From an optimization exercise on the open Yosys and OpenROAD flow, aimed at small area, a short achievable clock period and few clock cycles; shortcuts taken in it are not production practice.
Where RTL was checked, it was by simulation tests only, not by an equivalence proof against the original.
The series may have gaps, and a smaller design here may also do less where the tests do not look.
For runs 2 to 6 and 11 to 14, only the layout was checked, not whether the RTL still works.

File: design/flow/config.mk
export PLATFORM = sky130hd
export DESIGN_NAME = taylor_sine
export DESIGN_NICKNAME = taylor_sine
export VERILOG_FILES = /design/flow/design.v
export SDC_FILE = /design/flow/constraint.sdc
export NUM_CORES = 4
export LEC_CHECK = 0
export CAP_MARGIN = 20
export CORE_MARGIN = 2
export CORE_UTILIZATION = 40
export SLEW_MARGIN = 20
File: design/flow/constraint.sdc
create_clock -name core_clock -period 10.0 [get_ports {clock}]
set_input_delay 2.0000 -clock core_clock [delete_from_list [all_inputs] [get_ports {clock}]]
set_output_delay 2.0000 -clock core_clock [all_outputs]
set_load 0.01 [all_outputs]
File: design/flow/design.v
`timescale 1ns / 1ps
module taylor_sine(
    input clock,
    input reset,
    input start_in,
    input signed [11:0] x_in,  
    output reg ready_out,  
    output reg signed [11:0] sin_out  
);
parameter FXP_SCALE = 1024;  
parameter FXP_SHIFT = 10;  
parameter integer W = 12;
parameter S1 = 4'h1, S2 = 4'h2, S3 = 4'h3, S4 = 4'h4, S5 = 4'h5,
          S6 = 4'h6, S7 = 4'h7, S8 = 4'h8, S9 = 4'h9, S10 = 4'ha,
          S11 = 4'hb, S12 = 4'hc;
reg [3:0] state;
reg signed [W-1:0] sin;
reg signed [W-1:0] x_base, n_x_2, x_tmp;
reg signed [2*W-1:0] n_x_2_mul, x_tmp_mul;
reg [2:0] i;
reg [0:0] sum_rdy;
reg signed [W-1:0] i_coef;
always @(*) begin
    case (i)
        3'd0: i_coef = 12'sd171;
        3'd1: i_coef = 12'sd51;
        3'd2: i_coef = 12'sd24;
        3'd3: i_coef = 12'sd14;
        default: i_coef = 12'sd9;
    endcase
end
always @(posedge clock) begin
    if (reset == 1'b1) begin
        ready_out <= 1'b0;
        state <= S1;
    end else begin
        case(state)
            S1: begin
                if (start_in == 1'b1) 
                begin
                    ready_out <= 0;
                    state <= S2;
                end
                else 
                    state <= S1;
            end
            S2: begin
                x_base <= x_in;
                sin <= 0;             
                state <= S3;
            end
            S3: begin
                n_x_2_mul <= x_base * x_base;
                sin <= x_base;
                state <= S4;
            end
            S4: begin
                n_x_2_mul <= ~n_x_2_mul;
                state <= S5;
            end
            S5: begin
                n_x_2 <= n_x_2_mul >>> FXP_SHIFT;
                state <= S6;
            end
            S6: begin                
                x_tmp_mul <= x_base * n_x_2;
                i <= 0;
                sum_rdy <= 0;
                state <= S7;
            end
            S7: begin
                x_tmp <= x_tmp_mul >>> FXP_SHIFT;
                if (sum_rdy == 1)
                    state <= S10;
                else
                    state <= S8;
            end
            S8: begin
                x_tmp_mul <= x_tmp * i_coef;
                sum_rdy <= 1;
                state <= S7;
            end
            S9: begin
                x_tmp_mul <= x_tmp * n_x_2;
                state <= S7;
            end
            S10: begin
                sin <= sin + x_tmp;  
                i <= i + 1;
                sum_rdy <= 0;
                if (i < 4)
                    state <= S9;
                else
                    state <= S11;
            end
            S11: begin
                sin_out <= sin;
                ready_out <= 1;
                state <= S12;
            end
            S12: begin
                if (start_in == 1'b0) 
                    state <= S1; 
                else 
                    state <= S12;
            end
        endcase
    end
end
endmodule
File: design/flow/run.sh
#!/bin/bash
# synth_recipe.tcl (not shown) runs the flow's synth.tcl, then flattens the netlist and writes it again
# the make line also repeats each setting of config.mk as NAME=value (left out here)
make -C /OpenROAD-flow-scripts/flow DESIGN_CONFIG=/design/flow/config.mk WORK_HOME=/design/flow/orfs CLKGATE_MAP_FILE= SYNTH_SCRIPT=/design/flow/synth_recipe.tcl finish
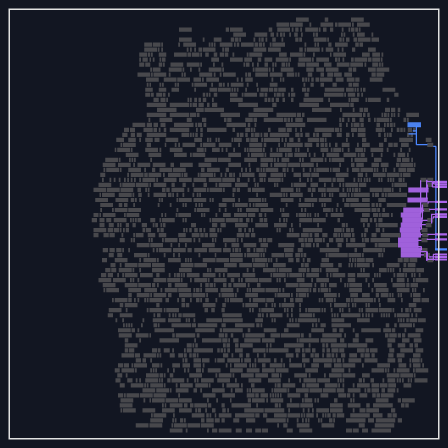
Fig. 1. I/O nets highlighted (run 1).
Purple stands for `sin_out`, bits 12, direction output, end cells 12, buffers 12, wire 136 µm. Blue stands for `ready_out`, bits 1, direction output, end cells 1, buffers 1, wire 82.2 µm.
ports placed on the boundary: 28
port bufs: 27

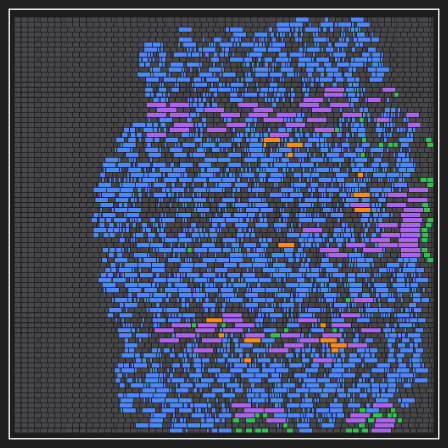
Fig. 2. Placement by cell class (run 1).
Fill, decap, tap and diode cells in grey.
Blue stands for combinational and other logic, cells 2017. Green stands for other buffers and delay cells, cells 51. Purple stands for flops, cells 93. Orange stands for clock drivers and dummy loads, cells 16.
post-route cell area: 22100 µm²
site row count: 83
final cell utilization of the core: 43.1%
Core Area: 51400 µm²

==> flow_metrics.env, run 1 <==
export IMPL_run_status="finished clean"
export IMPL_yosys_top_cells_area="fa_1 (41%), edfxtp_1 (13%), ha_1 (12%)"
export IMPL_detailed_place_area_um2=21800
export IMPL_number_of_fillers_in_the_final_layout=5005
export IMPL_worst_endpoint_data_arrival_time_ns=6.71
export IMPL_grt_util_met1_pct=23.9
export IMPL_holdPathStages=0
export IMPL_worstPathMaxFanout=25
export IMPL_final_hold_worst_slack_ns=0.417
export IMPL_area_growth_syn_to_layout_pct=6.17
export IMPL_post_route_clock_skew_ns=0.0200
export IMPL_synthTopCellsByCount="inv_1 (537), fa_1 (429), nand2_1 (276)"
export IMPL_globalplace_congestion=0.782
export IMPL_wl_met1_um=19400
export IMPL_inverters=539
export IMPL_share_of_final_layout_cell_area_taken_by_clock_buffers_and_inverters_pct=1.30
export IMPL_worst_path_largest_cell_delay_ns=0.61
export IMPL_synth_most_common_cell="inv_1"
export IMPL_post_synth_edffs=88
export IMPL_path_buf_inv=2
export IMPL_final_hold_viol_count=0
export IMPL_cts_num_sinks=93
export IMPL_vias_per_cell=4.95
export IMPL_layout_worst_path_cycle_share_pct=66.0
export IMPL_cp_data_required_time_ns=10.11
export IMPL_drc=0
export IMPL_dieWidth_um=232
export IMPL_synth_cells=2203
export IMPL_setup_ws_ns=3.40
export IMPL_async_flop_share_pct=0
export IMPL_synthesis_area_per_instance_um2=9.47
export IMPL_cts_resized=0
export IMPL_synth_simple_area_share_pct=13.6
export IMPL_dominant_combinational_cell_family_by_area_after_synthesis="adder cells"
export IMPL_setup_violations=0
export IMPL_grt_setup_unrepaired="no"
export IMPL_crit_path_end_kind="flop"
export IMPL_yosys_area_top_type_share_pct=41.2
export IMPL_slew_headroom_pct=26.8
export IMPL_gr_usage_met2_pct=32.2
export IMPL_synthAdderAreaFrac_pct=52.9
export IMPL_gr_total_overflow=0
export IMPL_clock_fmax_mhz=151
export IMPL_max_capacitance_violation_count=0
Testbench counts for the RTL of run 1, summed over its fixed seeds: cycles 51,192.
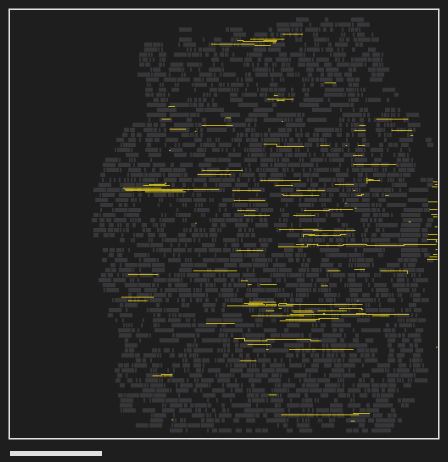
Fig. 3. M3 wires (run 1).
Bar = 50 µm. Cells faint in the background.
73 nets have wire on it. The layer carries 1500 µm of wire. The wires run mostly horizontal.
GR Util met3: 1.66%
total routed wirelength: 43900 µm
number of vias in the routed layout: 14133

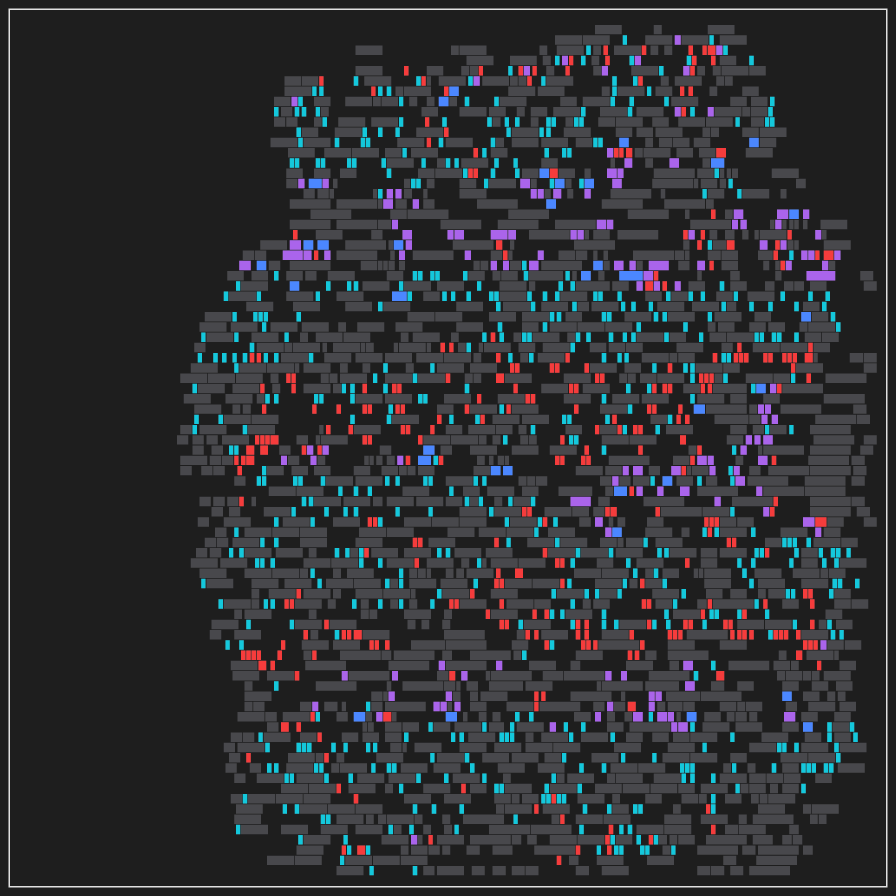
Fig. 4. Selected gate families (run 1).
Cyan stands for inverters, cells 539. Blue stands for AND-OR and OR-AND gates, cells 35. Purple stands for inverting AOI/OAI gates, cells 139. Red stands for NAND gates, cells 303.
Final Non-Filler Cells: 2857
most common library cell in the layout ignoring fill and taps: inv_1
share of the final layout cell area in multi-input gates: 71.2%

--- run 2 (diff from run 1) ---
==> design/flow/design.v (replaced) <==
module taylor_sine(
    input clock,
    input reset,
    input start_in,
    input signed [11:0] x_in,
    output reg ready_out,
    output signed [11:0] sin_out
);
reg armed;
reg signed [11:0] x_r, n2_r;
reg signed [9:0]  c0_r;
wire signed [23:0] sq  = x_in * x_in;
wire signed [23:0] nsq = ~sq;
wire signed [11:0] n2  = nsq[21:10];
wire signed [23:0] m0  = x_in * n2;
wire signed [11:0] p0  = m0[21:10];
wire signed [21:0] m0c = p0 * 10'sd171;
wire signed [9:0]  c0  = m0c[19:10];
always @(posedge clock) begin
    if (reset) begin
        ready_out <= 1'b0;
        armed <= 1'b1;
    end else if (armed && start_in) begin
        ready_out <= 1'b1;
        armed <= 1'b0;
    end else if (!start_in) begin
        armed <= 1'b1;
    end
end
always @(posedge clock) begin
    if (!reset && armed && start_in) begin
        x_r  <= x_in;
        n2_r <= n2;
        c0_r <= c0;
    end
end
wire signed [21:0] m1  = c0_r * n2_r;
wire signed [10:0] p1  = m1[20:10];
wire signed [17:0] m1c = p1 * 8'sd51;
wire signed [5:0]  c1  = m1c[15:10];
wire signed [17:0] m2  = c1 * n2_r;
wire signed [6:0]  p2  = m2[16:10];
wire signed [1:0]  c2  = (p2 >= 7'sd43) ? 2'sd1 :
                         (p2 >= 7'sd0)  ? 2'sd0 :
                         (p2 >= -7'sd42) ? -2'sd1 : -2'sd2;
wire n2_pos = !n2_r[11] && (n2_r != 12'sd0);
wire n2_neg = n2_r[11];
wire signed [1:0]  tl  = (c2[1] && n2_pos) ? -2'sd2 :
                         (c2 == 2'sd1 && n2_neg) ? -2'sd1 : 2'sd0;
assign sin_out = x_r + c0_r + c1 + c2 + tl;
endmodule
==> run 2 against run 1 <==
Against the previous run:
- the layout now fails its checks (setup timing)
- setup slack worse by 11 ns
- clock-buffer cell count is 4 lower
- maximum frequency is 62% lower
- synthesized cell count is 1.3% higher
- sequential share of layout area is 8.4 points lower
- global-route usage is 0.68 points higher
- critical path type is now flop to output port
- highest routed layer unchanged
==> flow_metrics.env, run 2 <==
export IMPL_dieWidth_um=234
export IMPL_cts_num_sinks=36
export IMPL_synthesis_area_per_instance_um2=9.45
export IMPL_run_status="complete, but fails checks"
export IMPL_setup_violations=22
export IMPL_post_synth_edffs=34
export IMPL_slew_headroom_pct=67.1
export IMPL_crit_path_end_kind="output port"
export IMPL_placement_io_buffers=27
export IMPL_worst_endpoint_data_arrival_time_ns=15.51
export IMPL_io_pin_count=28
export IMPL_worst_path_largest_cell_delay_ns=0.56
export IMPL_gr_usage_met2_pct=35.2
export IMPL_grt_util_met1_pct=23.4
export IMPL_area_growth_syn_to_layout_pct=27.1
export IMPL_gr_total_overflow=0
export IMPL_detailed_place_area_um2=25400
export IMPL_wl_met1_um=20300
export IMPL_layout_worst_path_cycle_share_pct=175
export IMPL_total_routed_wirelength_um=47800
export IMPL_clock_fmax_mhz=57.1
export IMPL_yosys_area_top_type_share_pct=43.2
export IMPL_synth_simple_area_share_pct=12.9
export IMPL_final_hold_viol_count=0
export IMPL_hold_end="ready_out"
export IMPL_final_common_cell="inv_1"
export IMPL_cp_data_required_time_ns=8.00
export IMPL_holdPathStages=1
export IMPL_yosys_top_cells_area="fa_1 (43%), ha_1 (17%), inv_1 (9.8%)"
export IMPL_vias_per_cell=4.73
export IMPL_globalplace_congestion=0.869
export IMPL_post_route_clock_skew_ns=0.00671
export IMPL_drc=0
export IMPL_grt_setup_unrepaired="yes"
export IMPL_setup_ws_ns=-7.51
export IMPL_share_of_final_layout_cell_area_taken_by_clock_buffers_and_inverters_pct=0.537
export IMPL_dominant_combinational_cell_family_by_area_after_synthesis="adder cells"
export IMPL_use_met3_pct=0.684
export IMPL_cts_resized=222
export IMPL_worstPathMaxFanout=5
export IMPL_so_violations="setup timing"
export IMPL_synthTopCellsByCount="inv_1 (549), fa_1 (455), ha_1 (281)"
export IMPL_max_capacitance_violation_count=0
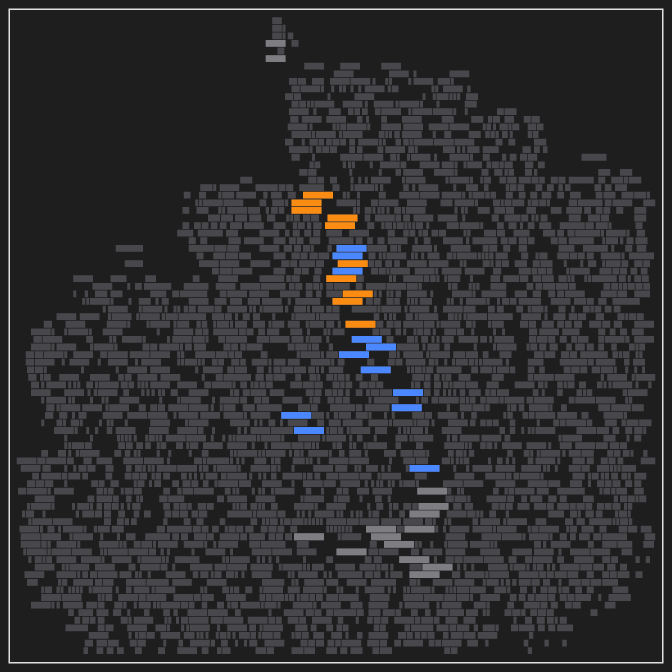
Fig. 5. Sequential cells coloured by netlist name (run 2).
Orange stands for `c0_r`, flops 10. Blue stands for `n2_r`, flops 12, where centre.
footprint of the flip-flops and latches: 1060 µm²
final cell utilization of the core: 51.2%
proportion of cell area occupied by registers: 3.96%

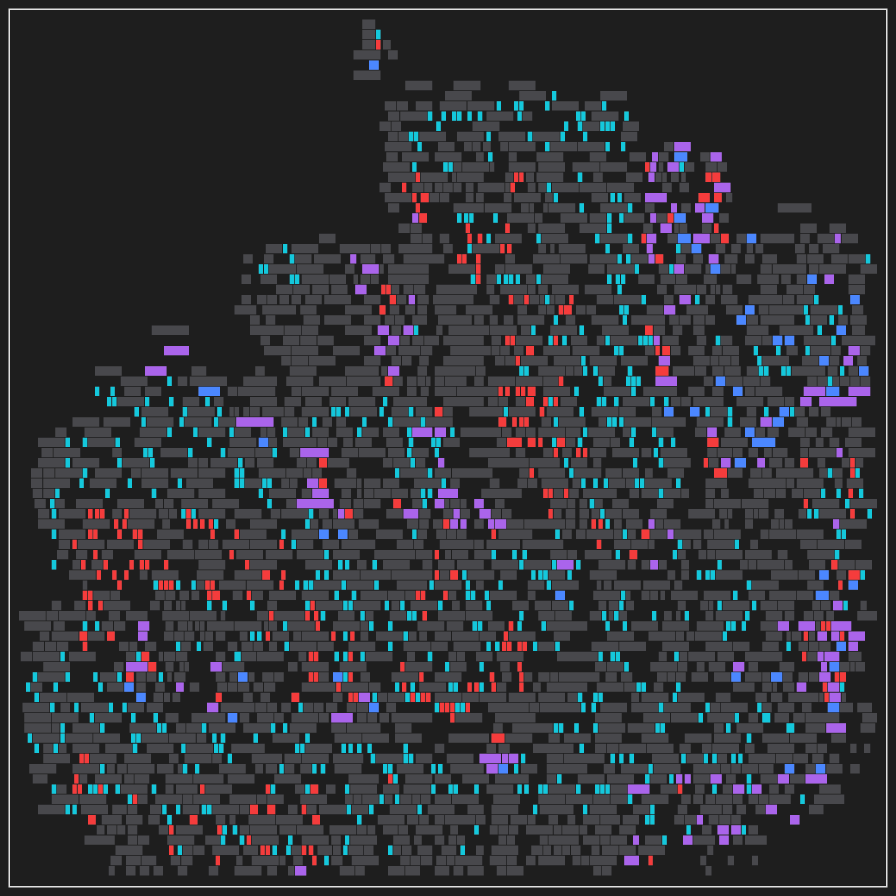
Fig. 6. Selected gate families (run 2).
Cyan stands for inverters, cells 553, where all over the die. Blue stands for AND-OR and OR-AND gates, cells 49. Red stands for NAND gates, cells 244, where all over the die. Purple stands for inverting AOI/OAI gates, cells 120.
share of the final layout cell area in multi-input gates: 70.8%
Final Non-Filler Cells: 3340

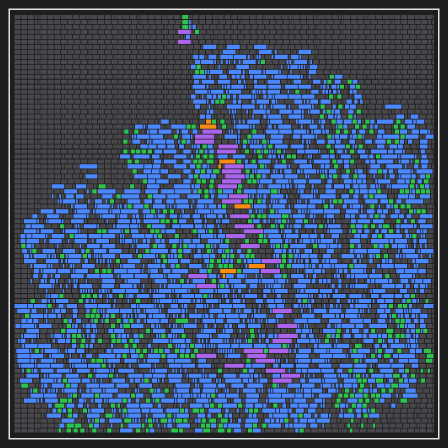
Fig. 7. Placement by cell class (run 2).
Fill, decap, tap and diode cells in grey.
Purple stands for flops, cells 36. Blue stands for combinational and other logic, cells 2131. Green stands for other buffers and delay cells, cells 477. Orange stands for clock drivers and dummy loads, cells 8.
post-route cell area: 26800 µm²
Core Area: 52300 µm²
site row count: 84

Fig. 8: run 2, signal routing as the flow saved it
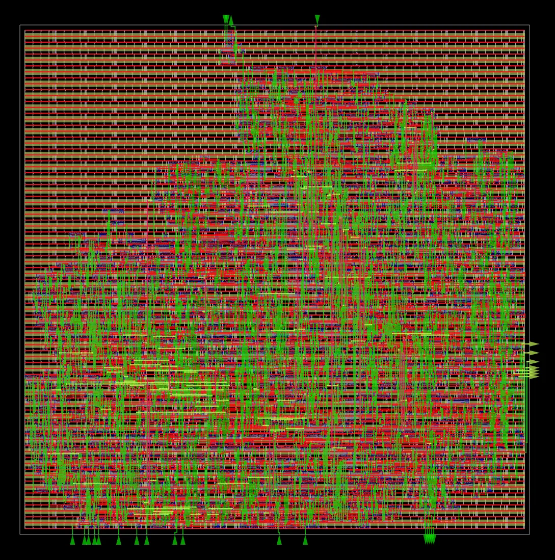

--- run 3 (diff from run 2) ---
==> design/flow/design.v (replaced) <==
module taylor_sine(
    input clock,
    input reset,
    input start_in,
    input signed [11:0] x_in,
    output reg ready_out,
    output signed [11:0] sin_out
);
reg armed;
reg [2:0] st;
reg signed [11:0] t, n2, s;
reg signed [11:0] mb;
always @(*) begin
    case (st)
        3'd1: mb = t;
        3'd3: mb = 12'sd171;
        3'd5: mb = 12'sd51;
        default: mb = n2;
    endcase
end
wire signed [23:0] prod = t * mb;
wire signed [11:0] ph = prod[21:10];
always @(posedge clock) begin
    if (reset) begin
        ready_out <= 1'b0;
        armed <= 1'b1;
        st <= 3'd0;
    end else begin
        case (st)
            3'd0: begin
                if (armed && start_in) begin
                    ready_out <= 1'b0;
                    armed <= 1'b0;
                    st <= 3'd1;
                end else if (!start_in) begin
                    armed <= 1'b1;
                end
            end
            3'd6: begin
                ready_out <= 1'b1;
                st <= 3'd0;
            end
            default: st <= st + 3'd1;
        endcase
    end
end
always @(posedge clock) begin
    case (st)
        3'd0: if (armed && start_in) begin
            t <= x_in;
            s <= x_in;
        end
        3'd1: n2 <= ~ph;
        3'd2, 3'd3, 3'd5: t <= ph;
        3'd4, 3'd6: begin
            t <= ph;
            s <= s + t;
        end
        default: ;
    endcase
end
wire signed [6:0] p2 = t[6:0];
wire signed [1:0] c2 = (p2 >= 7'sd43) ? 2'sd1 :
                       (p2 >= 7'sd0)  ? 2'sd0 :
                       (p2 >= -7'sd42) ? -2'sd1 : -2'sd2;
wire n2_pos = !n2[11] && (n2 != 12'sd0);
wire n2_neg = n2[11];
wire signed [1:0] tl = (c2[1] && n2_pos) ? -2'sd2 :
                       (c2 == 2'sd1 && n2_neg) ? -2'sd1 : 2'sd0;
assign sin_out = s + c2 + tl;
endmodule
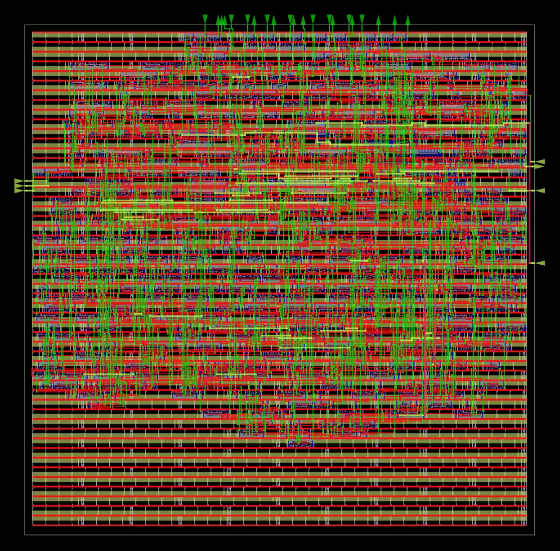
Fig. 9. Signal routing as the flow saved it (run 3).
total track usage: 18.5%
met2 wirelength from detailed routing: 8020 µm
Detail Route met3 WL: 728 µm
average routed wire per standard cell: 15.6 µm

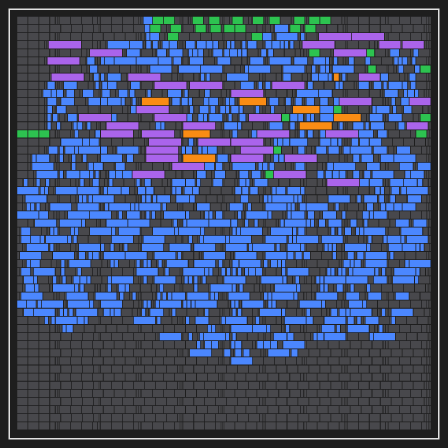
Fig. 10. Placement by cell class (run 3).
Fill, decap, tap and diode cells in grey.
Orange stands for clock drivers and dummy loads, cells 8. Blue stands for combinational and other logic, cells 752. Purple stands for flops, cells 41. Green stands for other buffers and delay cells, cells 33.
Core Area: 19300 µm²
final cell utilization of the core: 44.2%
site row count: 51
proportion of cell area occupied by registers: 13.9%

==> run 3 against run 2 <==
Against the previous run:
- setup slack improved by 10 ns
- global-route usage decreased by 0.24 points
- register-to-register slack worse by 5.5 ns
- largest cell class unchanged
- the run now finishes clean
- routed wire length shrank 64%
==> flow_metrics.env, run 3 <==
export IMPL_run_status="finished clean"
export IMPL_async_flop_share_pct=0
export IMPL_inverters=167
export IMPL_dieWidth_um=144
export IMPL_grt_util_met1_pct=26.9
export IMPL_use_met3_pct=2.60
export IMPL_dominant_combinational_cell_family_by_area_after_synthesis="adder cells"
export IMPL_final_hold_viol_count=0
export IMPL_synthesis_area_per_instance_um2=9.47
export IMPL_final_hold_worst_slack_ns=0.476
export IMPL_yosys_area_top_type_share_pct=35.7
export IMPL_synth_most_common_cell="inv_1"
export IMPL_worst_endpoint_data_arrival_time_ns=5.20
export IMPL_clock_fmax_mhz=139
export IMPL_share_of_final_layout_cell_area_taken_by_clock_buffers_and_inverters_pct=2.23
export IMPL_vias_per_cell=4.89
export IMPL_post_route_clock_skew_ns=0.00886
export IMPL_worst_path_largest_cell_delay_ns=0.67
export IMPL_placement_io_buffers=27
export IMPL_post_synth_edffs=36
export IMPL_finish_cell_count_without_fillers=1099
export IMPL_path_buf_inv=2
export IMPL_setup_violations=0
export IMPL_hold_end="ready_out"
export IMPL_number_of_fillers_in_the_final_layout=1945
export IMPL_cts_num_sinks=41
export IMPL_holdPathStages=2
export IMPL_route_vias_total=5376
export IMPL_crit_path_end_kind="output port"
export IMPL_wl_met1_um=8260
export IMPL_layout_cell_area_non_filler_um2=8520
export IMPL_cp_data_required_time_ns=8.00
export IMPL_final_common_cell="inv_1"
export IMPL_layout_worst_path_cycle_share_pct=72.0
export IMPL_globalplace_congestion=0.822
export IMPL_detailed_place_area_um2=8330
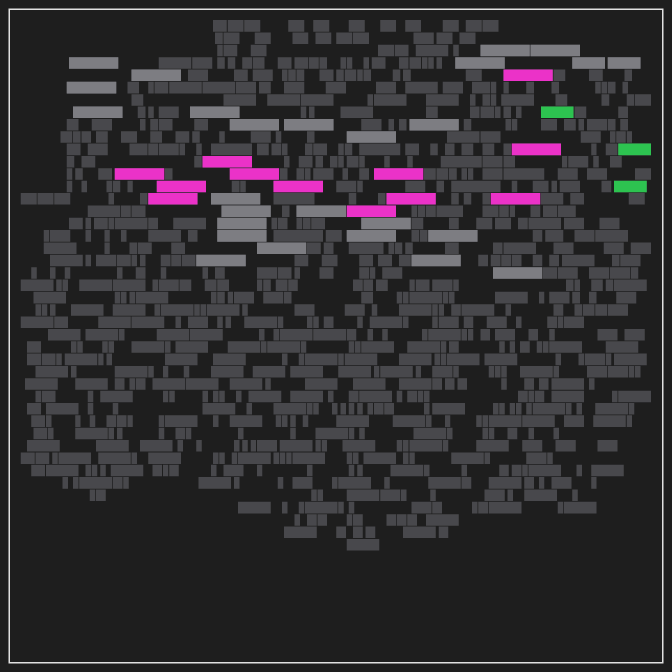
Fig. 11. Sequential cells coloured by netlist name (run 3).
Green stands for `st`, flops 3. Magenta stands for `t`, flops 12.
Another 26 sequential cells are not coloured.
footprint of the flip-flops and latches: 1180 µm²

--- run 4 (diff from run 3) ---
==> design/flow/design.v (replaced) <==
module taylor_sine(
    input clock,
    input reset,
    input start_in,
    input signed [11:0] x_in,
    output reg ready_out,
    output signed [11:0] sin_out
);
reg armed;
reg [5:1] ph;           
reg signed [11:0] t, n2, s;
wire idle = ~|ph;
wire acc  = idle && armed && start_in;
wire signed [11:0] mb = ph[3] ? 12'sd171 : ph[5] ? 12'sd51 : n2;
reg [21:0] prod;
reg [12:0] v, e;
reg one, two, neg, bm1;
integer i;
always @(*) begin
    prod = 22'h2ab000;   
    for (i = 0; i < 6; i = i + 1) begin
        bm1 = (i == 0) ? 1'b0 : mb[2*i-1];
        one = mb[2*i] ^ bm1;
        two = (mb[2*i+1] & ~mb[2*i] & ~bm1) | (~mb[2*i+1] & mb[2*i] & bm1);
        neg = mb[2*i+1];
        v = one ? {t[11], t} : two ? {t, 1'b0} : 13'd0;
        e = v ^ {13{neg}};
        prod = prod + ({9'd0, ~e[12], e[11:0]} << (2*i)) + ({21'd0, neg} << (2*i));
    end
end
wire signed [11:0] res = prod[21:10];
always @(posedge clock) begin
    if (reset) begin
        ready_out <= 1'b0;
        armed <= 1'b1;
        ph <= 5'd0;
    end else begin
        ph <= {ph[4:1], acc};
        if (acc) begin
            ready_out <= 1'b0;
            armed <= 1'b0;
        end else if (ph[5]) begin
            ready_out <= 1'b1;
        end else if (idle && !start_in) begin
            armed <= 1'b1;
        end
    end
end
always @(posedge clock) begin
    if (acc) begin
        t  <= x_in;
        n2 <= x_in;
        s  <= x_in;
    end
    if (ph[1]) n2 <= ~res;
    if (ph[2] | ph[3] | ph[4] | ph[5]) t <= res;
    if (ph[4]) s <= s + t;
end
wire c1_neg = t[11];
wire c1_pos = !t[11] && (t[10:0] != 11'd0);
wire n2_neg = n2[11];
wire n2_pos = !n2[11] && (n2[10:0] != 11'd0);
wire [10:0] nn2 = ~n2[10:0];    
reg big;
always @(*) begin
    case (t[4:0])
        5'd22: big = nn2 >= 11'd1954;
        5'd23: big = nn2 >= 11'd1869;
        5'd24: big = nn2 >= 11'd1792;
        5'd25: big = nn2 >= 11'd1720;
        5'd26: big = nn2 >= 11'd1654;
        5'd27: big = nn2 >= 11'd1592;
        5'd28: big = nn2 >= 11'd1536;
        5'd29: big = nn2 >= 11'd1483;
        5'd30: big = nn2 >= 11'd1433;
        5'd31: big = nn2 >= 11'd1387;
        default: big = 1'b0;
    endcase
end
wire signed [2:0] corr = (c1_neg && n2_pos) ? -3'sd3 :
                         (c1_pos && n2_neg) ? (big ? -3'sd2 : -3'sd1) : 3'sd0;
assign sin_out = s + t + corr;
endmodule
==> run 4 against run 3 <==
Against the previous run:
- largest cell class unchanged
- sequential share of layout area up 1.3 points
- setup slack better by 0.051 ns
- critical path type unchanged
- cell area down 5.4%
- register-to-register slack worse by 0.09 ns
- hold slack better by 0.023 ns
- highest routed layer unchanged
==> flow_metrics.env, run 4 <==
export IMPL_run_status="finished clean"
export IMPL_holdPathStages=1
export IMPL_wl_per_cell_um=18.5
export IMPL_grt_setup_unrepaired="no"
export IMPL_core_area_um2=18600
export IMPL_post_route_clock_skew_ns=0.00998
export IMPL_final_hold_viol_count=0
export IMPL_post_synth_edffs=36
export IMPL_share_of_final_layout_cell_area_taken_by_clock_buffers_and_inverters_pct=2.14
export IMPL_grt_util_met1_pct=32.9
export IMPL_synth_simple_area_share_pct=15.9
export IMPL_vias_per_cell=5.92
export IMPL_gr_total_overflow=0
export IMPL_dieWidth_um=141
export IMPL_layout_cell_area_non_filler_um2=8060
export IMPL_yosys_top_cells_area="edfxtp_1 (14%), ha_1 (13%), fa_1 (11%)"
export IMPL_slew_headroom_pct=27.4
export IMPL_globalplace_congestion=0.948
export IMPL_inverters=75
export IMPL_worstPathMaxFanout=33
export IMPL_yosys_area_top_type_share_pct=14.4
export IMPL_cts_num_sinks=43
export IMPL_crit_path_end_kind="output port"
export IMPL_finalCoreUtilization_pct=43.4
export IMPL_setup_ws_ns=2.85
export IMPL_cts_resized=0
export IMPL_clock_fmax_mhz=140
export IMPL_setup_violations=0
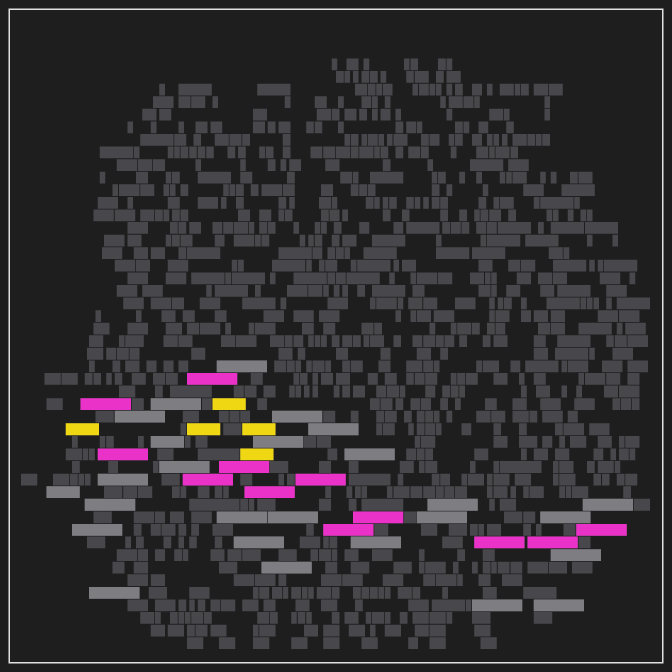
Fig. 12. Sequential cells coloured by netlist name (run 4).
Magenta stands for `t`, flops 12. Yellow stands for `ph`, flops 5.
Another 26 sequential cells are not coloured.
proportion of cell area occupied by registers: 15.2%
footprint of the flip-flops and latches: 1220 µm²

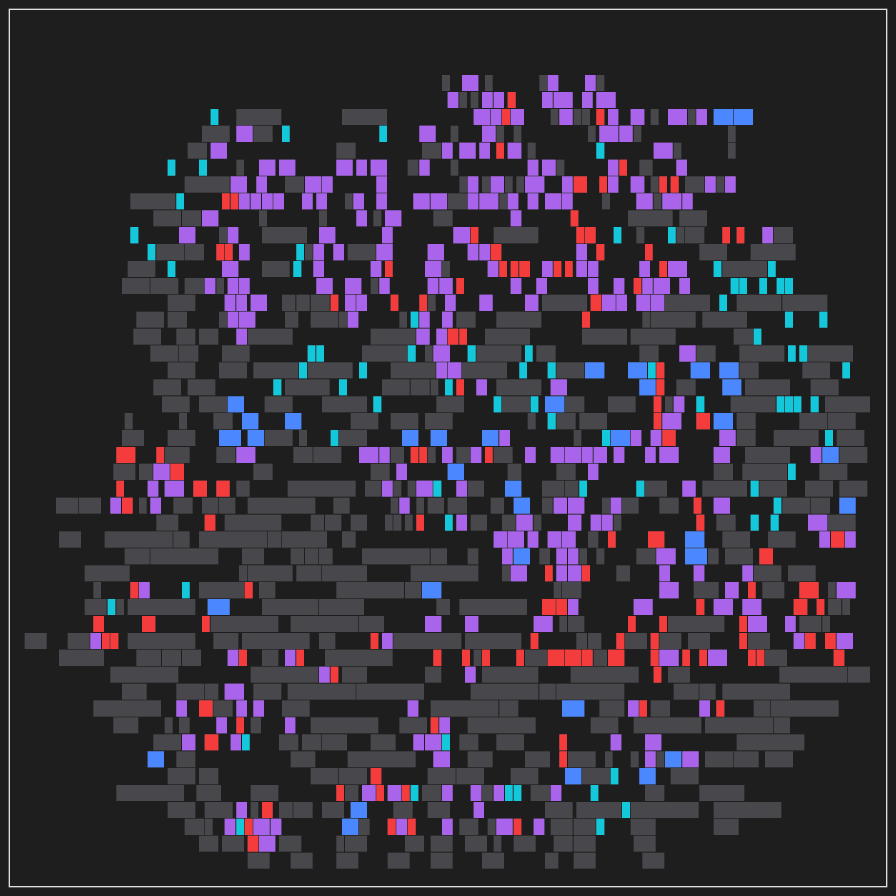
Fig. 13. Selected gate families (run 4).
Purple stands for inverting AOI/OAI gates, cells 258. Red stands for NAND gates, cells 125. Blue stands for AND-OR and OR-AND gates, cells 36. Cyan stands for inverters, cells 75, where all over the die.
share of the final layout cell area in multi-input gates: 70.5%
Final Non-Filler Cells: 1170
most common library cell in the layout ignoring fill and taps: o21ai_0

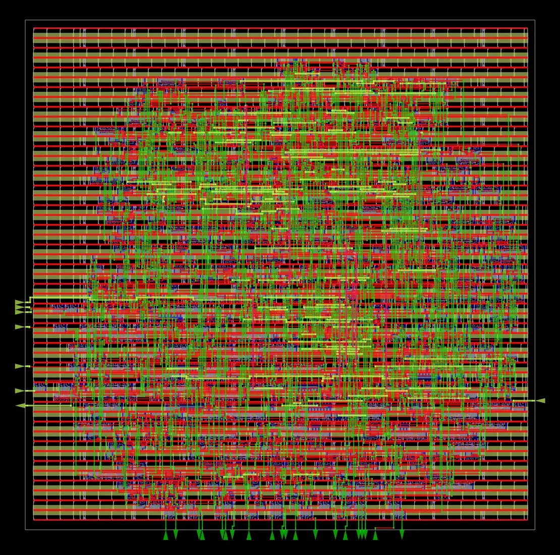
Fig. 14. Signal routing as the flow saved it (run 4).
DRT met1 WL: 10300 µm
met2 wirelength from detailed routing: 9880 µm
Detail Route met3 WL: 1240 µm

--- run 5 (diff from run 4) ---
--- a/design/flow/design.v
+++ b/design/flow/design.v
@@ -13,10 +13,11 @@
 wire acc  = idle && armed && start_in;
 wire signed [11:0] mb = ph[3] ? 12'sd171 : ph[5] ? 12'sd51 : n2;
-reg [21:0] prod;
+reg [21:0] r0, r1, r2, r3, r4, r5, rc;
 reg [12:0] v, e;
 reg one, two, neg, bm1;
+reg [5:0] negs;
+reg [21:0] pp [0:5];
 integer i;
 always @(*) begin
-    prod = 22'h2ab000;   
     for (i = 0; i < 6; i = i + 1) begin
         bm1 = (i == 0) ? 1'b0 : mb[2*i-1];
@@ -26,7 +27,25 @@
         v = one ? {t[11], t} : two ? {t, 1'b0} : 13'd0;
         e = v ^ {13{neg}};
-        prod = prod + ({9'd0, ~e[12], e[11:0]} << (2*i)) + ({21'd0, neg} << (2*i));
+        negs[i] = neg;
+        pp[i] = {9'd0, ~e[12], e[11:0]} << (2*i);
     end
+    r0 = pp[0];
+    r1 = pp[1] | {21'd0, negs[0]};
+    r2 = pp[2] | ({21'd0, negs[1]} << 2);
+    r3 = pp[3] | ({21'd0, negs[2]} << 4);
+    r4 = pp[4] | ({21'd0, negs[3]} << 6);
+    r5 = pp[5] | ({21'd0, negs[4]} << 8);
+    rc = 22'h2ab000 | ({21'd0, negs[5]} << 10);
 end
+function [43:0] csa(input [21:0] a, input [21:0] b, input [21:0] c);
+    csa = {a ^ b ^ c, ((a & b) | (a & c) | (b & c)) << 1};
+endfunction
+wire [21:0] s1, c1, s2, c2, s3, c3, s4, c4, s5, c5;
+assign {s1, c1} = csa(r0, r1, r2);
+assign {s2, c2} = csa(r3, r4, r5);
+assign {s3, c3} = csa(s1, c1, rc);
+assign {s4, c4} = csa(s2, c2, s3);
+assign {s5, c5} = csa(s4, c4, c3);
+wire [21:0] prod = s5 + c5;
 wire signed [11:0] res = prod[21:10];
 always @(posedge clock) begin
==> run 5 against run 4 <==
Against the previous run:
- maximum frequency grew 3.3%
- first-iteration DRC count grew 9.7%
- flip-flop and latch count did not move
- routed wire length rose by 3.9%
- via count decreased by 0.58%
- sequential share of layout area shrank 0.14 points
- critical path type unchanged
==> flow_metrics.env, run 5 <==
export IMPL_run_status="finished clean"
export IMPL_final_hold_worst_slack_ns=0.489
export IMPL_setup_ws_ns=3.08
export IMPL_layout_cell_area_non_filler_um2=8130
export IMPL_number_of_fillers_in_the_final_layout=1887
export IMPL_finish_cell_count_without_fillers=1171
export IMPL_area_growth_syn_to_layout_pct=6.75
export IMPL_globalRouteTotalUtil_pct=22.5
export IMPL_wl_met2_um=10300
export IMPL_synth_cells=961
export IMPL_globalplace_congestion=0.895
export IMPL_synthesis_area_per_instance_um2=7.93
export IMPL_yosys_top_cells_area="edfxtp_1 (14%), ha_1 (11%), fa_1 (11%)"
export IMPL_cts_resized=0
export IMPL_holdPathStages=1
export IMPL_path_buf_inv=2
export IMPL_io_pin_count=28
export IMPL_met3_length_um=1530
export IMPL_detailed_place_area_um2=7990
export IMPL_worstPathMaxFanout=22
export IMPL_seq_area_share_pct=15.0
export IMPL_final_hold_viol_count=0
export IMPL_wl_met1_um=10100
export IMPL_setup_violations=0
export IMPL_inverters=96
export IMPL_synth_most_common_cell="nor2_1"
export IMPL_route_vias_total=6891
export IMPL_synth_simple_area_share_pct=16.9
export IMPL_post_route_clock_skew_ns=0.00347
export IMPL_gr_usage_met2_pct=36.0
export IMPL_dieWidth_um=142
export IMPL_async_flop_share_pct=0
export IMPL_vias_per_cell=5.88
export IMPL_grt_util_met1_pct=31.5
export IMPL_hold_end="ph[3]"
export IMPL_dominant_combinational_cell_family_by_area_after_synthesis="adder cells"
export IMPL_slew_headroom_pct=30.2
export IMPL_register_area_um2=1220
export IMPL_worst_endpoint_data_arrival_time_ns=4.92
export IMPL_cts_num_sinks=43
export IMPL_total_routed_wirelength_um=22500
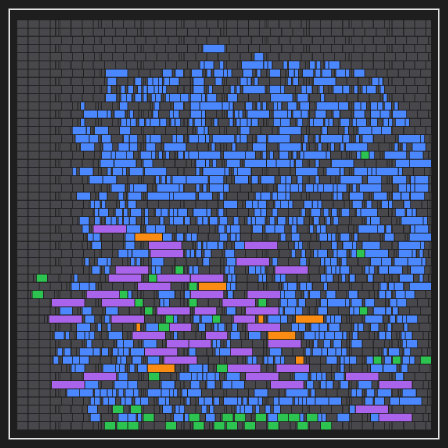
Fig. 15. Placement by cell class (run 5).
Fill, decap, tap and diode cells in grey.
Purple stands for flops, cells 43. Blue stands for combinational and other logic, cells 844. Green stands for other buffers and delay cells, cells 42. Orange stands for clock drivers and dummy loads, cells 8.
Core Area: 18700 µm²
site row count: 50
final cell utilization of the core: 43.5%

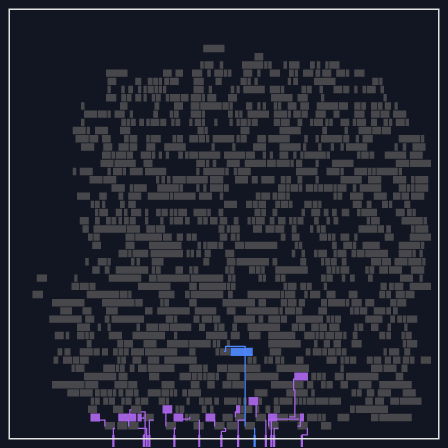
Fig. 16. I/O nets highlighted (run 5).
Purple stands for `sin_out`, bits 12, direction output, end cells 12, buffers 12, wire 133 µm. Blue stands for `ready_out`, bits 1, direction output, end cells 1, buffers 1, wire 40.3 µm.

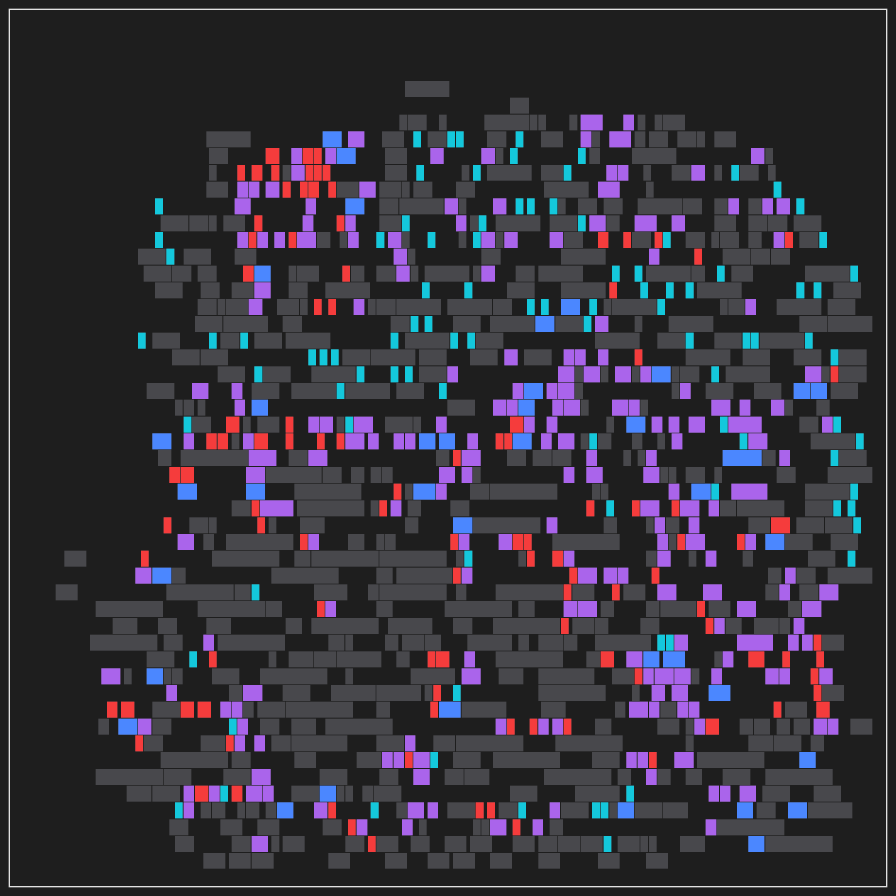
Fig. 17. Selected gate families (run 5).
Blue stands for AND-OR and OR-AND gates, cells 38. Cyan stands for inverters, cells 96, where all over the die. Red stands for NAND gates, cells 105, where all over the die. Purple stands for inverting AOI/OAI gates, cells 214.
share of the final layout cell area in multi-input gates: 70.5%
most common library cell in the layout ignoring fill and taps: nor2_1

Fig. 18: run 5, signal routing as the flow saved it
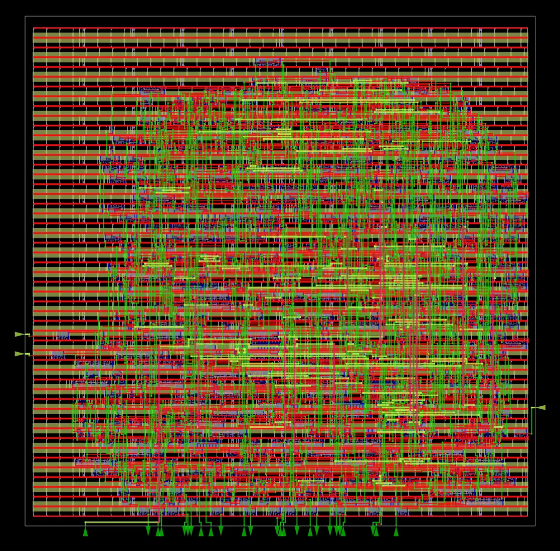

--- run 6 (diff from run 5) ---
==> design/flow/design.v (replaced) <==
module taylor_sine(
    input clock,
    input reset,
    input start_in,
    input signed [11:0] x_in,
    output reg ready_out,
    output [11:0] sin_out
);
reg armed;
reg [5:1] ph;           
reg signed [11:0] t, n2, acc;
reg [1:0] m;
wire idle = ~|ph;
wire go   = idle && armed && start_in;
function in_range(input signed [11:0] v, input signed [11:0] lo, input signed [11:0] hi);
    in_range = (v >= lo) && (v <= hi);
endfunction
wire m3 = in_range(x_in, -12'sd2047, -12'sd1716) | in_range(x_in, 12'sd1449, 12'sd1715);
wire m2 = in_range(x_in, -12'sd1417, -12'sd1415) | (x_in == -12'sd1401) |
          in_range(x_in, -12'sd1399, -12'sd1384) | in_range(x_in, -12'sd1381, -12'sd1302) |
          in_range(x_in, -12'sd1292, -12'sd1290);
wire m1 = in_range(x_in, -12'sd1448, -12'sd1290) | in_range(x_in, 12'sd670, 12'sd1289);
wire [1:0] m_x = m3 ? 2'd3 : m2 ? 2'd2 : m1 ? 2'd1 : 2'd0;
wire [11:0] mb = ph[3] ? 12'd171 : ph[5] ? 12'd51 : n2;
reg [21:0] r0, r1, r2, r3, r4, r5, rc, ra, rm;
reg [12:0] v, e;
reg one, two, neg, bm1;
reg [5:0] negs;
reg [21:0] pp [0:5];
integer i;
always @(*) begin
    for (i = 0; i < 6; i = i + 1) begin
        bm1 = (i == 0) ? 1'b0 : mb[2*i-1];
        one = mb[2*i] ^ bm1;
        two = (mb[2*i+1] & ~mb[2*i] & ~bm1) | (~mb[2*i+1] & mb[2*i] & bm1);
        neg = mb[2*i+1];
        v = one ? {t[11], t} : two ? {t, 1'b0} : 13'd0;
        e = v ^ {13{neg}};
        negs[i] = neg;
        pp[i] = {9'd0, ~e[12], e[11:0]} << (2*i);
    end
    r0 = pp[0];
    r1 = pp[1] | {21'd0, negs[0]};
    r2 = pp[2] | ({21'd0, negs[1]} << 2);
    r3 = pp[3] | ({21'd0, negs[2]} << 4);
    r4 = pp[4] | ({21'd0, negs[3]} << 6);
    r5 = pp[5] | ({21'd0, negs[4]} << 8);
    ra = {acc, 10'd0};
    rm = ({20'd0, ~m} + {21'd0, negs[5]}) << 10;
    rc = 22'h2aa400;
end
function [43:0] csa(input [21:0] a, input [21:0] b, input [21:0] c);
    csa = {a ^ b ^ c, ((a & b) | (a & c) | (b & c)) << 1};
endfunction
wire [21:0] s1, c1, s2, c2, s3, c3, s4, c4, s5, c5, s6, c6;
assign {s1, c1} = csa(r0, r1, r2);
assign {s2, c2} = csa(r3, r4, r5);
assign {s3, c3} = csa(rc, ra, rm);
assign {s4, c4} = csa(s1, c1, s2);
assign {s5, c5} = csa(c2, s3, c3);
assign {s6, c6} = csa(s4, c4, s5);
wire [21:0] s7, c7;
assign {s7, c7} = csa(s6, c6, c5);
wire [21:0] prod = s7 + c7;
wire [11:0] res = prod[21:10];
always @(posedge clock) begin
    if (reset) begin
        ready_out <= 1'b0;
        armed <= 1'b1;
        ph <= 5'd0;
    end else begin
        ph <= {ph[4:1], go};
        if (go) begin
            ready_out <= 1'b0;
            armed <= 1'b0;
        end else if (ph[5]) begin
            ready_out <= 1'b1;
        end else if (idle && !start_in) begin
            armed <= 1'b1;
        end
    end
end
always @(posedge clock) begin
    if (go) begin
        t   <= x_in;
        n2  <= x_in;
        acc <= 12'd0;
        m   <= 2'd0;
    end
    if (ph[1]) n2 <= ~res;
    if (ph[2] | ph[3] | ph[4] | ph[5]) t <= res;
    if (ph[4]) begin
        acc <= x_in + t;
        m   <= m_x;
    end
end
assign sin_out = t;
endmodule
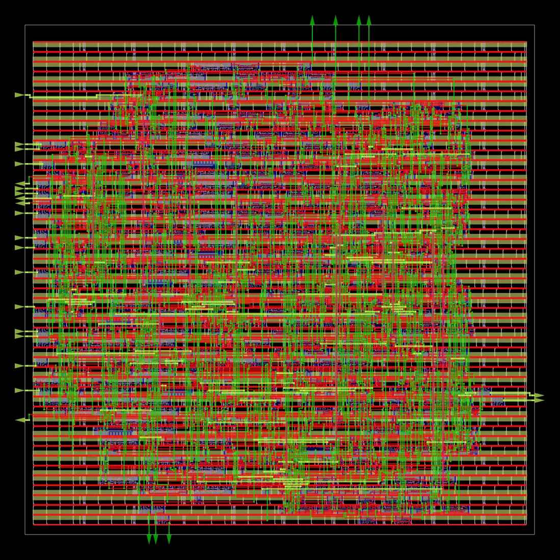
Fig. 19. Signal routing as the flow saved it (run 6).
Detail Route met3 WL: 979 µm
uppermost metal layer occupied by signal nets: met4
DRT met1 WL: 10300 µm
number of vias in the routed layout: 6368
average routed wire per standard cell: 19.3 µm

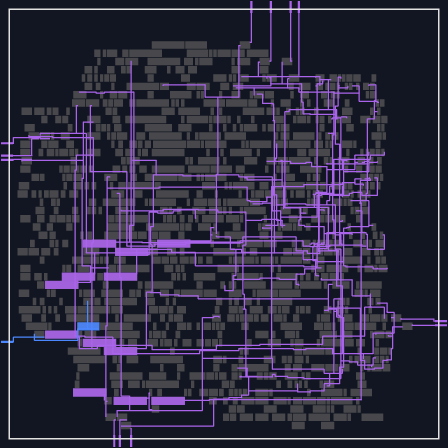
Fig. 20. I/O nets highlighted (run 6).
Blue stands for `ready_out`, bits 1, direction output, end cells 1, buffers 1, wire 48.5 µm. Purple stands for `sin_out`, bits 12, direction output, end cells 12, buffers 17, wire 3810 µm.

==> run 6 against run 5 <==
Against the previous run:
- register-to-register slack got worse by 0.70 ns
- die area fell by 1.8%
- hold slack improved by 0.0068 ns
- synthesized cell count fell by 4.6%
- non-clock buffer count fell by 1
- routed wire length fell by 2.4%
- global-route usage rose by 0.33 points
- setup slack got worse by 0.37 ns
- critical path type is now flop to flop
- highest routed layer unchanged
==> flow_metrics.env, run 6 <==
export IMPL_run_status="finished clean"
export IMPL_multi_input_area_share_pct=68.9
export IMPL_layout_cell_area_non_filler_um2=8080
export IMPL_path_buf_inv=2
export IMPL_number_of_fillers_in_the_final_layout=1820
export IMPL_globalRouteTotalUtil_pct=22.8
export IMPL_worst_path_largest_cell_delay_ns=0.79
export IMPL_clock_fmax_mhz=137
export IMPL_cts_num_sinks=45
export IMPL_final_hold_worst_slack_ns=0.496
export IMPL_setup_violations=0
export IMPL_core_rowCount=49
export IMPL_wl_met2_um=10200
export IMPL_layout_worst_path_cycle_share_pct=73.0
export IMPL_core_area_um2=18100
export IMPL_worst_endpoint_data_arrival_time_ns=7.34
export IMPL_slew_headroom_pct=34.2
export IMPL_area_growth_syn_to_layout_pct=8.10
export IMPL_grt_util_met1_pct=32.3
export IMPL_worstPathMaxFanout=22
export IMPL_total_routed_wirelength_um=22000
export IMPL_synth_most_common_cell="inv_1"
export IMPL_placement_io_buffers=27
export IMPL_cp_data_required_time_ns=10.04
export IMPL_synthesis_area_per_instance_um2=8.15
export IMPL_hold_end="ph[3]"
export IMPL_max_capacitance_violation_count=0
export IMPL_synth_cells=917
export IMPL_vias_per_cell=5.60
export IMPL_finalCoreUtilization_pct=44.5
export IMPL_gr_total_overflow=0
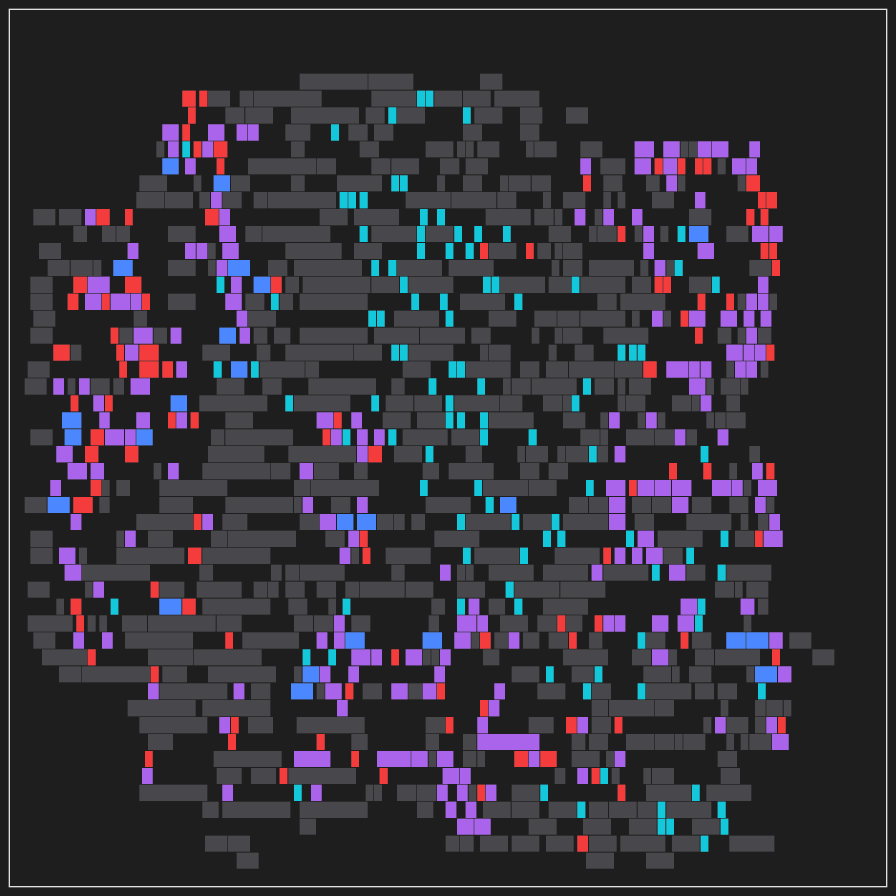
Fig. 21. Selected gate families (run 6).
Cyan stands for inverters, cells 106. Red stands for NAND gates, cells 103, where all over the die. Blue stands for AND-OR and OR-AND gates, cells 24. Purple stands for inverting AOI/OAI gates, cells 186, where all over the die.
most common library cell in the layout ignoring fill and taps: inv_1
Final Non-Filler Cells: 1137

--- run 7 (diff from run 6) ---
--- a/design/flow/design.v
+++ b/design/flow/design.v
@@ -9,6 +9,7 @@
 reg armed;
 reg [5:1] ph;           
-reg signed [11:0] t, n2, acc;
+reg [11:0] t, n2, acc;
 reg [1:0] m;
+reg [5:0] b_one, b_two, b_neg;    
 wire idle = ~|ph;
 wire go   = idle && armed && start_in;
@@ -22,30 +23,33 @@
 wire m1 = in_range(x_in, -12'sd1448, -12'sd1290) | in_range(x_in, 12'sd670, 12'sd1289);
 wire [1:0] m_x = m3 ? 2'd3 : m2 ? 2'd2 : m1 ? 2'd1 : 2'd0;
-wire [11:0] mb = ph[3] ? 12'd171 : ph[5] ? 12'd51 : n2;
-reg [21:0] r0, r1, r2, r3, r4, r5, rc, ra, rm;
-reg [12:0] v, e;
-reg one, two, neg, bm1;
-reg [5:0] negs;
-reg [21:0] pp [0:5];
+wire [11:0] bnext = (idle | ph[1]) ? x_in : ph[2] ? 12'd171 : ph[3] ? n2 : 12'd51;
+reg [5:0] e_one, e_two, e_neg;
+reg bm1;
 integer i;
 always @(*) begin
     for (i = 0; i < 6; i = i + 1) begin
-        bm1 = (i == 0) ? 1'b0 : mb[2*i-1];
-        one = mb[2*i] ^ bm1;
-        two = (mb[2*i+1] & ~mb[2*i] & ~bm1) | (~mb[2*i+1] & mb[2*i] & bm1);
-        neg = mb[2*i+1];
-        v = one ? {t[11], t} : two ? {t, 1'b0} : 13'd0;
-        e = v ^ {13{neg}};
-        negs[i] = neg;
+        bm1 = (i == 0) ? 1'b0 : bnext[2*i-1];
+        e_one[i] = bnext[2*i] ^ bm1;
+        e_two[i] = (bnext[2*i+1] & ~bnext[2*i] & ~bm1) | (~bnext[2*i+1] & bnext[2*i] & bm1);
+        e_neg[i] = bnext[2*i+1];
+    end
+end
+reg [21:0] r0, r1, r2, r3, r4, r5, rc, ra, rm;
+reg [12:0] v, e;
+reg [21:0] pp [0:5];
+always @(*) begin
+    for (i = 0; i < 6; i = i + 1) begin
+        v = b_one[i] ? {t[11], t} : b_two[i] ? {t, 1'b0} : 13'd0;
+        e = v ^ {13{b_neg[i]}};
         pp[i] = {9'd0, ~e[12], e[11:0]} << (2*i);
     end
     r0 = pp[0];
-    r1 = pp[1] | {21'd0, negs[0]};
-    r2 = pp[2] | ({21'd0, negs[1]} << 2);
-    r3 = pp[3] | ({21'd0, negs[2]} << 4);
-    r4 = pp[4] | ({21'd0, negs[3]} << 6);
-    r5 = pp[5] | ({21'd0, negs[4]} << 8);
+    r1 = pp[1] | {21'd0, b_neg[0]};
+    r2 = pp[2] | ({21'd0, b_neg[1]} << 2);
+    r3 = pp[3] | ({21'd0, b_neg[2]} << 4);
+    r4 = pp[4] | ({21'd0, b_neg[3]} << 6);
+    r5 = pp[5] | ({21'd0, b_neg[4]} << 8);
     ra = {acc, 10'd0};
-    rm = ({20'd0, ~m} + {21'd0, negs[5]}) << 10;
+    rm = ({20'd0, ~m} + {21'd0, b_neg[5]}) << 10;
     rc = 22'h2aa400;
 end
@@ -53,5 +57,5 @@
     csa = {a ^ b ^ c, ((a & b) | (a & c) | (b & c)) << 1};
 endfunction
-wire [21:0] s1, c1, s2, c2, s3, c3, s4, c4, s5, c5, s6, c6;
+wire [21:0] s1, c1, s2, c2, s3, c3, s4, c4, s5, c5, s6, c6, s7, c7;
 assign {s1, c1} = csa(r0, r1, r2);
 assign {s2, c2} = csa(r3, r4, r5);
@@ -60,5 +64,4 @@
 assign {s5, c5} = csa(c2, s3, c3);
 assign {s6, c6} = csa(s4, c4, s5);
-wire [21:0] s7, c7;
 assign {s7, c7} = csa(s6, c6, c5);
 wire [21:0] prod = s7 + c7;
@@ -82,12 +85,14 @@
 end
 always @(posedge clock) begin
+    b_one <= e_one;
+    b_two <= e_two;
+    b_neg <= e_neg;
     if (go) begin
         t   <= x_in;
-        n2  <= x_in;
         acc <= 12'd0;
         m   <= 2'd0;
     end
     if (ph[1]) n2 <= ~res;
-    if (ph[2] | ph[3] | ph[4] | ph[5]) t <= res;
+    if (ph[1] | ph[2] | ph[3] | ph[4] | ph[5]) t <= res ^ {12{ph[1]}};
     if (ph[4]) begin
         acc <= x_in + t;
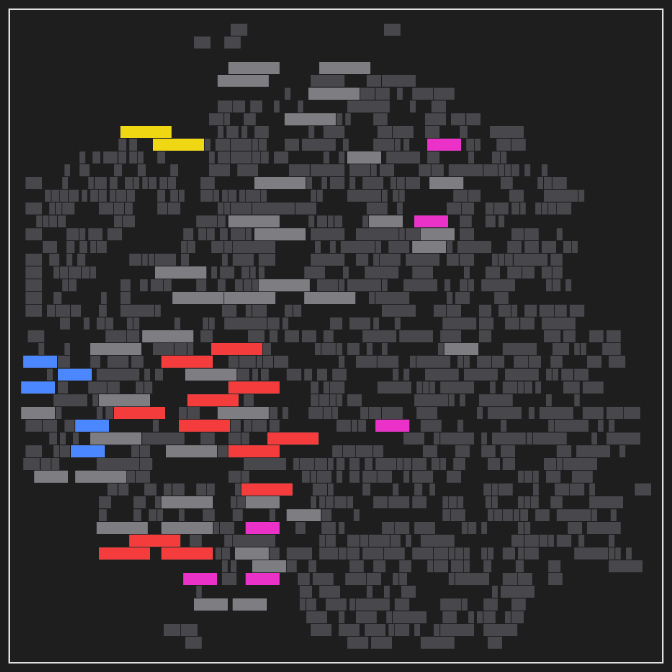
Fig. 22. Sequential cells coloured by netlist name (run 7).
Blue stands for `ph`, flops 5, where west. Red stands for `t`, flops 12. Magenta stands for `b_one`, flops 6. Yellow stands for `m`, flops 2.
footprint of the flip-flops and latches: 1640 µm²
final cell utilization of the core: 44.2%

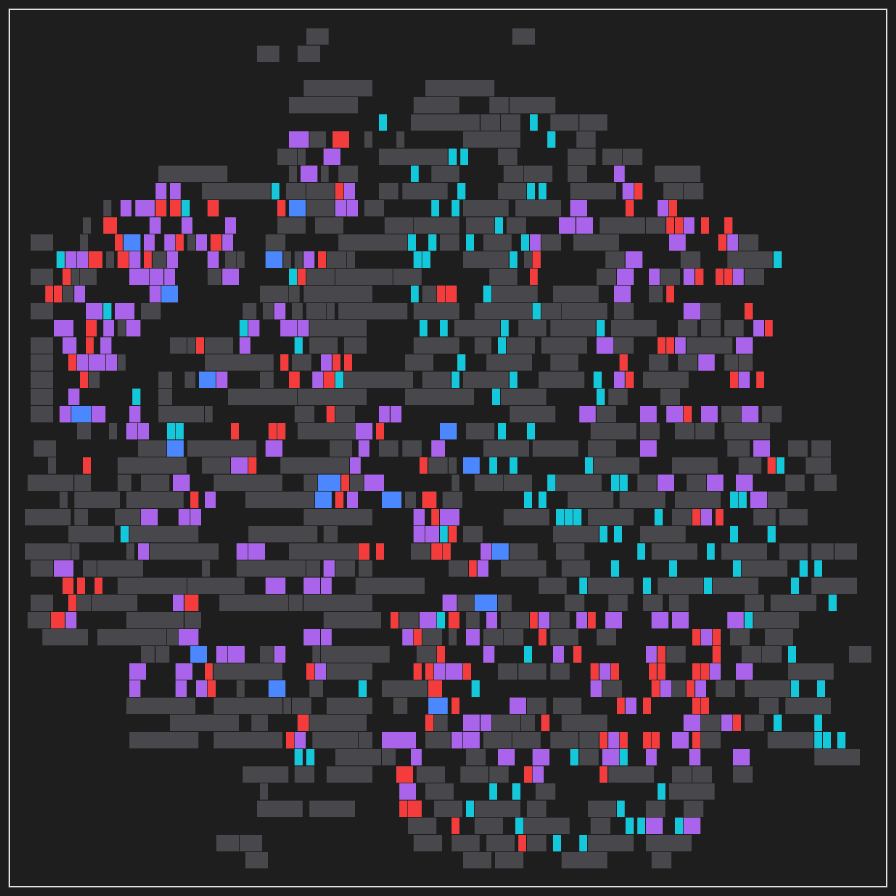
Fig. 23. Selected gate families (run 7).
Cyan stands for inverters, cells 108. Blue stands for AND-OR and OR-AND gates, cells 17. Red stands for NAND gates, cells 130. Purple stands for inverting AOI/OAI gates, cells 178.
share of the final layout cell area in multi-input gates: 63.2%
Final Non-Filler Cells: 1072

==> run 7 against run 6 <==
Against the previous run:
- via count down 8.7%
- first-iteration DRC count is 8.8% higher
- flip-flop and latch count increased by 18
- cell area is 2.1% lower
- synthesized cell count down 7.2%
- register-to-register slack better by 1.4 ns
- hold slack improved by 0.019 ns
- highest routed layer unchanged
==> flow_metrics.env, run 7 <==
export IMPL_run_status="finished clean"
export IMPL_final_hold_viol_count=0
export IMPL_yosys_top_cells_area="fa_1 (16%), edfxtp_1 (16%), ha_1 (10%)"
export IMPL_number_of_fillers_in_the_final_layout=1806
export IMPL_cts_resized=0
export IMPL_synthTopCellsByCount="inv_1 (107), nand2_1 (107), o21ai_0 (68)"
export IMPL_route_top_layer_used="met4"
export IMPL_met3_length_um=1000
export IMPL_worst_path_largest_cell_delay_ns=0.58
export IMPL_post_synth_edffs=38
export IMPL_placement_io_buffers=27
export IMPL_synth_simple_area_share_pct=13.6
export IMPL_yosys_area_top_type_share_pct=15.7
export IMPL_worst_endpoint_data_arrival_time_ns=6.00
export IMPL_wl_met1_um=9180
export IMPL_final_hold_worst_slack_ns=0.514
export IMPL_synthAdderAreaFrac_pct=25.7
export IMPL_vias_per_cell=5.42
export IMPL_hold_end="ready_out"
export IMPL_seq_area_share_pct=20.7
export IMPL_inverters=108
export IMPL_gr_total_overflow=0
export IMPL_layout_worst_path_cycle_share_pct=59.0
export IMPL_dieWidth_um=139
export IMPL_gr_usage_met2_pct=31.7
export IMPL_clock_fmax_mhz=169
export IMPL_worstPathMaxFanout=18
export IMPL_globalplace_congestion=0.874
export IMPL_cp_data_required_time_ns=10.10
export IMPL_post_route_clock_skew_ns=0.00582
export IMPL_max_capacitance_violation_count=0
export IMPL_grt_util_met1_pct=30.5
export IMPL_synth_cells=851
export IMPL_share_of_final_layout_cell_area_taken_by_clock_buffers_and_inverters_pct=3.72
export IMPL_wl_per_cell_um=18.1
export IMPL_setup_violations=0
export IMPL_core_area_um2=17900
export IMPL_core_rowCount=49
export IMPL_area_growth_syn_to_layout_pct=8.77
export IMPL_use_met3_pct=2.45
Testbench counts for the RTL of run 7, summed over its fixed seeds: cycles 11,192.
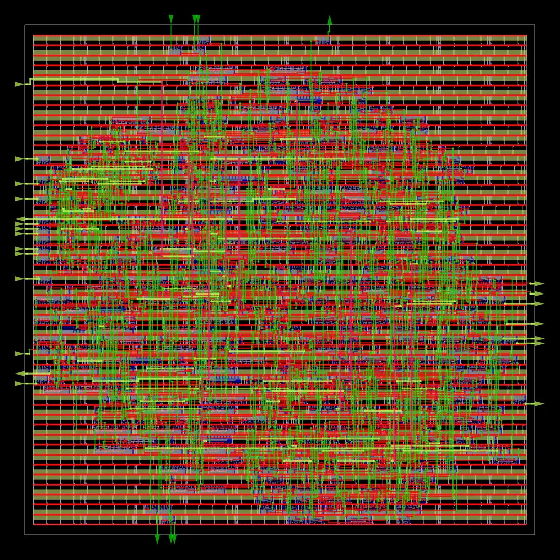
Fig. 24. Signal routing as the flow saved it (run 7).
total track usage: 20.7%
number of vias in the routed layout: 5811

Fig. 25: run 7, I/O nets highlighted
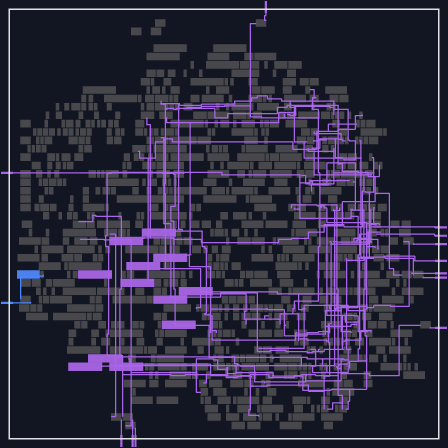

--- run 8 (diff from run 7) ---
--- a/design/flow/config.mk
+++ b/design/flow/config.mk
@@ -9,3 +9,4 @@
 export CORE_MARGIN = 2
 export CORE_UTILIZATION = 40
+export SETUP_SLACK_MARGIN = 5
 export SLEW_MARGIN = 20
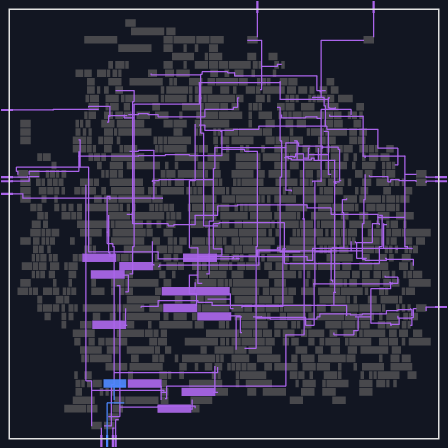
Fig. 26. I/O nets highlighted (run 8).
Blue stands for `ready_out`, bits 1, direction output, end cells 1, buffers 1, wire 24.7 µm. Purple stands for `sin_out`, bits 12, direction output, end cells 12, buffers 34, wire 2830 µm.

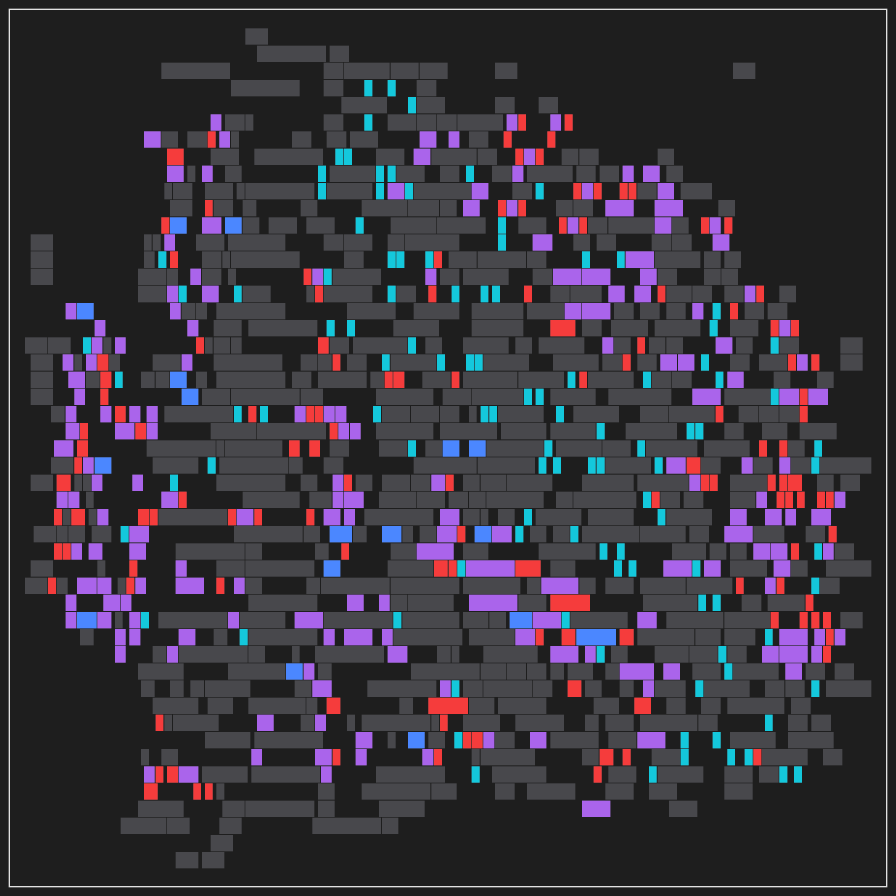
Fig. 27. Selected gate families (run 8).
Blue stands for AND-OR and OR-AND gates, cells 17. Purple stands for inverting AOI/OAI gates, cells 178. Cyan stands for inverters, cells 108. Red stands for NAND gates, cells 130.
share of the final layout cell area in multi-input gates: 60.0%
Final Non-Filler Cells: 1146
most common library cell in the layout ignoring fill and taps: nand2_1

==> run 8 against run 7 <==
Against the previous run:
- global-route usage is 1.7 points higher
- cell area up 17%
- maximum frequency increased by 16%
- still clean on timing, DRC and antenna
- setup slack better by 0.80 ns
- critical path type unchanged
- via count increased by 8.0%
- non-clock buffer count rose by 74
- largest cell class unchanged
==> flow_metrics.env, run 8 <==
export IMPL_clock_fmax_mhz=196
export IMPL_layout_cell_area_non_filler_um2=9220
export IMPL_synthTopCellsByCount="inv_1 (107), nand2_1 (107), o21ai_0 (68)"
export IMPL_slew_headroom_pct=41.2
export IMPL_core_rowCount=49
export IMPL_cp_data_required_time_ns=10.09
export IMPL_number_of_fillers_in_the_final_layout=1635
export IMPL_vias_per_cell=5.48
export IMPL_use_met3_pct=2.83
export IMPL_final_hold_worst_slack_ns=0.504
export IMPL_async_flop_share_pct=0
export IMPL_area_growth_syn_to_layout_pct=26.7
export IMPL_globalplace_congestion=0.851
export IMPL_final_hold_viol_count=0
export IMPL_register_area_um2=1680
export IMPL_cts_resized=103
export IMPL_synth_cells=851
export IMPL_finalCoreUtilization_pct=51.5
export IMPL_inverters=108
export IMPL_crit_path_end_kind="flop"
export IMPL_setup_ws_ns=4.90
export IMPL_seq_area_share_pct=18.2
export IMPL_wl_per_cell_um=19.2
export IMPL_setup_violations=0
export IMPL_grt_setup_unrepaired="yes"
export IMPL_share_of_final_layout_cell_area_taken_by_clock_buffers_and_inverters_pct=3.39
export IMPL_holdPathStages=1
export IMPL_core_area_um2=17900
export IMPL_hold_end="ready_out"
export IMPL_globalRouteTotalUtil_pct=22.4
export IMPL_worst_path_largest_cell_delay_ns=0.56
export IMPL_dominant_combinational_cell_family_by_area_after_synthesis="adder cells"
export IMPL_worstPathMaxFanout=3
export IMPL_route_top_layer_used="met4"
export IMPL_synthAdderAreaFrac_pct=25.7
export IMPL_run_status="finished clean"
export IMPL_placement_io_buffers=27
export IMPL_io_pin_count=28
export IMPL_gr_usage_met2_pct=37.3
export IMPL_grt_util_met1_pct=30.4
export IMPL_detailed_place_area_um2=7700
export IMPL_post_synth_edffs=38
export IMPL_yosys_area_top_type_share_pct=15.7
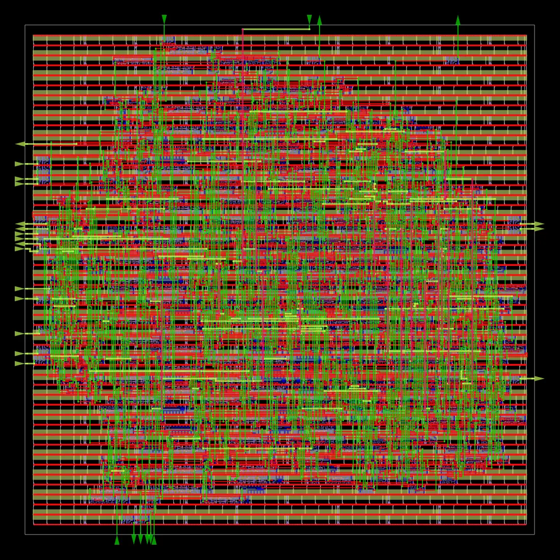
Fig. 28. Signal routing as the flow saved it (run 8).
DRT met1 WL: 9830 µm
met2 wirelength from detailed routing: 10700 µm
Detail Route met3 WL: 932 µm
total routed wirelength: 22000 µm
number of vias in the routed layout: 6277

--- run 9 (diff from run 8) ---
--- a/design/flow/config.mk
+++ b/design/flow/config.mk
@@ -9,4 +9,4 @@
 export CORE_MARGIN = 2
 export CORE_UTILIZATION = 40
-export SETUP_SLACK_MARGIN = 5
+export SETUP_SLACK_MARGIN = 4
 export SLEW_MARGIN = 20
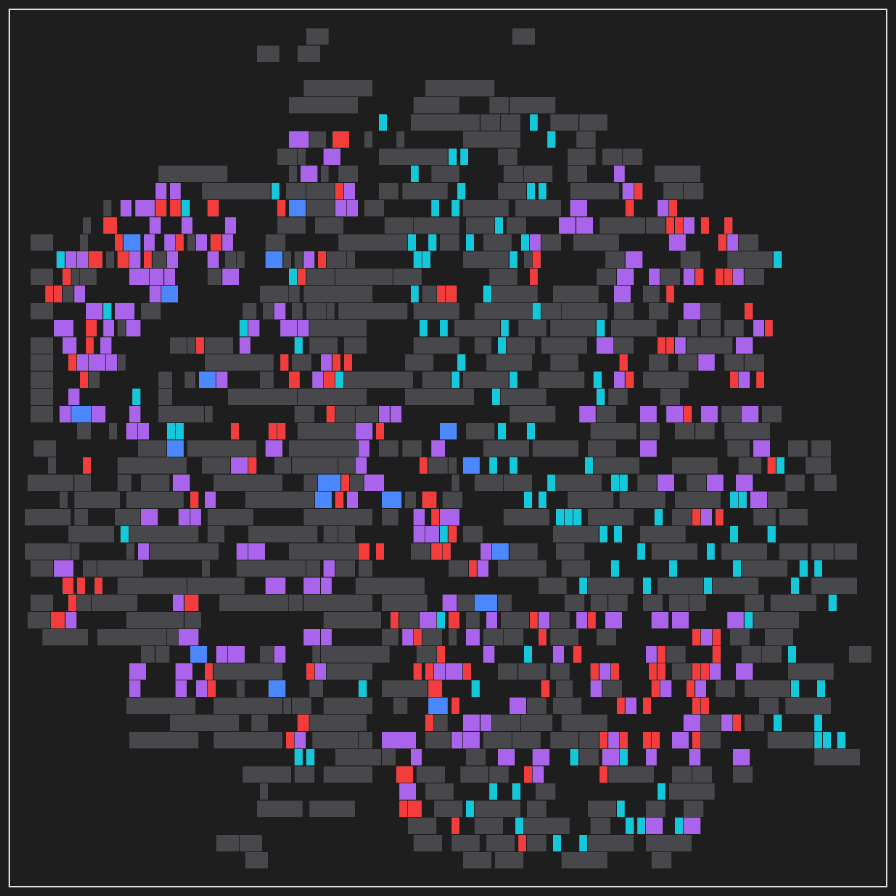
Fig. 29. Selected gate families (run 9).
Red stands for NAND gates, cells 130. Purple stands for inverting AOI/OAI gates, cells 178. Cyan stands for inverters, cells 108. Blue stands for AND-OR and OR-AND gates, cells 17.
share of the final layout cell area in multi-input gates: 62.2%
Final Non-Filler Cells: 1085

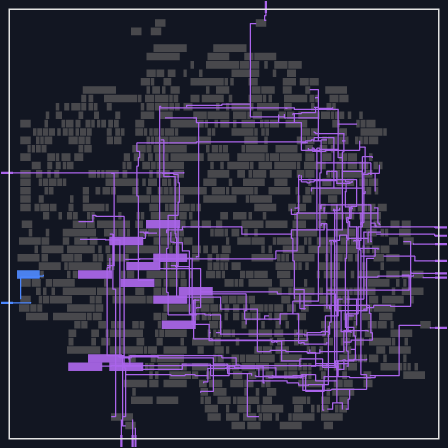
Fig. 30. I/O nets highlighted (run 9).
Blue stands for `ready_out`, bits 1, direction output, end cells 1, buffers 1, wire 21.6 µm. Purple stands for `sin_out`, bits 12, direction output, end cells 12, buffers 21, wire 3440 µm.

==> run 9 against run 8 <==
Against the previous run:
- cell area decreased by 12%
- utilization decreased by 6.4 points
- cell count decreased by 5.3%
- clock skew decreased by 0.0081 ns
- still clean on timing, DRC and antenna
- register-to-register slack got worse by 0.55 ns
- synthesized area unchanged
- critical path depth decreased by 2
==> flow_metrics.env, run 9 <==
export IMPL_holdPathStages=1
export IMPL_globalplace_congestion=0.874
export IMPL_placement_io_buffers=27
export IMPL_clock_fmax_mhz=177
export IMPL_dieWidth_um=139
export IMPL_post_route_clock_skew_ns=0.00629
export IMPL_setup_ws_ns=4.35
export IMPL_inverters=108
export IMPL_cts_resized=0
export IMPL_setup_violations=0
export IMPL_synthTopCellsByCount="inv_1 (107), nand2_1 (107), o21ai_0 (68)"
export IMPL_grt_setup_unrepaired="no"
export IMPL_seq_area_share_pct=20.4
export IMPL_route_vias_total=5867
export IMPL_number_of_fillers_in_the_final_layout=1802
export IMPL_cp_data_required_time_ns=10.10
export IMPL_hold_end="ready_out"
export IMPL_layout_cell_area_non_filler_um2=8070
export IMPL_globalRouteTotalUtil_pct=20.7
export IMPL_slew_headroom_pct=35.6
export IMPL_final_hold_viol_count=0
export IMPL_share_of_final_layout_cell_area_taken_by_clock_buffers_and_inverters_pct=3.64
export IMPL_yosys_top_cells_area="fa_1 (16%), edfxtp_1 (16%), ha_1 (10%)"
export IMPL_finalCoreUtilization_pct=45.1
export IMPL_synth_simple_area_share_pct=13.6
export IMPL_grt_util_met1_pct=30.5
export IMPL_vias_per_cell=5.41
export IMPL_max_capacitance_violation_count=0
export IMPL_async_flop_share_pct=0
export IMPL_area_growth_syn_to_layout_pct=11.0
export IMPL_detailed_place_area_um2=7620
export IMPL_worstPathMaxFanout=14
export IMPL_worst_endpoint_data_arrival_time_ns=5.75
export IMPL_crit_path_end_kind="flop"
export IMPL_wl_met1_um=9140
export IMPL_cts_num_sinks=63
export IMPL_register_area_um2=1650
export IMPL_run_status="finished clean"
export IMPL_drc=0
export IMPL_synthesis_area_per_instance_um2=8.55
export IMPL_use_met3_pct=2.45
export IMPL_synthAdderAreaFrac_pct=25.7
export IMPL_gr_usage_met2_pct=31.7
export IMPL_total_routed_wirelength_um=19600
export IMPL_layout_worst_path_cycle_share_pct=56.5
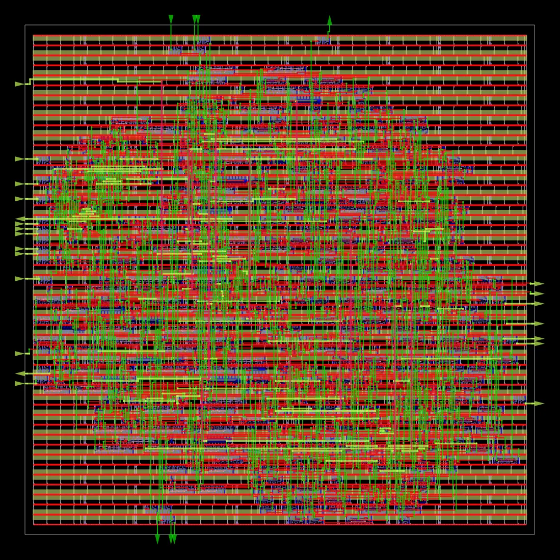
Fig. 31. Signal routing as the flow saved it (run 9).
met2 wirelength from detailed routing: 8820 µm
average routed wire per standard cell: 18.0 µm

--- run 10 (diff from run 9) ---
--- a/design/flow/config.mk
+++ b/design/flow/config.mk
@@ -8,5 +8,5 @@
 export CAP_MARGIN = 20
 export CORE_MARGIN = 2
-export CORE_UTILIZATION = 40
+export CORE_UTILIZATION = 60
 export SETUP_SLACK_MARGIN = 4
 export SLEW_MARGIN = 20
==> run 10 against run 9 <==
Against the previous run:
- highest routed layer unchanged
- clock skew down 0.00077 ns
- utilization rose by 23 points
- critical path type unchanged
- clock-buffer cell count stayed put
- cell count shrank 7.1%
- sequential share of layout area about the same
- critical path depth did not move
==> flow_metrics.env, run 10 <==
export IMPL_run_status="finished clean"
export IMPL_synth_cells=851
export IMPL_met3_length_um=1300
export IMPL_synthTopCellsByCount="inv_1 (107), nand2_1 (107), o21ai_0 (68)"
export IMPL_globalRouteTotalUtil_pct=32.1
export IMPL_cts_num_sinks=63
export IMPL_post_route_clock_skew_ns=0.00552
export IMPL_detailed_place_area_um2=7520
export IMPL_worst_endpoint_data_arrival_time_ns=5.79
export IMPL_register_area_um2=1650
export IMPL_use_met3_pct=5.45
export IMPL_async_flop_share_pct=0
export IMPL_dominant_combinational_cell_family_by_area_after_synthesis="adder cells"
export IMPL_wl_per_cell_um=19.7
export IMPL_dieWidth_um=114
export IMPL_total_routed_wirelength_um=19800
export IMPL_area_growth_syn_to_layout_pct=10.8
export IMPL_gr_usage_met2_pct=52.4
export IMPL_placement_io_buffers=27
export IMPL_yosys_area_top_type_share_pct=15.7
export IMPL_number_of_fillers_in_the_final_layout=991
export IMPL_gr_total_overflow=0
export IMPL_share_of_final_layout_cell_area_taken_by_clock_buffers_and_inverters_pct=4.35
export IMPL_core_area_um2=11900
export IMPL_max_capacitance_violation_count=0
export IMPL_inverters=108
export IMPL_clock_fmax_mhz=175
export IMPL_synthAdderAreaFrac_pct=25.7
export IMPL_route_vias_total=6062
export IMPL_cp_data_required_time_ns=10.09
export IMPL_setup_violations=0
export IMPL_yosys_top_cells_area="fa_1 (16%), edfxtp_1 (16%), ha_1 (10%)"
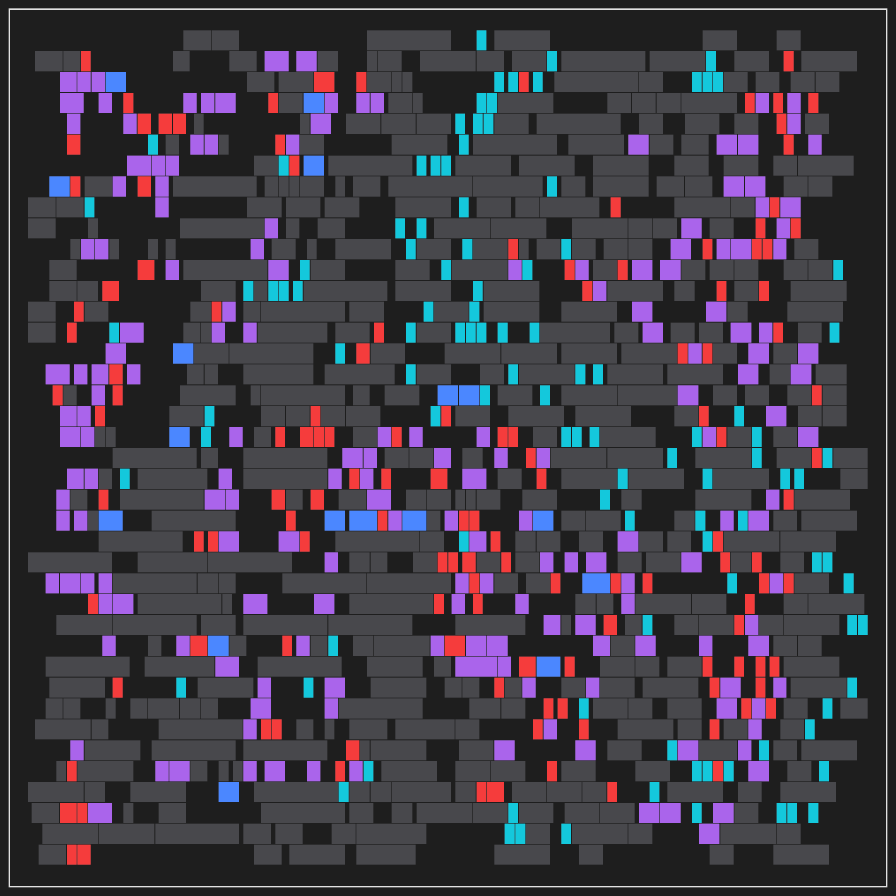
Fig. 32. Selected gate families (run 10).
Cyan stands for inverters, cells 108. Purple stands for inverting AOI/OAI gates, cells 178, where all over the die. Blue stands for AND-OR and OR-AND gates, cells 17. Red stands for NAND gates, cells 130, where all over the die.
Final Non-Filler Cells: 1008
share of the final layout cell area in multi-input gates: 62.2%

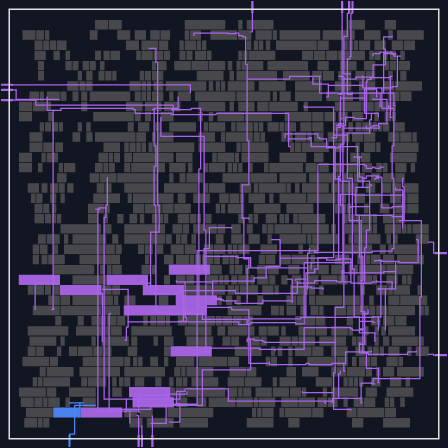
Fig. 33. I/O nets highlighted (run 10).
Blue stands for `ready_out`, bits 1, direction output, end cells 1, buffers 1, wire 20.6 µm. Purple stands for `sin_out`, bits 12, direction output, end cells 12, buffers 20, wire 2900 µm.

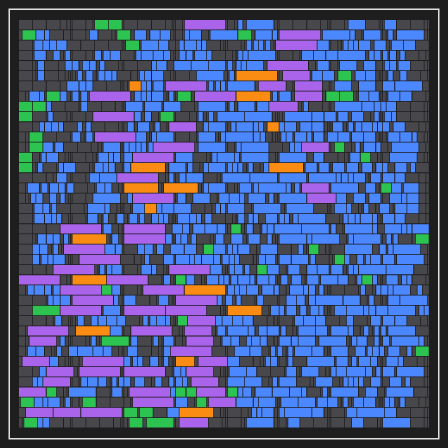
Fig. 34. Placement by cell class (run 10).
Fill, decap, tap and diode cells in grey.
Green stands for other buffers and delay cells, cells 47. Blue stands for combinational and other logic, cells 735. Purple stands for flops, cells 63. Orange stands for clock drivers and dummy loads, cells 16.
site row count: 40
proportion of cell area occupied by registers: 20.4%
post-route cell area: 8060 µm²

--- run 11 (diff from run 10) ---
--- a/design/flow/design.v
+++ b/design/flow/design.v
@@ -10,5 +10,5 @@
 reg [5:1] ph;           
 reg [11:0] t, n2, acc;
-reg [1:0] m;
+reg [1:0] m;            
 reg [5:0] b_one, b_two, b_neg;    
 wire idle = ~|ph;
@@ -35,5 +35,5 @@
     end
 end
-reg [21:0] r0, r1, r2, r3, r4, r5, rc, ra, rm;
+reg [21:0] r0, r1, r2, r3, r4, r5, rn;
 reg [12:0] v, e;
 reg [21:0] pp [0:5];
@@ -44,26 +44,23 @@
         pp[i] = {9'd0, ~e[12], e[11:0]} << (2*i);
     end
-    r0 = pp[0];
+    r0 = {1'b1, 1'b0, 1'b1, 1'b0, 1'b1, 1'b0, 1'b1, ~pp[0][12], ~pp[0][12], ~pp[0][12], pp[0][11:0]};
+    r0[14] = pp[0][12];
     r1 = pp[1] | {21'd0, b_neg[0]};
     r2 = pp[2] | ({21'd0, b_neg[1]} << 2);
     r3 = pp[3] | ({21'd0, b_neg[2]} << 4);
     r4 = pp[4] | ({21'd0, b_neg[3]} << 6);
-    r5 = pp[5] | ({21'd0, b_neg[4]} << 8);
-    ra = {acc, 10'd0};
-    rm = ({20'd0, ~m} + {21'd0, b_neg[5]}) << 10;
-    rc = 22'h2aa400;
+    r5 = pp[5] | {acc, 10'd0} | ({21'd0, b_neg[4]} << 8);
+    rn = {21'd0, b_neg[5]} << 10;
 end
 function [43:0] csa(input [21:0] a, input [21:0] b, input [21:0] c);
     csa = {a ^ b ^ c, ((a & b) | (a & c) | (b & c)) << 1};
 endfunction
-wire [21:0] s1, c1, s2, c2, s3, c3, s4, c4, s5, c5, s6, c6, s7, c7;
+wire [21:0] s1, c1, s2, c2, s3, c3, s4, c4, s5, c5;
 assign {s1, c1} = csa(r0, r1, r2);
 assign {s2, c2} = csa(r3, r4, r5);
-assign {s3, c3} = csa(rc, ra, rm);
-assign {s4, c4} = csa(s1, c1, s2);
-assign {s5, c5} = csa(c2, s3, c3);
-assign {s6, c6} = csa(s4, c4, s5);
-assign {s7, c7} = csa(s6, c6, c5);
-wire [21:0] prod = s7 + c7;
+assign {s3, c3} = csa(s1, c1, s2);
+assign {s4, c4} = csa(c2, rn, s3);
+assign {s5, c5} = csa(s4, c4, c3);
+wire [21:0] prod = s5 + c5;
 wire [11:0] res = prod[21:10];
 always @(posedge clock) begin
@@ -88,14 +85,13 @@
     b_two <= e_two;
     b_neg <= e_neg;
+    m <= m_x;
     if (go) begin
         t   <= x_in;
         acc <= 12'd0;
-        m   <= 2'd0;
     end
     if (ph[1]) n2 <= ~res;
     if (ph[1] | ph[2] | ph[3] | ph[4] | ph[5]) t <= res ^ {12{ph[1]}};
     if (ph[4]) begin
-        acc <= x_in + t;
-        m   <= m_x;
+        acc <= x_in + t - {10'd0, m};
     end
 end
--- a/design/flow/config.mk
+++ b/design/flow/config.mk
@@ -8,5 +8,5 @@
 export CAP_MARGIN = 20
 export CORE_MARGIN = 2
-export CORE_UTILIZATION = 60
+export CORE_UTILIZATION = 40
 export SETUP_SLACK_MARGIN = 4
 export SLEW_MARGIN = 20
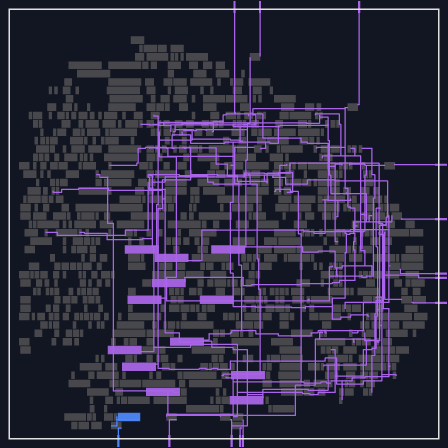
Fig. 35. I/O nets highlighted (run 11).
Purple stands for `sin_out`, bits 12, direction output, end cells 12, buffers 13, wire 3440 µm. Blue stands for `ready_out`, bits 1, direction output, end cells 1, buffers 1, wire 16.1 µm.

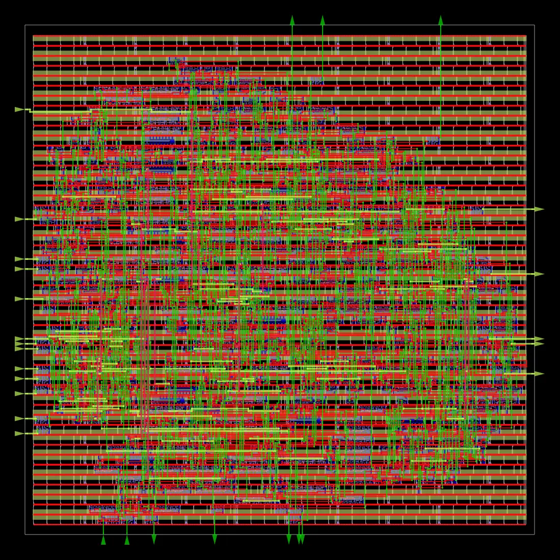
Fig. 36. Signal routing as the flow saved it (run 11).
Detail Route met3 WL: 1210 µm
number of vias in the routed layout: 5927
total routed wirelength: 19500 µm
total track usage: 20.7%

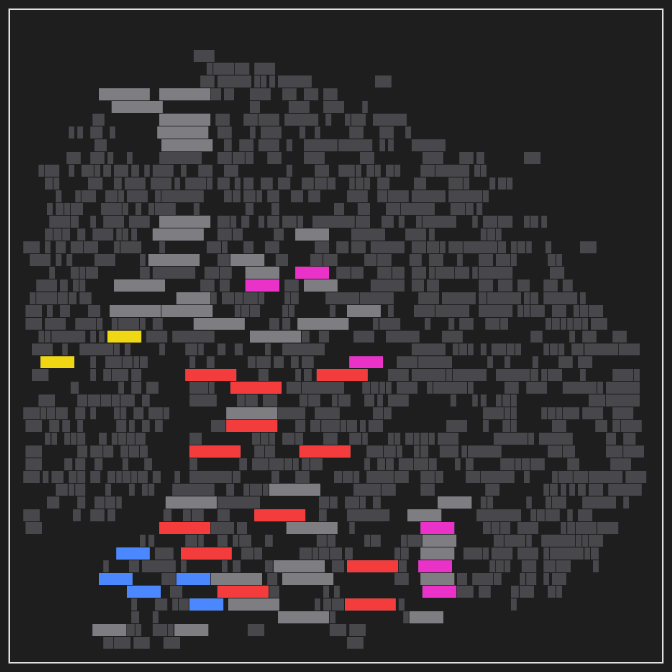
Fig. 37. Sequential cells coloured by netlist name (run 11).
Red stands for `t`, flops 12. Magenta stands for `b_one`, flops 6. Yellow stands for `m`, flops 2. Blue stands for `ph`, flops 5, where south-west.
final cell utilization of the core: 44.6%
footprint of the flip-flops and latches: 1620 µm²

==> run 11 against run 10 <==
Against the previous run:
- clock skew increased by 0.0030 ns
- hold slack better by 0.0059 ns
- global-route usage fell by 11 points
- setup slack improved by 0.069 ns
- via count down 2.2%
- utilization decreased by 23 points
- sequential share of layout area down 0.11 points
- die area grew 48%
- synthesized cell count grew 2.7%
- register-to-register slack gained 0.07 ns
- routed wire length is 1.7% lower
==> flow_metrics.env, run 11 <==
export IMPL_grt_util_met1_pct=28.8
export IMPL_final_hold_worst_slack_ns=0.504
export IMPL_detailed_place_area_um2=7660
export IMPL_number_of_fillers_in_the_final_layout=1812
export IMPL_wl_met1_um=8750
export IMPL_synth_simple_area_share_pct=15.2
export IMPL_post_synth_edffs=36
export IMPL_multi_input_area_share_pct=63.3
export IMPL_core_rowCount=49
export IMPL_dominant_combinational_cell_family_by_area_after_synthesis="adder cells"
export IMPL_share_of_final_layout_cell_area_taken_by_clock_buffers_and_inverters_pct=4.00
export IMPL_drc=0
export IMPL_area_growth_syn_to_layout_pct=9.48
export IMPL_finish_cell_count_without_fillers=1096
export IMPL_io_pin_count=28
export IMPL_use_met3_pct=2.83
export IMPL_setup_violations=0
export IMPL_yosys_area_top_type_share_pct=14.8
export IMPL_cts_num_sinks=63
export IMPL_synthTopCellsByCount="nand2_1 (106), inv_1 (105), xnor2_1 (68)"
export IMPL_worst_path_largest_cell_delay_ns=0.66
export IMPL_cts_resized=0
export IMPL_synthesis_area_per_instance_um2=8.34
export IMPL_path_buf_inv=2
export IMPL_gr_usage_met2_pct=33.4
export IMPL_run_status="finished clean"
export IMPL_dieWidth_um=139
export IMPL_hold_end="ready_out"
export IMPL_grt_setup_unrepaired="no"
export IMPL_synth_most_common_cell="nand2_1"
export IMPL_seq_area_share_pct=20.3
export IMPL_synthAdderAreaFrac_pct=23.3
export IMPL_cp_data_required_time_ns=10.08
export IMPL_globalplace_congestion=0.915
export IMPL_layout_worst_path_cycle_share_pct=56.3
export IMPL_gr_total_overflow=0
export IMPL_holdPathStages=2
export IMPL_crit_path_end_kind="flop"
export IMPL_placement_io_buffers=27
export IMPL_final_common_cell="nand2_1"
Fig. 38: run 11, placement by cell class
Fill, decap, tap and diode cells in grey.
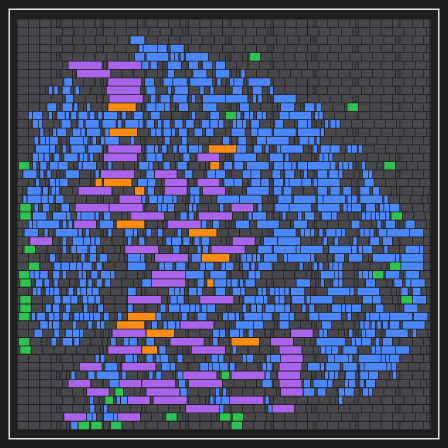

--- run 12 (diff from run 11) ---
--- a/design/flow/design.v
+++ b/design/flow/design.v
@@ -10,17 +10,15 @@
 reg [5:1] ph;           
 reg [11:0] t, n2, acc;
-reg [1:0] m;            
 reg [5:0] b_one, b_two, b_neg;    
 wire idle = ~|ph;
 wire go   = idle && armed && start_in;
-function in_range(input signed [11:0] v, input signed [11:0] lo, input signed [11:0] hi);
-    in_range = (v >= lo) && (v <= hi);
-endfunction
-wire m3 = in_range(x_in, -12'sd2047, -12'sd1716) | in_range(x_in, 12'sd1449, 12'sd1715);
-wire m2 = in_range(x_in, -12'sd1417, -12'sd1415) | (x_in == -12'sd1401) |
-          in_range(x_in, -12'sd1399, -12'sd1384) | in_range(x_in, -12'sd1381, -12'sd1302) |
-          in_range(x_in, -12'sd1292, -12'sd1290);
-wire m1 = in_range(x_in, -12'sd1448, -12'sd1290) | in_range(x_in, 12'sd670, 12'sd1289);
-wire [1:0] m_x = m3 ? 2'd3 : m2 ? 2'd2 : m1 ? 2'd1 : 2'd0;
+wire [10:0] u = ~n2[10:0];
+wire big = (u >= 11'd1624 && u < 11'd1632) || (u >= 11'd1654 && u < 11'd1864) ||
+           (u >= 11'd1868 && u < 11'd1912) || (u >= 11'd1916 && u < 11'd1918) ||
+           (u >= 11'd1954 && u < 11'd1962);
+wire n2_pos = !n2[11] && (n2[10:0] != 11'd0);
+wire m3 = n2_pos && t[11];
+wire m12 = n2[11] && ($signed(t) <= -12'sd49);
+wire [1:0] m = m3 ? 2'd3 : m12 ? (big ? 2'd2 : 2'd1) : 2'd0;
 wire [11:0] bnext = (idle | ph[1]) ? x_in : ph[2] ? 12'd171 : ph[3] ? n2 : 12'd51;
 reg [5:0] e_one, e_two, e_neg;
@@ -85,5 +83,4 @@
     b_two <= e_two;
     b_neg <= e_neg;
-    m <= m_x;
     if (go) begin
         t   <= x_in;
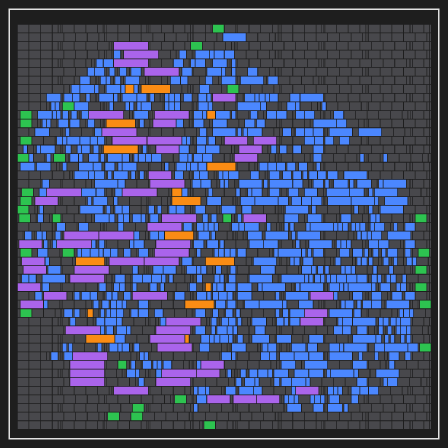
Fig. 39. Placement by cell class (run 12).
Fill, decap, tap and diode cells in grey.
Orange stands for clock drivers and dummy loads, cells 16. Blue stands for combinational and other logic, cells 686. Purple stands for flops, cells 61. Green stands for other buffers and delay cells, cells 30.
site row count: 47
post-route cell area: 7550 µm²
final cell utilization of the core: 45.2%
proportion of cell area occupied by registers: 20.9%
Core Area: 16700 µm²

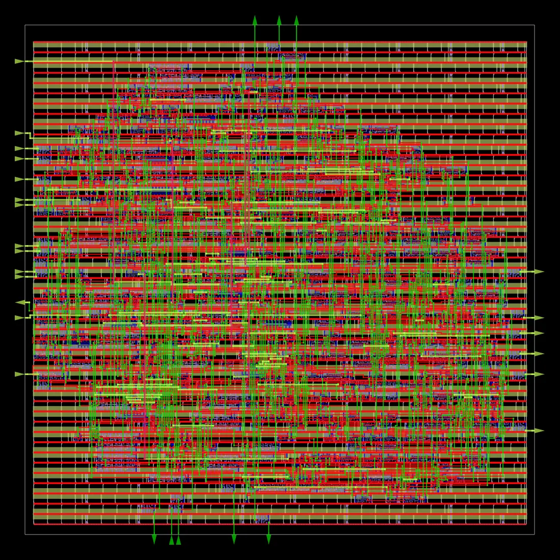
Fig. 40. Signal routing as the flow saved it (run 12).
DRT met1 WL: 8690 µm
total routed wirelength: 18000 µm
total track usage: 20.8%
Detail Route met3 WL: 1080 µm
number of vias in the routed layout: 5374

==> run 12 against run 11 <==
Against the previous run:
- synthesized cell count fell by 9.6%
- routed wire length fell by 8.0%
- maximum frequency fell by 0.48%
- flip-flop and latch count fell by 2
- via count fell by 9.3%
- first-iteration DRC count fell by 1.8%
- synthesized area fell by 5.7%
- global-route usage rose by 0.11 points
- critical path type unchanged
- highest routed layer unchanged
==> flow_metrics.env, run 12 <==
export IMPL_worst_path_largest_cell_delay_ns=0.61
export IMPL_drc=0
export IMPL_placement_io_buffers=27
export IMPL_dominant_combinational_cell_family_by_area_after_synthesis="adder cells"
export IMPL_layout_worst_path_cycle_share_pct=56.6
export IMPL_yosys_top_cells_area="edfxtp_1 (16%), fa_1 (13%), ha_1 (11%)"
export IMPL_wl_met2_um=7890
export IMPL_run_status="finished clean"
export IMPL_slew_headroom_pct=46.7
export IMPL_synth_most_common_cell="inv_1"
export IMPL_synth_simple_area_share_pct=13.3
export IMPL_multi_input_area_share_pct=62.7
export IMPL_worstPathMaxFanout=14
export IMPL_setup_violations=0
export IMPL_number_of_fillers_in_the_final_layout=1632
export IMPL_inverters=100
export IMPL_vias_per_cell=5.31
export IMPL_synthTopCellsByCount="inv_1 (99), nand2_1 (89), xnor2_1 (71)"
export IMPL_path_buf_inv=2
export IMPL_holdPathStages=2
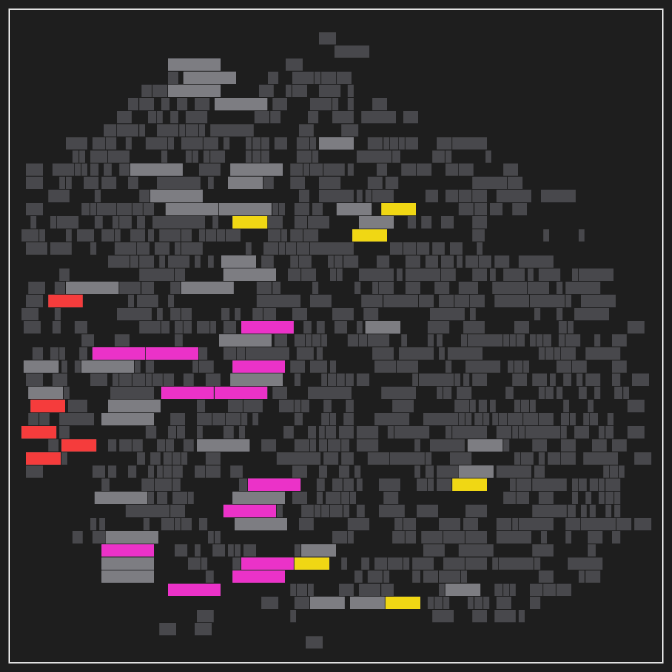
Fig. 41. Sequential cells coloured by netlist name (run 12).
Yellow stands for `b_one`, flops 6. Red stands for `ph`, flops 5. Magenta stands for `t`, flops 12.
Another 38 sequential cells are not coloured.
footprint of the flip-flops and latches: 1580 µm²

Fig. 42: run 12, selected gate families
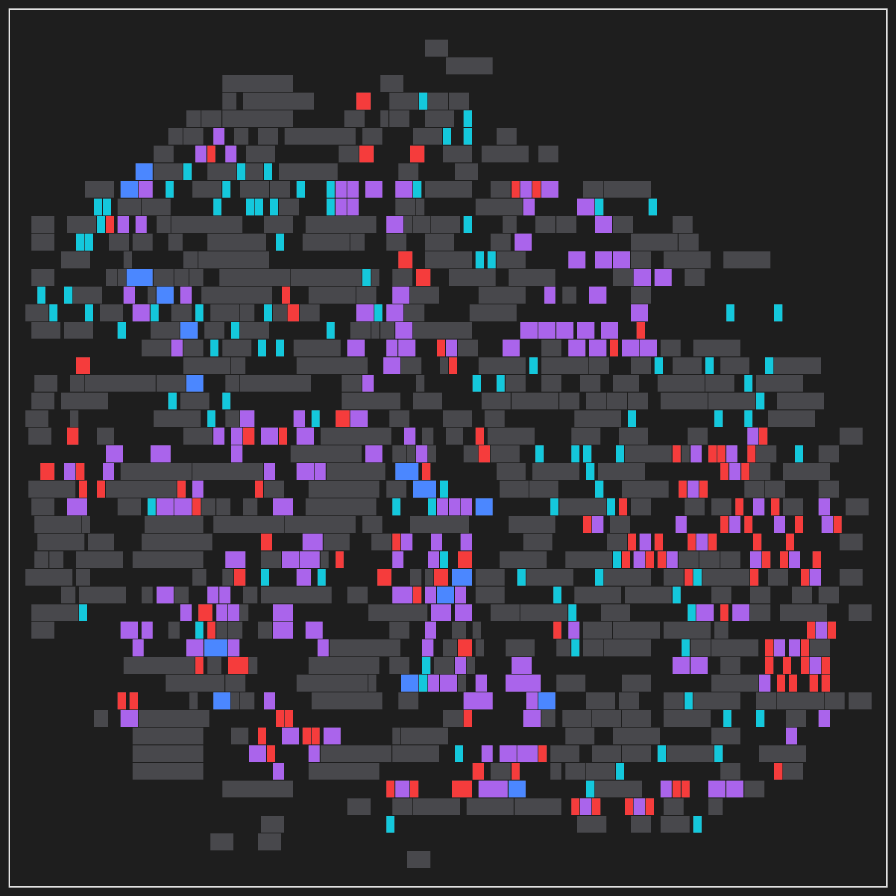

--- run 13 (diff from run 12) ---
--- a/design/flow/design.v
+++ b/design/flow/design.v
@@ -83,13 +83,8 @@
     b_two <= e_two;
     b_neg <= e_neg;
-    if (go) begin
-        t   <= x_in;
-        acc <= 12'd0;
-    end
+    acc <= ph[4] ? x_in + t - {10'd0, m} : 12'd0;
+    if (go) t <= x_in;
     if (ph[1]) n2 <= ~res;
     if (ph[1] | ph[2] | ph[3] | ph[4] | ph[5]) t <= res ^ {12{ph[1]}};
-    if (ph[4]) begin
-        acc <= x_in + t - {10'd0, m};
-    end
 end
 assign sin_out = t;
--- a/design/flow/config.mk
+++ b/design/flow/config.mk
@@ -8,5 +8,6 @@
 export CAP_MARGIN = 20
 export CORE_MARGIN = 2
-export CORE_UTILIZATION = 40
+export CORE_UTILIZATION = 65
+export CTS_BUF_LIST = sky130_fd_sc_hd__clkbuf_4
 export SETUP_SLACK_MARGIN = 4
 export SLEW_MARGIN = 20
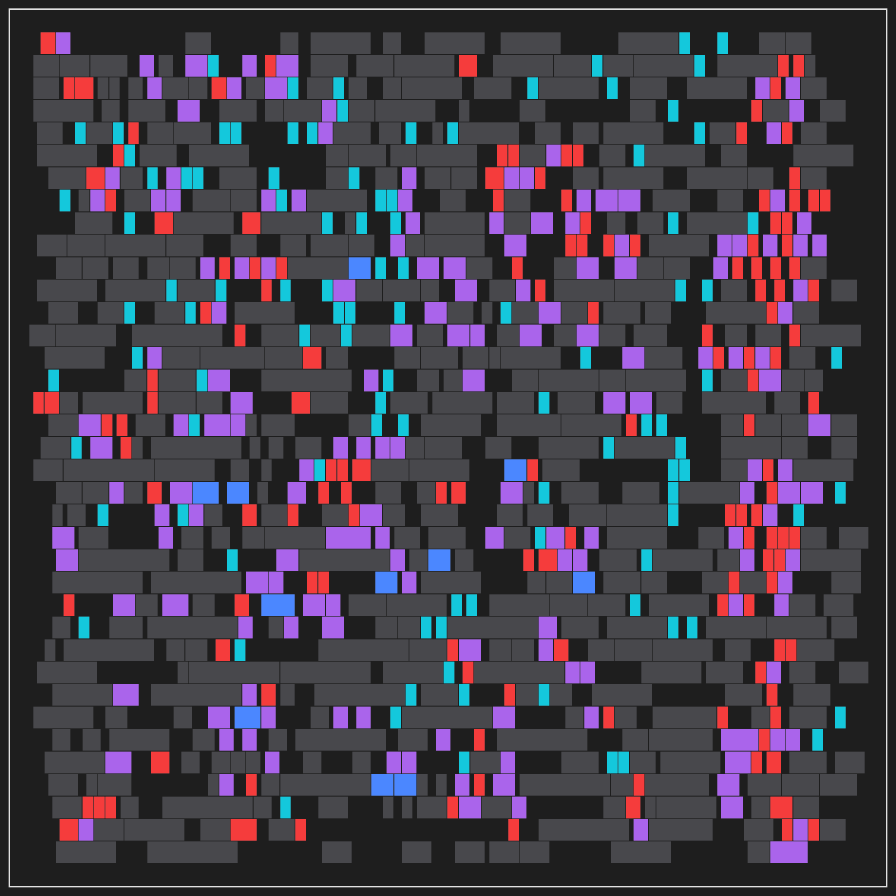
Fig. 43. Selected gate families (run 13).
Cyan stands for inverters, cells 103, where all over the die. Purple stands for inverting AOI/OAI gates, cells 166, where all over the die. Red stands for NAND gates, cells 142, where all over the die. Blue stands for AND-OR and OR-AND gates, cells 11.
share of the final layout cell area in multi-input gates: 64.1%
Final Non-Filler Cells: 980

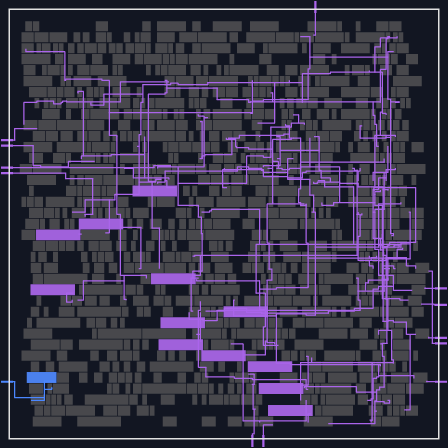
Fig. 44. I/O nets highlighted (run 13).
Blue stands for `ready_out`, bits 1, direction output, end cells 1, buffers 1, wire 24.9 µm. Purple stands for `sin_out`, bits 12, direction output, end cells 12, buffers 25, wire 2570 µm.

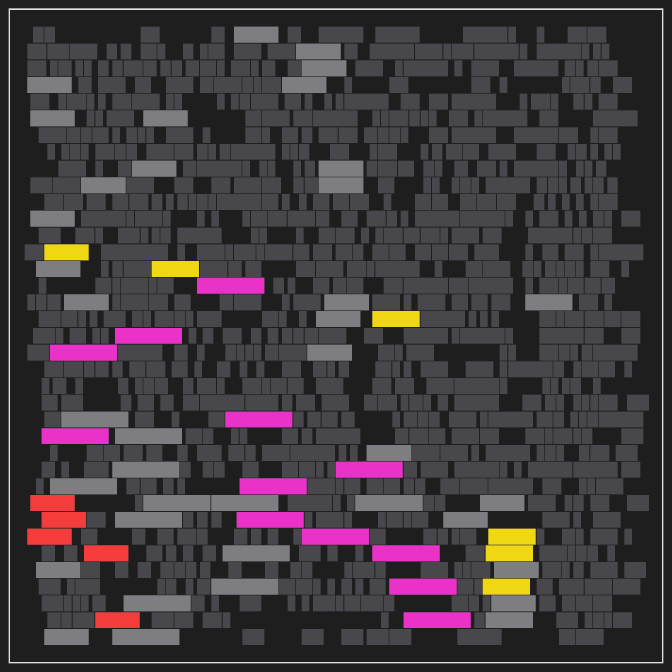
Fig. 45. Sequential cells coloured by netlist name (run 13).
Magenta stands for `t`, flops 12. Red stands for `ph`, flops 5, where south-west. Yellow stands for `b_one`, flops 6.
Another 38 sequential cells are not coloured.
final cell utilization of the core: 72.7%

==> run 13 against run 12 <==
Against the previous run:
- register-to-register slack is essentially flat
- setup slack lost 0.0065 ns
- clock-buffer cell count is the same
- via count grew 10%
- routed wire length grew 0.87%
- non-clock buffer count grew 21
- critical endpoint is now t[10]
==> flow_metrics.env, run 13 <==
export IMPL_final_hold_worst_slack_ns=0.484
export IMPL_worst_endpoint_data_arrival_time_ns=5.85
export IMPL_tritoncts_clock_tree="built"
export IMPL_synthesis_area_per_instance_um2=8.28
export IMPL_clock_fmax_mhz=177
export IMPL_final_hold_viol_count=0
export IMPL_final_common_cell="nand2_1"
export IMPL_wl_met2_um=8920
export IMPL_post_route_clock_skew_ns=0.0226
export IMPL_globalplace_congestion=0.960
export IMPL_setup_violations=0
export IMPL_layout_worst_path_cycle_share_pct=56.6
export IMPL_holdPathStages=2
export IMPL_cts_num_sinks=61
export IMPL_dominant_combinational_cell_family_by_area_after_synthesis="adder cells"
export IMPL_path_buf_inv=2
export IMPL_synth_simple_area_share_pct=15.4
export IMPL_detailed_place_area_um2=7080
export IMPL_hold_end="ph[1]"
export IMPL_number_of_fillers_in_the_final_layout=825
export IMPL_async_flop_share_pct=0
export IMPL_crit_path_end_kind="flop"
export IMPL_wl_per_cell_um=18.5
export IMPL_worstPathMaxFanout=7
export IMPL_core_area_um2=10200
export IMPL_run_status="finished clean"
export IMPL_synthAdderAreaFrac_pct=25.1
export IMPL_vias_per_cell=6.04
export IMPL_synthTopCellsByCount="nand2_1 (116), inv_1 (102), xnor2_1 (70)"
export IMPL_yosys_area_top_type_share_pct=13.6
export IMPL_total_routed_wirelength_um=18100
export IMPL_share_of_final_layout_cell_area_taken_by_clock_buffers_and_inverters_pct=1.88
export IMPL_slew_headroom_pct=27.3
export IMPL_area_growth_syn_to_layout_pct=9.91
export IMPL_synth_most_common_cell="nand2_1"
export IMPL_cts_resized=0
export IMPL_register_area_um2=1470
export IMPL_io_pin_count=28
export IMPL_placement_io_buffers=27
export IMPL_globalRouteTotalUtil_pct=33.6
export IMPL_met3_length_um=1390
export IMPL_route_vias_total=5921
export IMPL_core_rowCount=37
export IMPL_cp_data_required_time_ns=10.19
export IMPL_gr_total_overflow=0
export IMPL_route_top_layer_used="met4"
export IMPL_setup_ws_ns=4.34
export IMPL_worst_path_largest_cell_delay_ns=0.55
export IMPL_layout_cell_area_non_filler_um2=7440
export IMPL_use_met3_pct=6.01
export IMPL_wl_met1_um=7150
export IMPL_dieWidth_um=106
export IMPL_post_synth_edffs=24
export IMPL_inverters=103
export IMPL_max_capacitance_violation_count=0
export IMPL_grt_setup_unrepaired="no"
==> run 14: too many edits to list; what changed since run 13 <==
design/flow/design.v: 91 -> 203 lines; modules unchanged: 0
  taylor_sine: edited, 91 -> 203 lines
--- a/design/flow/config.mk
+++ b/design/flow/config.mk
@@ -9,5 +9,5 @@
 export CORE_MARGIN = 2
 export CORE_UTILIZATION = 65
-export CTS_BUF_LIST = sky130_fd_sc_hd__clkbuf_4
+export CTS_BUF_LIST = sky130_fd_sc_hd__clkbuf_8
 export SETUP_SLACK_MARGIN = 4
 export SLEW_MARGIN = 20
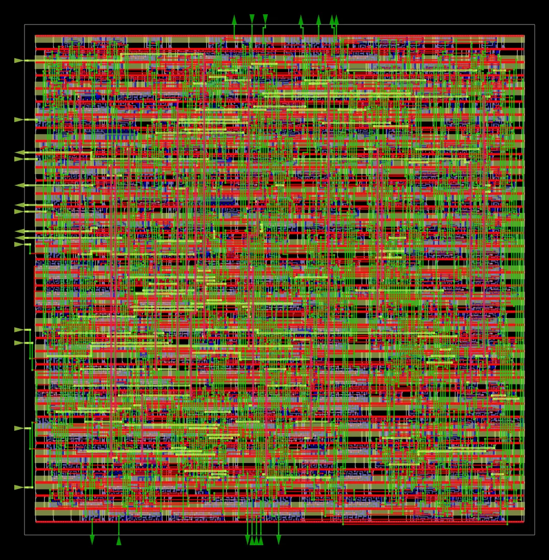
Fig. 46. Signal routing as the flow saved it (run 14).
number of vias in the routed layout: 5835
average routed wire per standard cell: 19.0 µm

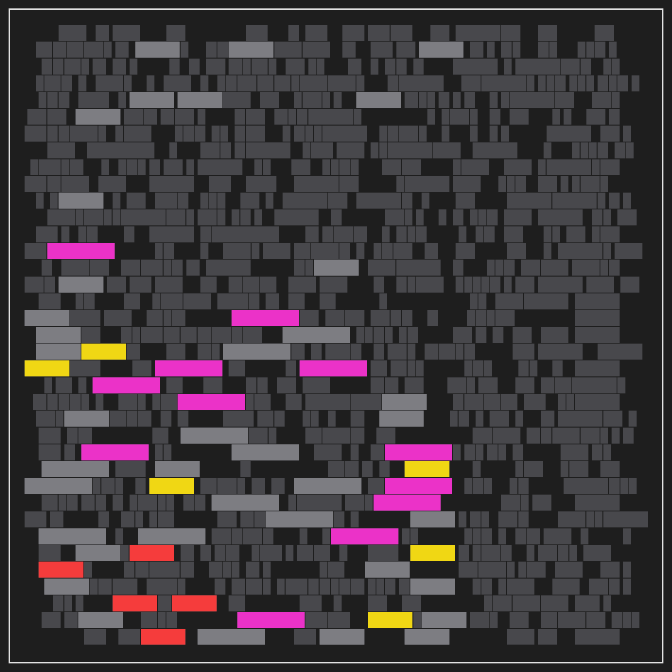
Fig. 47. Sequential cells coloured by netlist name (run 14).
Red stands for `ph`, flops 5, where south-west. Yellow stands for `b_one`, flops 6. Magenta stands for `t`, flops 12.
Another 38 sequential cells are not coloured.
footprint of the flip-flops and latches: 1460 µm²
final cell utilization of the core: 71.0%

==> run 14 against run 13 <==
Against the previous run:
- synthesized area decreased by 0.59%
- highest routed layer unchanged
- cell count decreased by 0.31%
- via count decreased by 1.5%
- register-to-register slack improved by 0.36 ns
==> flow_metrics.env, run 14 <==
export IMPL_synth_cells=842
export IMPL_gr_total_overflow=0
export IMPL_detailed_place_area_um2=7000
export IMPL_drc=0
export IMPL_slew_headroom_pct=25.8
export IMPL_async_flop_share_pct=0
export IMPL_crit_path_end_kind="flop"
export IMPL_synth_most_common_cell="nand2_1"
export IMPL_synth_simple_area_share_pct=17.6
export IMPL_grt_setup_unrepaired="no"
export IMPL_route_top_layer_used="met4"
export IMPL_placement_io_buffers=27
export IMPL_max_capacitance_violation_count=0
export IMPL_run_status="finished clean"
export IMPL_holdPathStages=2
export IMPL_synthAdderAreaFrac_pct=23.4
export IMPL_synthesis_area_per_instance_um2=7.99
export IMPL_worst_endpoint_data_arrival_time_ns=5.41
export IMPL_post_synth_edffs=24
export IMPL_gr_usage_met2_pct=60.5
export IMPL_hold_end="ph[1]"
export IMPL_yosys_area_top_type_share_pct=13.4
export IMPL_setup_violations=0
export IMPL_grt_util_met1_pct=42.3
export IMPL_vias_per_cell=5.97
export IMPL_number_of_fillers_in_the_final_layout=848
export IMPL_wl_met2_um=9150
export IMPL_dieWidth_um=106
export IMPL_layout_cell_area_non_filler_um2=7230
export IMPL_use_met3_pct=4.95
export IMPL_final_common_cell="nand2_1"
export IMPL_yosys_top_cells_area="fa_1 (13%), dfxtp_1 (11%), edfxtp_1 (11%)"
export IMPL_globalplace_congestion=0.940
export IMPL_finish_cell_count_without_fillers=977
export IMPL_share_of_final_layout_cell_area_taken_by_clock_buffers_and_inverters_pct=3.15
export IMPL_worst_path_largest_cell_delay_ns=0.76
export IMPL_post_route_clock_skew_ns=0.0141
export IMPL_seq_area_share_pct=20.2
export IMPL_clock_fmax_mhz=189
export IMPL_core_area_um2=10200
export IMPL_setup_ws_ns=4.70
export IMPL_final_hold_worst_slack_ns=0.492
export IMPL_multi_input_area_share_pct=65.6
export IMPL_tritoncts_clock_tree="built"
export IMPL_core_rowCount=37
export IMPL_globalRouteTotalUtil_pct=34.8
export IMPL_met3_length_um=1140
export IMPL_worstPathMaxFanout=14
export IMPL_inverters=93
export IMPL_final_hold_viol_count=0
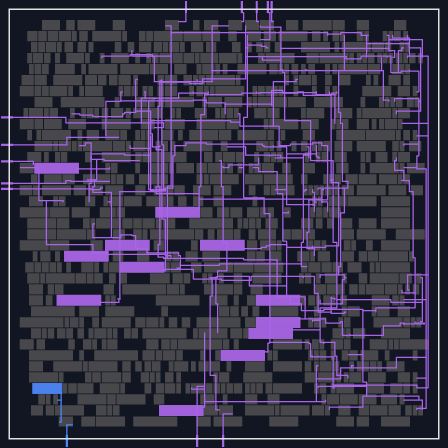
Fig. 48. I/O nets highlighted (run 14).
Purple stands for `sin_out`, bits 12, direction output, end cells 12, buffers 12, wire 2780 µm. Blue stands for `ready_out`, bits 1, direction output, end cells 1, buffers 1, wire 13.1 µm.


==> screenshots <==
I/O nets highlighted.
shot_01.png
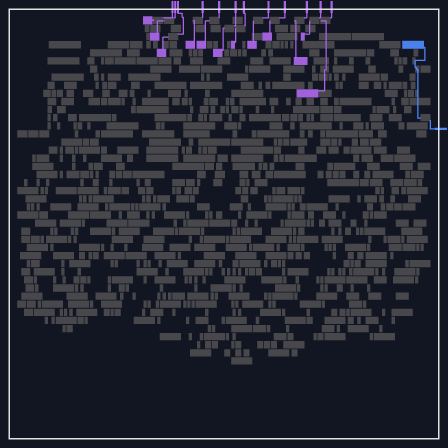
shot_02.png
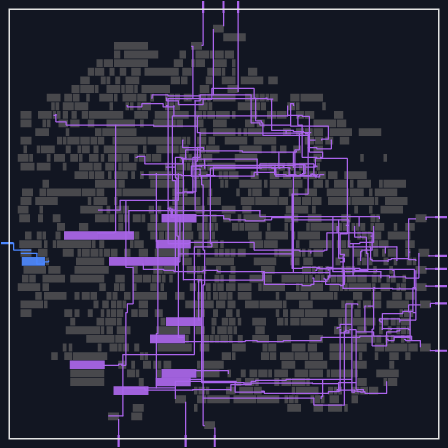
shot_03.png
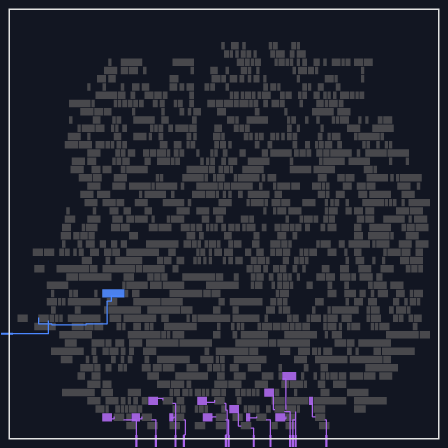
shot_04.png
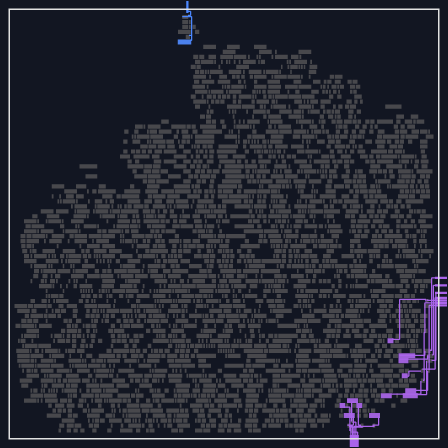
The one with the most cells is shot_04.png.
Run 2 is shot_04.png.
Run 4 is shot_03.png.
Run 12 is shot_02.png.
Run 3 is shot_01.png.

Key to shot_03.png:
Purple stands for `sin_out`, bits 12, direction output, end cells 12, buffers 12, wire 140 µm. Blue stands for `ready_out`, bits 1, direction output, end cells 1, buffers 1, wire 56.4 µm.


==> screenshots <==
Placement by cell class.
Fill, decap, tap and diode cells in grey.
Plate I
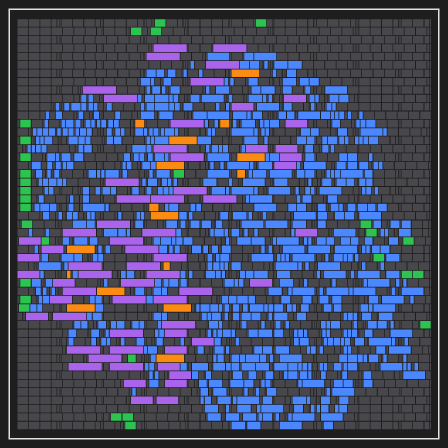
Plate II
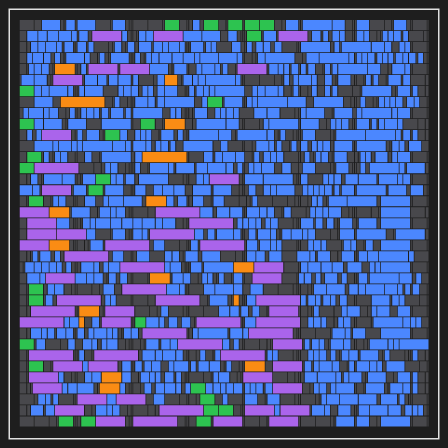
Plate III
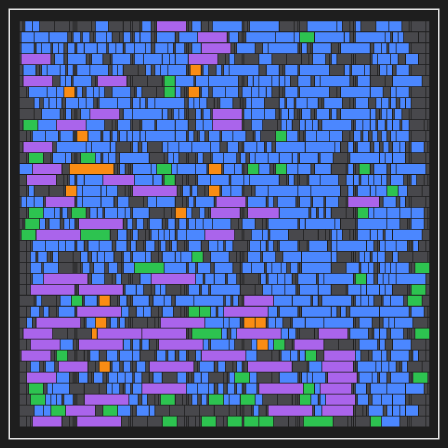
Plate IV
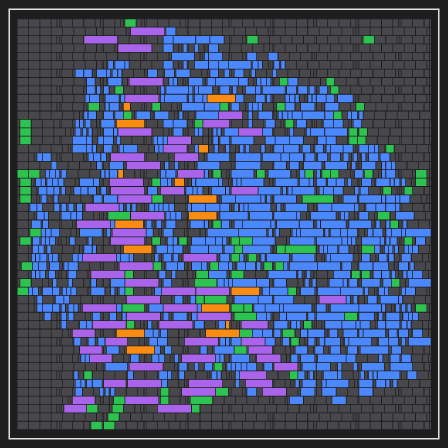
Plate V
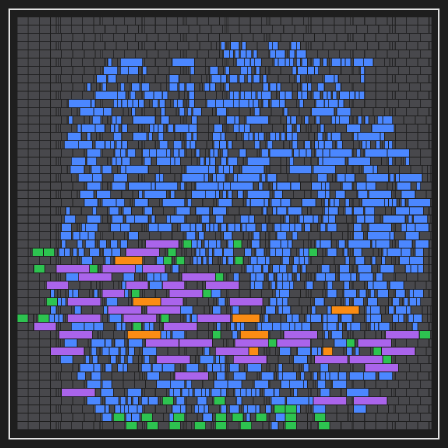
- Plate II = run 14
- Plate III = run 13
- Plate V = run 4
- Plate IV = run 8
- Plate I = run 7
The one with the fewest sequential cells is Plate V.

## port drivers added, routing unchanged
The results above use ideal ports. As a check the final layouts listed here were re-extracted and re-timed, cells and wires unchanged. Step 1: set_driving_cell puts a clkbuf_16 on clock and a buf_2 on each other input, an assumption about the parent block. Step 2, shift: input delay + t, output delay - t, t = (earliest + latest rising clock arrival at the registers) / 2. This alone moves slack from input paths to output paths. a / b / c = no drivers / after step 1 / after step 2; a / b = the first two.
run	shift t [ns]	setup slack, ns	hold slack, ns	latest minus earliest clock arrival (ns)	cell pins on the clock port's net
run 1	0.405	3.399 / 3.399 / 3.399	0.417 / 0.417 / 0.417	0.020 / 0.021	1
run 2	0.329	-7.513 / -7.556 / -7.227	0.470 / 0.470 / 0.470	0.012 / 0.012	1
run 3	0.325	2.800 / 2.760 / 3.084	0.476 / 0.476 / 0.476	0.009 / 0.009	1
run 4	0.328	2.851 / 2.811 / 3.139	0.499 / 0.499 / 0.499	0.010 / 0.010	1
run 5	0.331	3.078 / 3.039 / 3.370	0.489 / 0.489 / 0.489	0.004 / 0.003	1
run 6	0.324	2.704 / 2.704 / 2.704	0.496 / 0.496 / 0.496	0.012 / 0.012	1
run 7	0.369	4.098 / 4.098 / 4.098	0.514 / 0.514 / 0.514	0.006 / 0.006	1
run 8	0.371	4.901 / 4.901 / 4.901	0.504 / 0.504 / 0.504	0.014 / 0.015	1
run 9	0.369	4.348 / 4.348 / 4.348	0.509 / 0.509 / 0.509	0.007 / 0.007	1
run 10	0.370	4.301 / 4.301 / 4.301	0.498 / 0.498 / 0.498	0.006 / 0.007	1
run 11	0.373	4.371 / 4.371 / 4.371	0.504 / 0.504 / 0.504	0.008 / 0.009	1
run 12	0.373	4.344 / 4.344 / 4.344	0.505 / 0.505 / 0.505	0.010 / 0.010	1
run 13	0.464	4.337 / 4.337 / 4.337	0.484 / 0.484 / 0.484	0.023 / 0.022	1
run 14	0.392	4.701 / 4.701 / 4.701	0.492 / 0.492 / 0.492	0.014 / 0.014	1
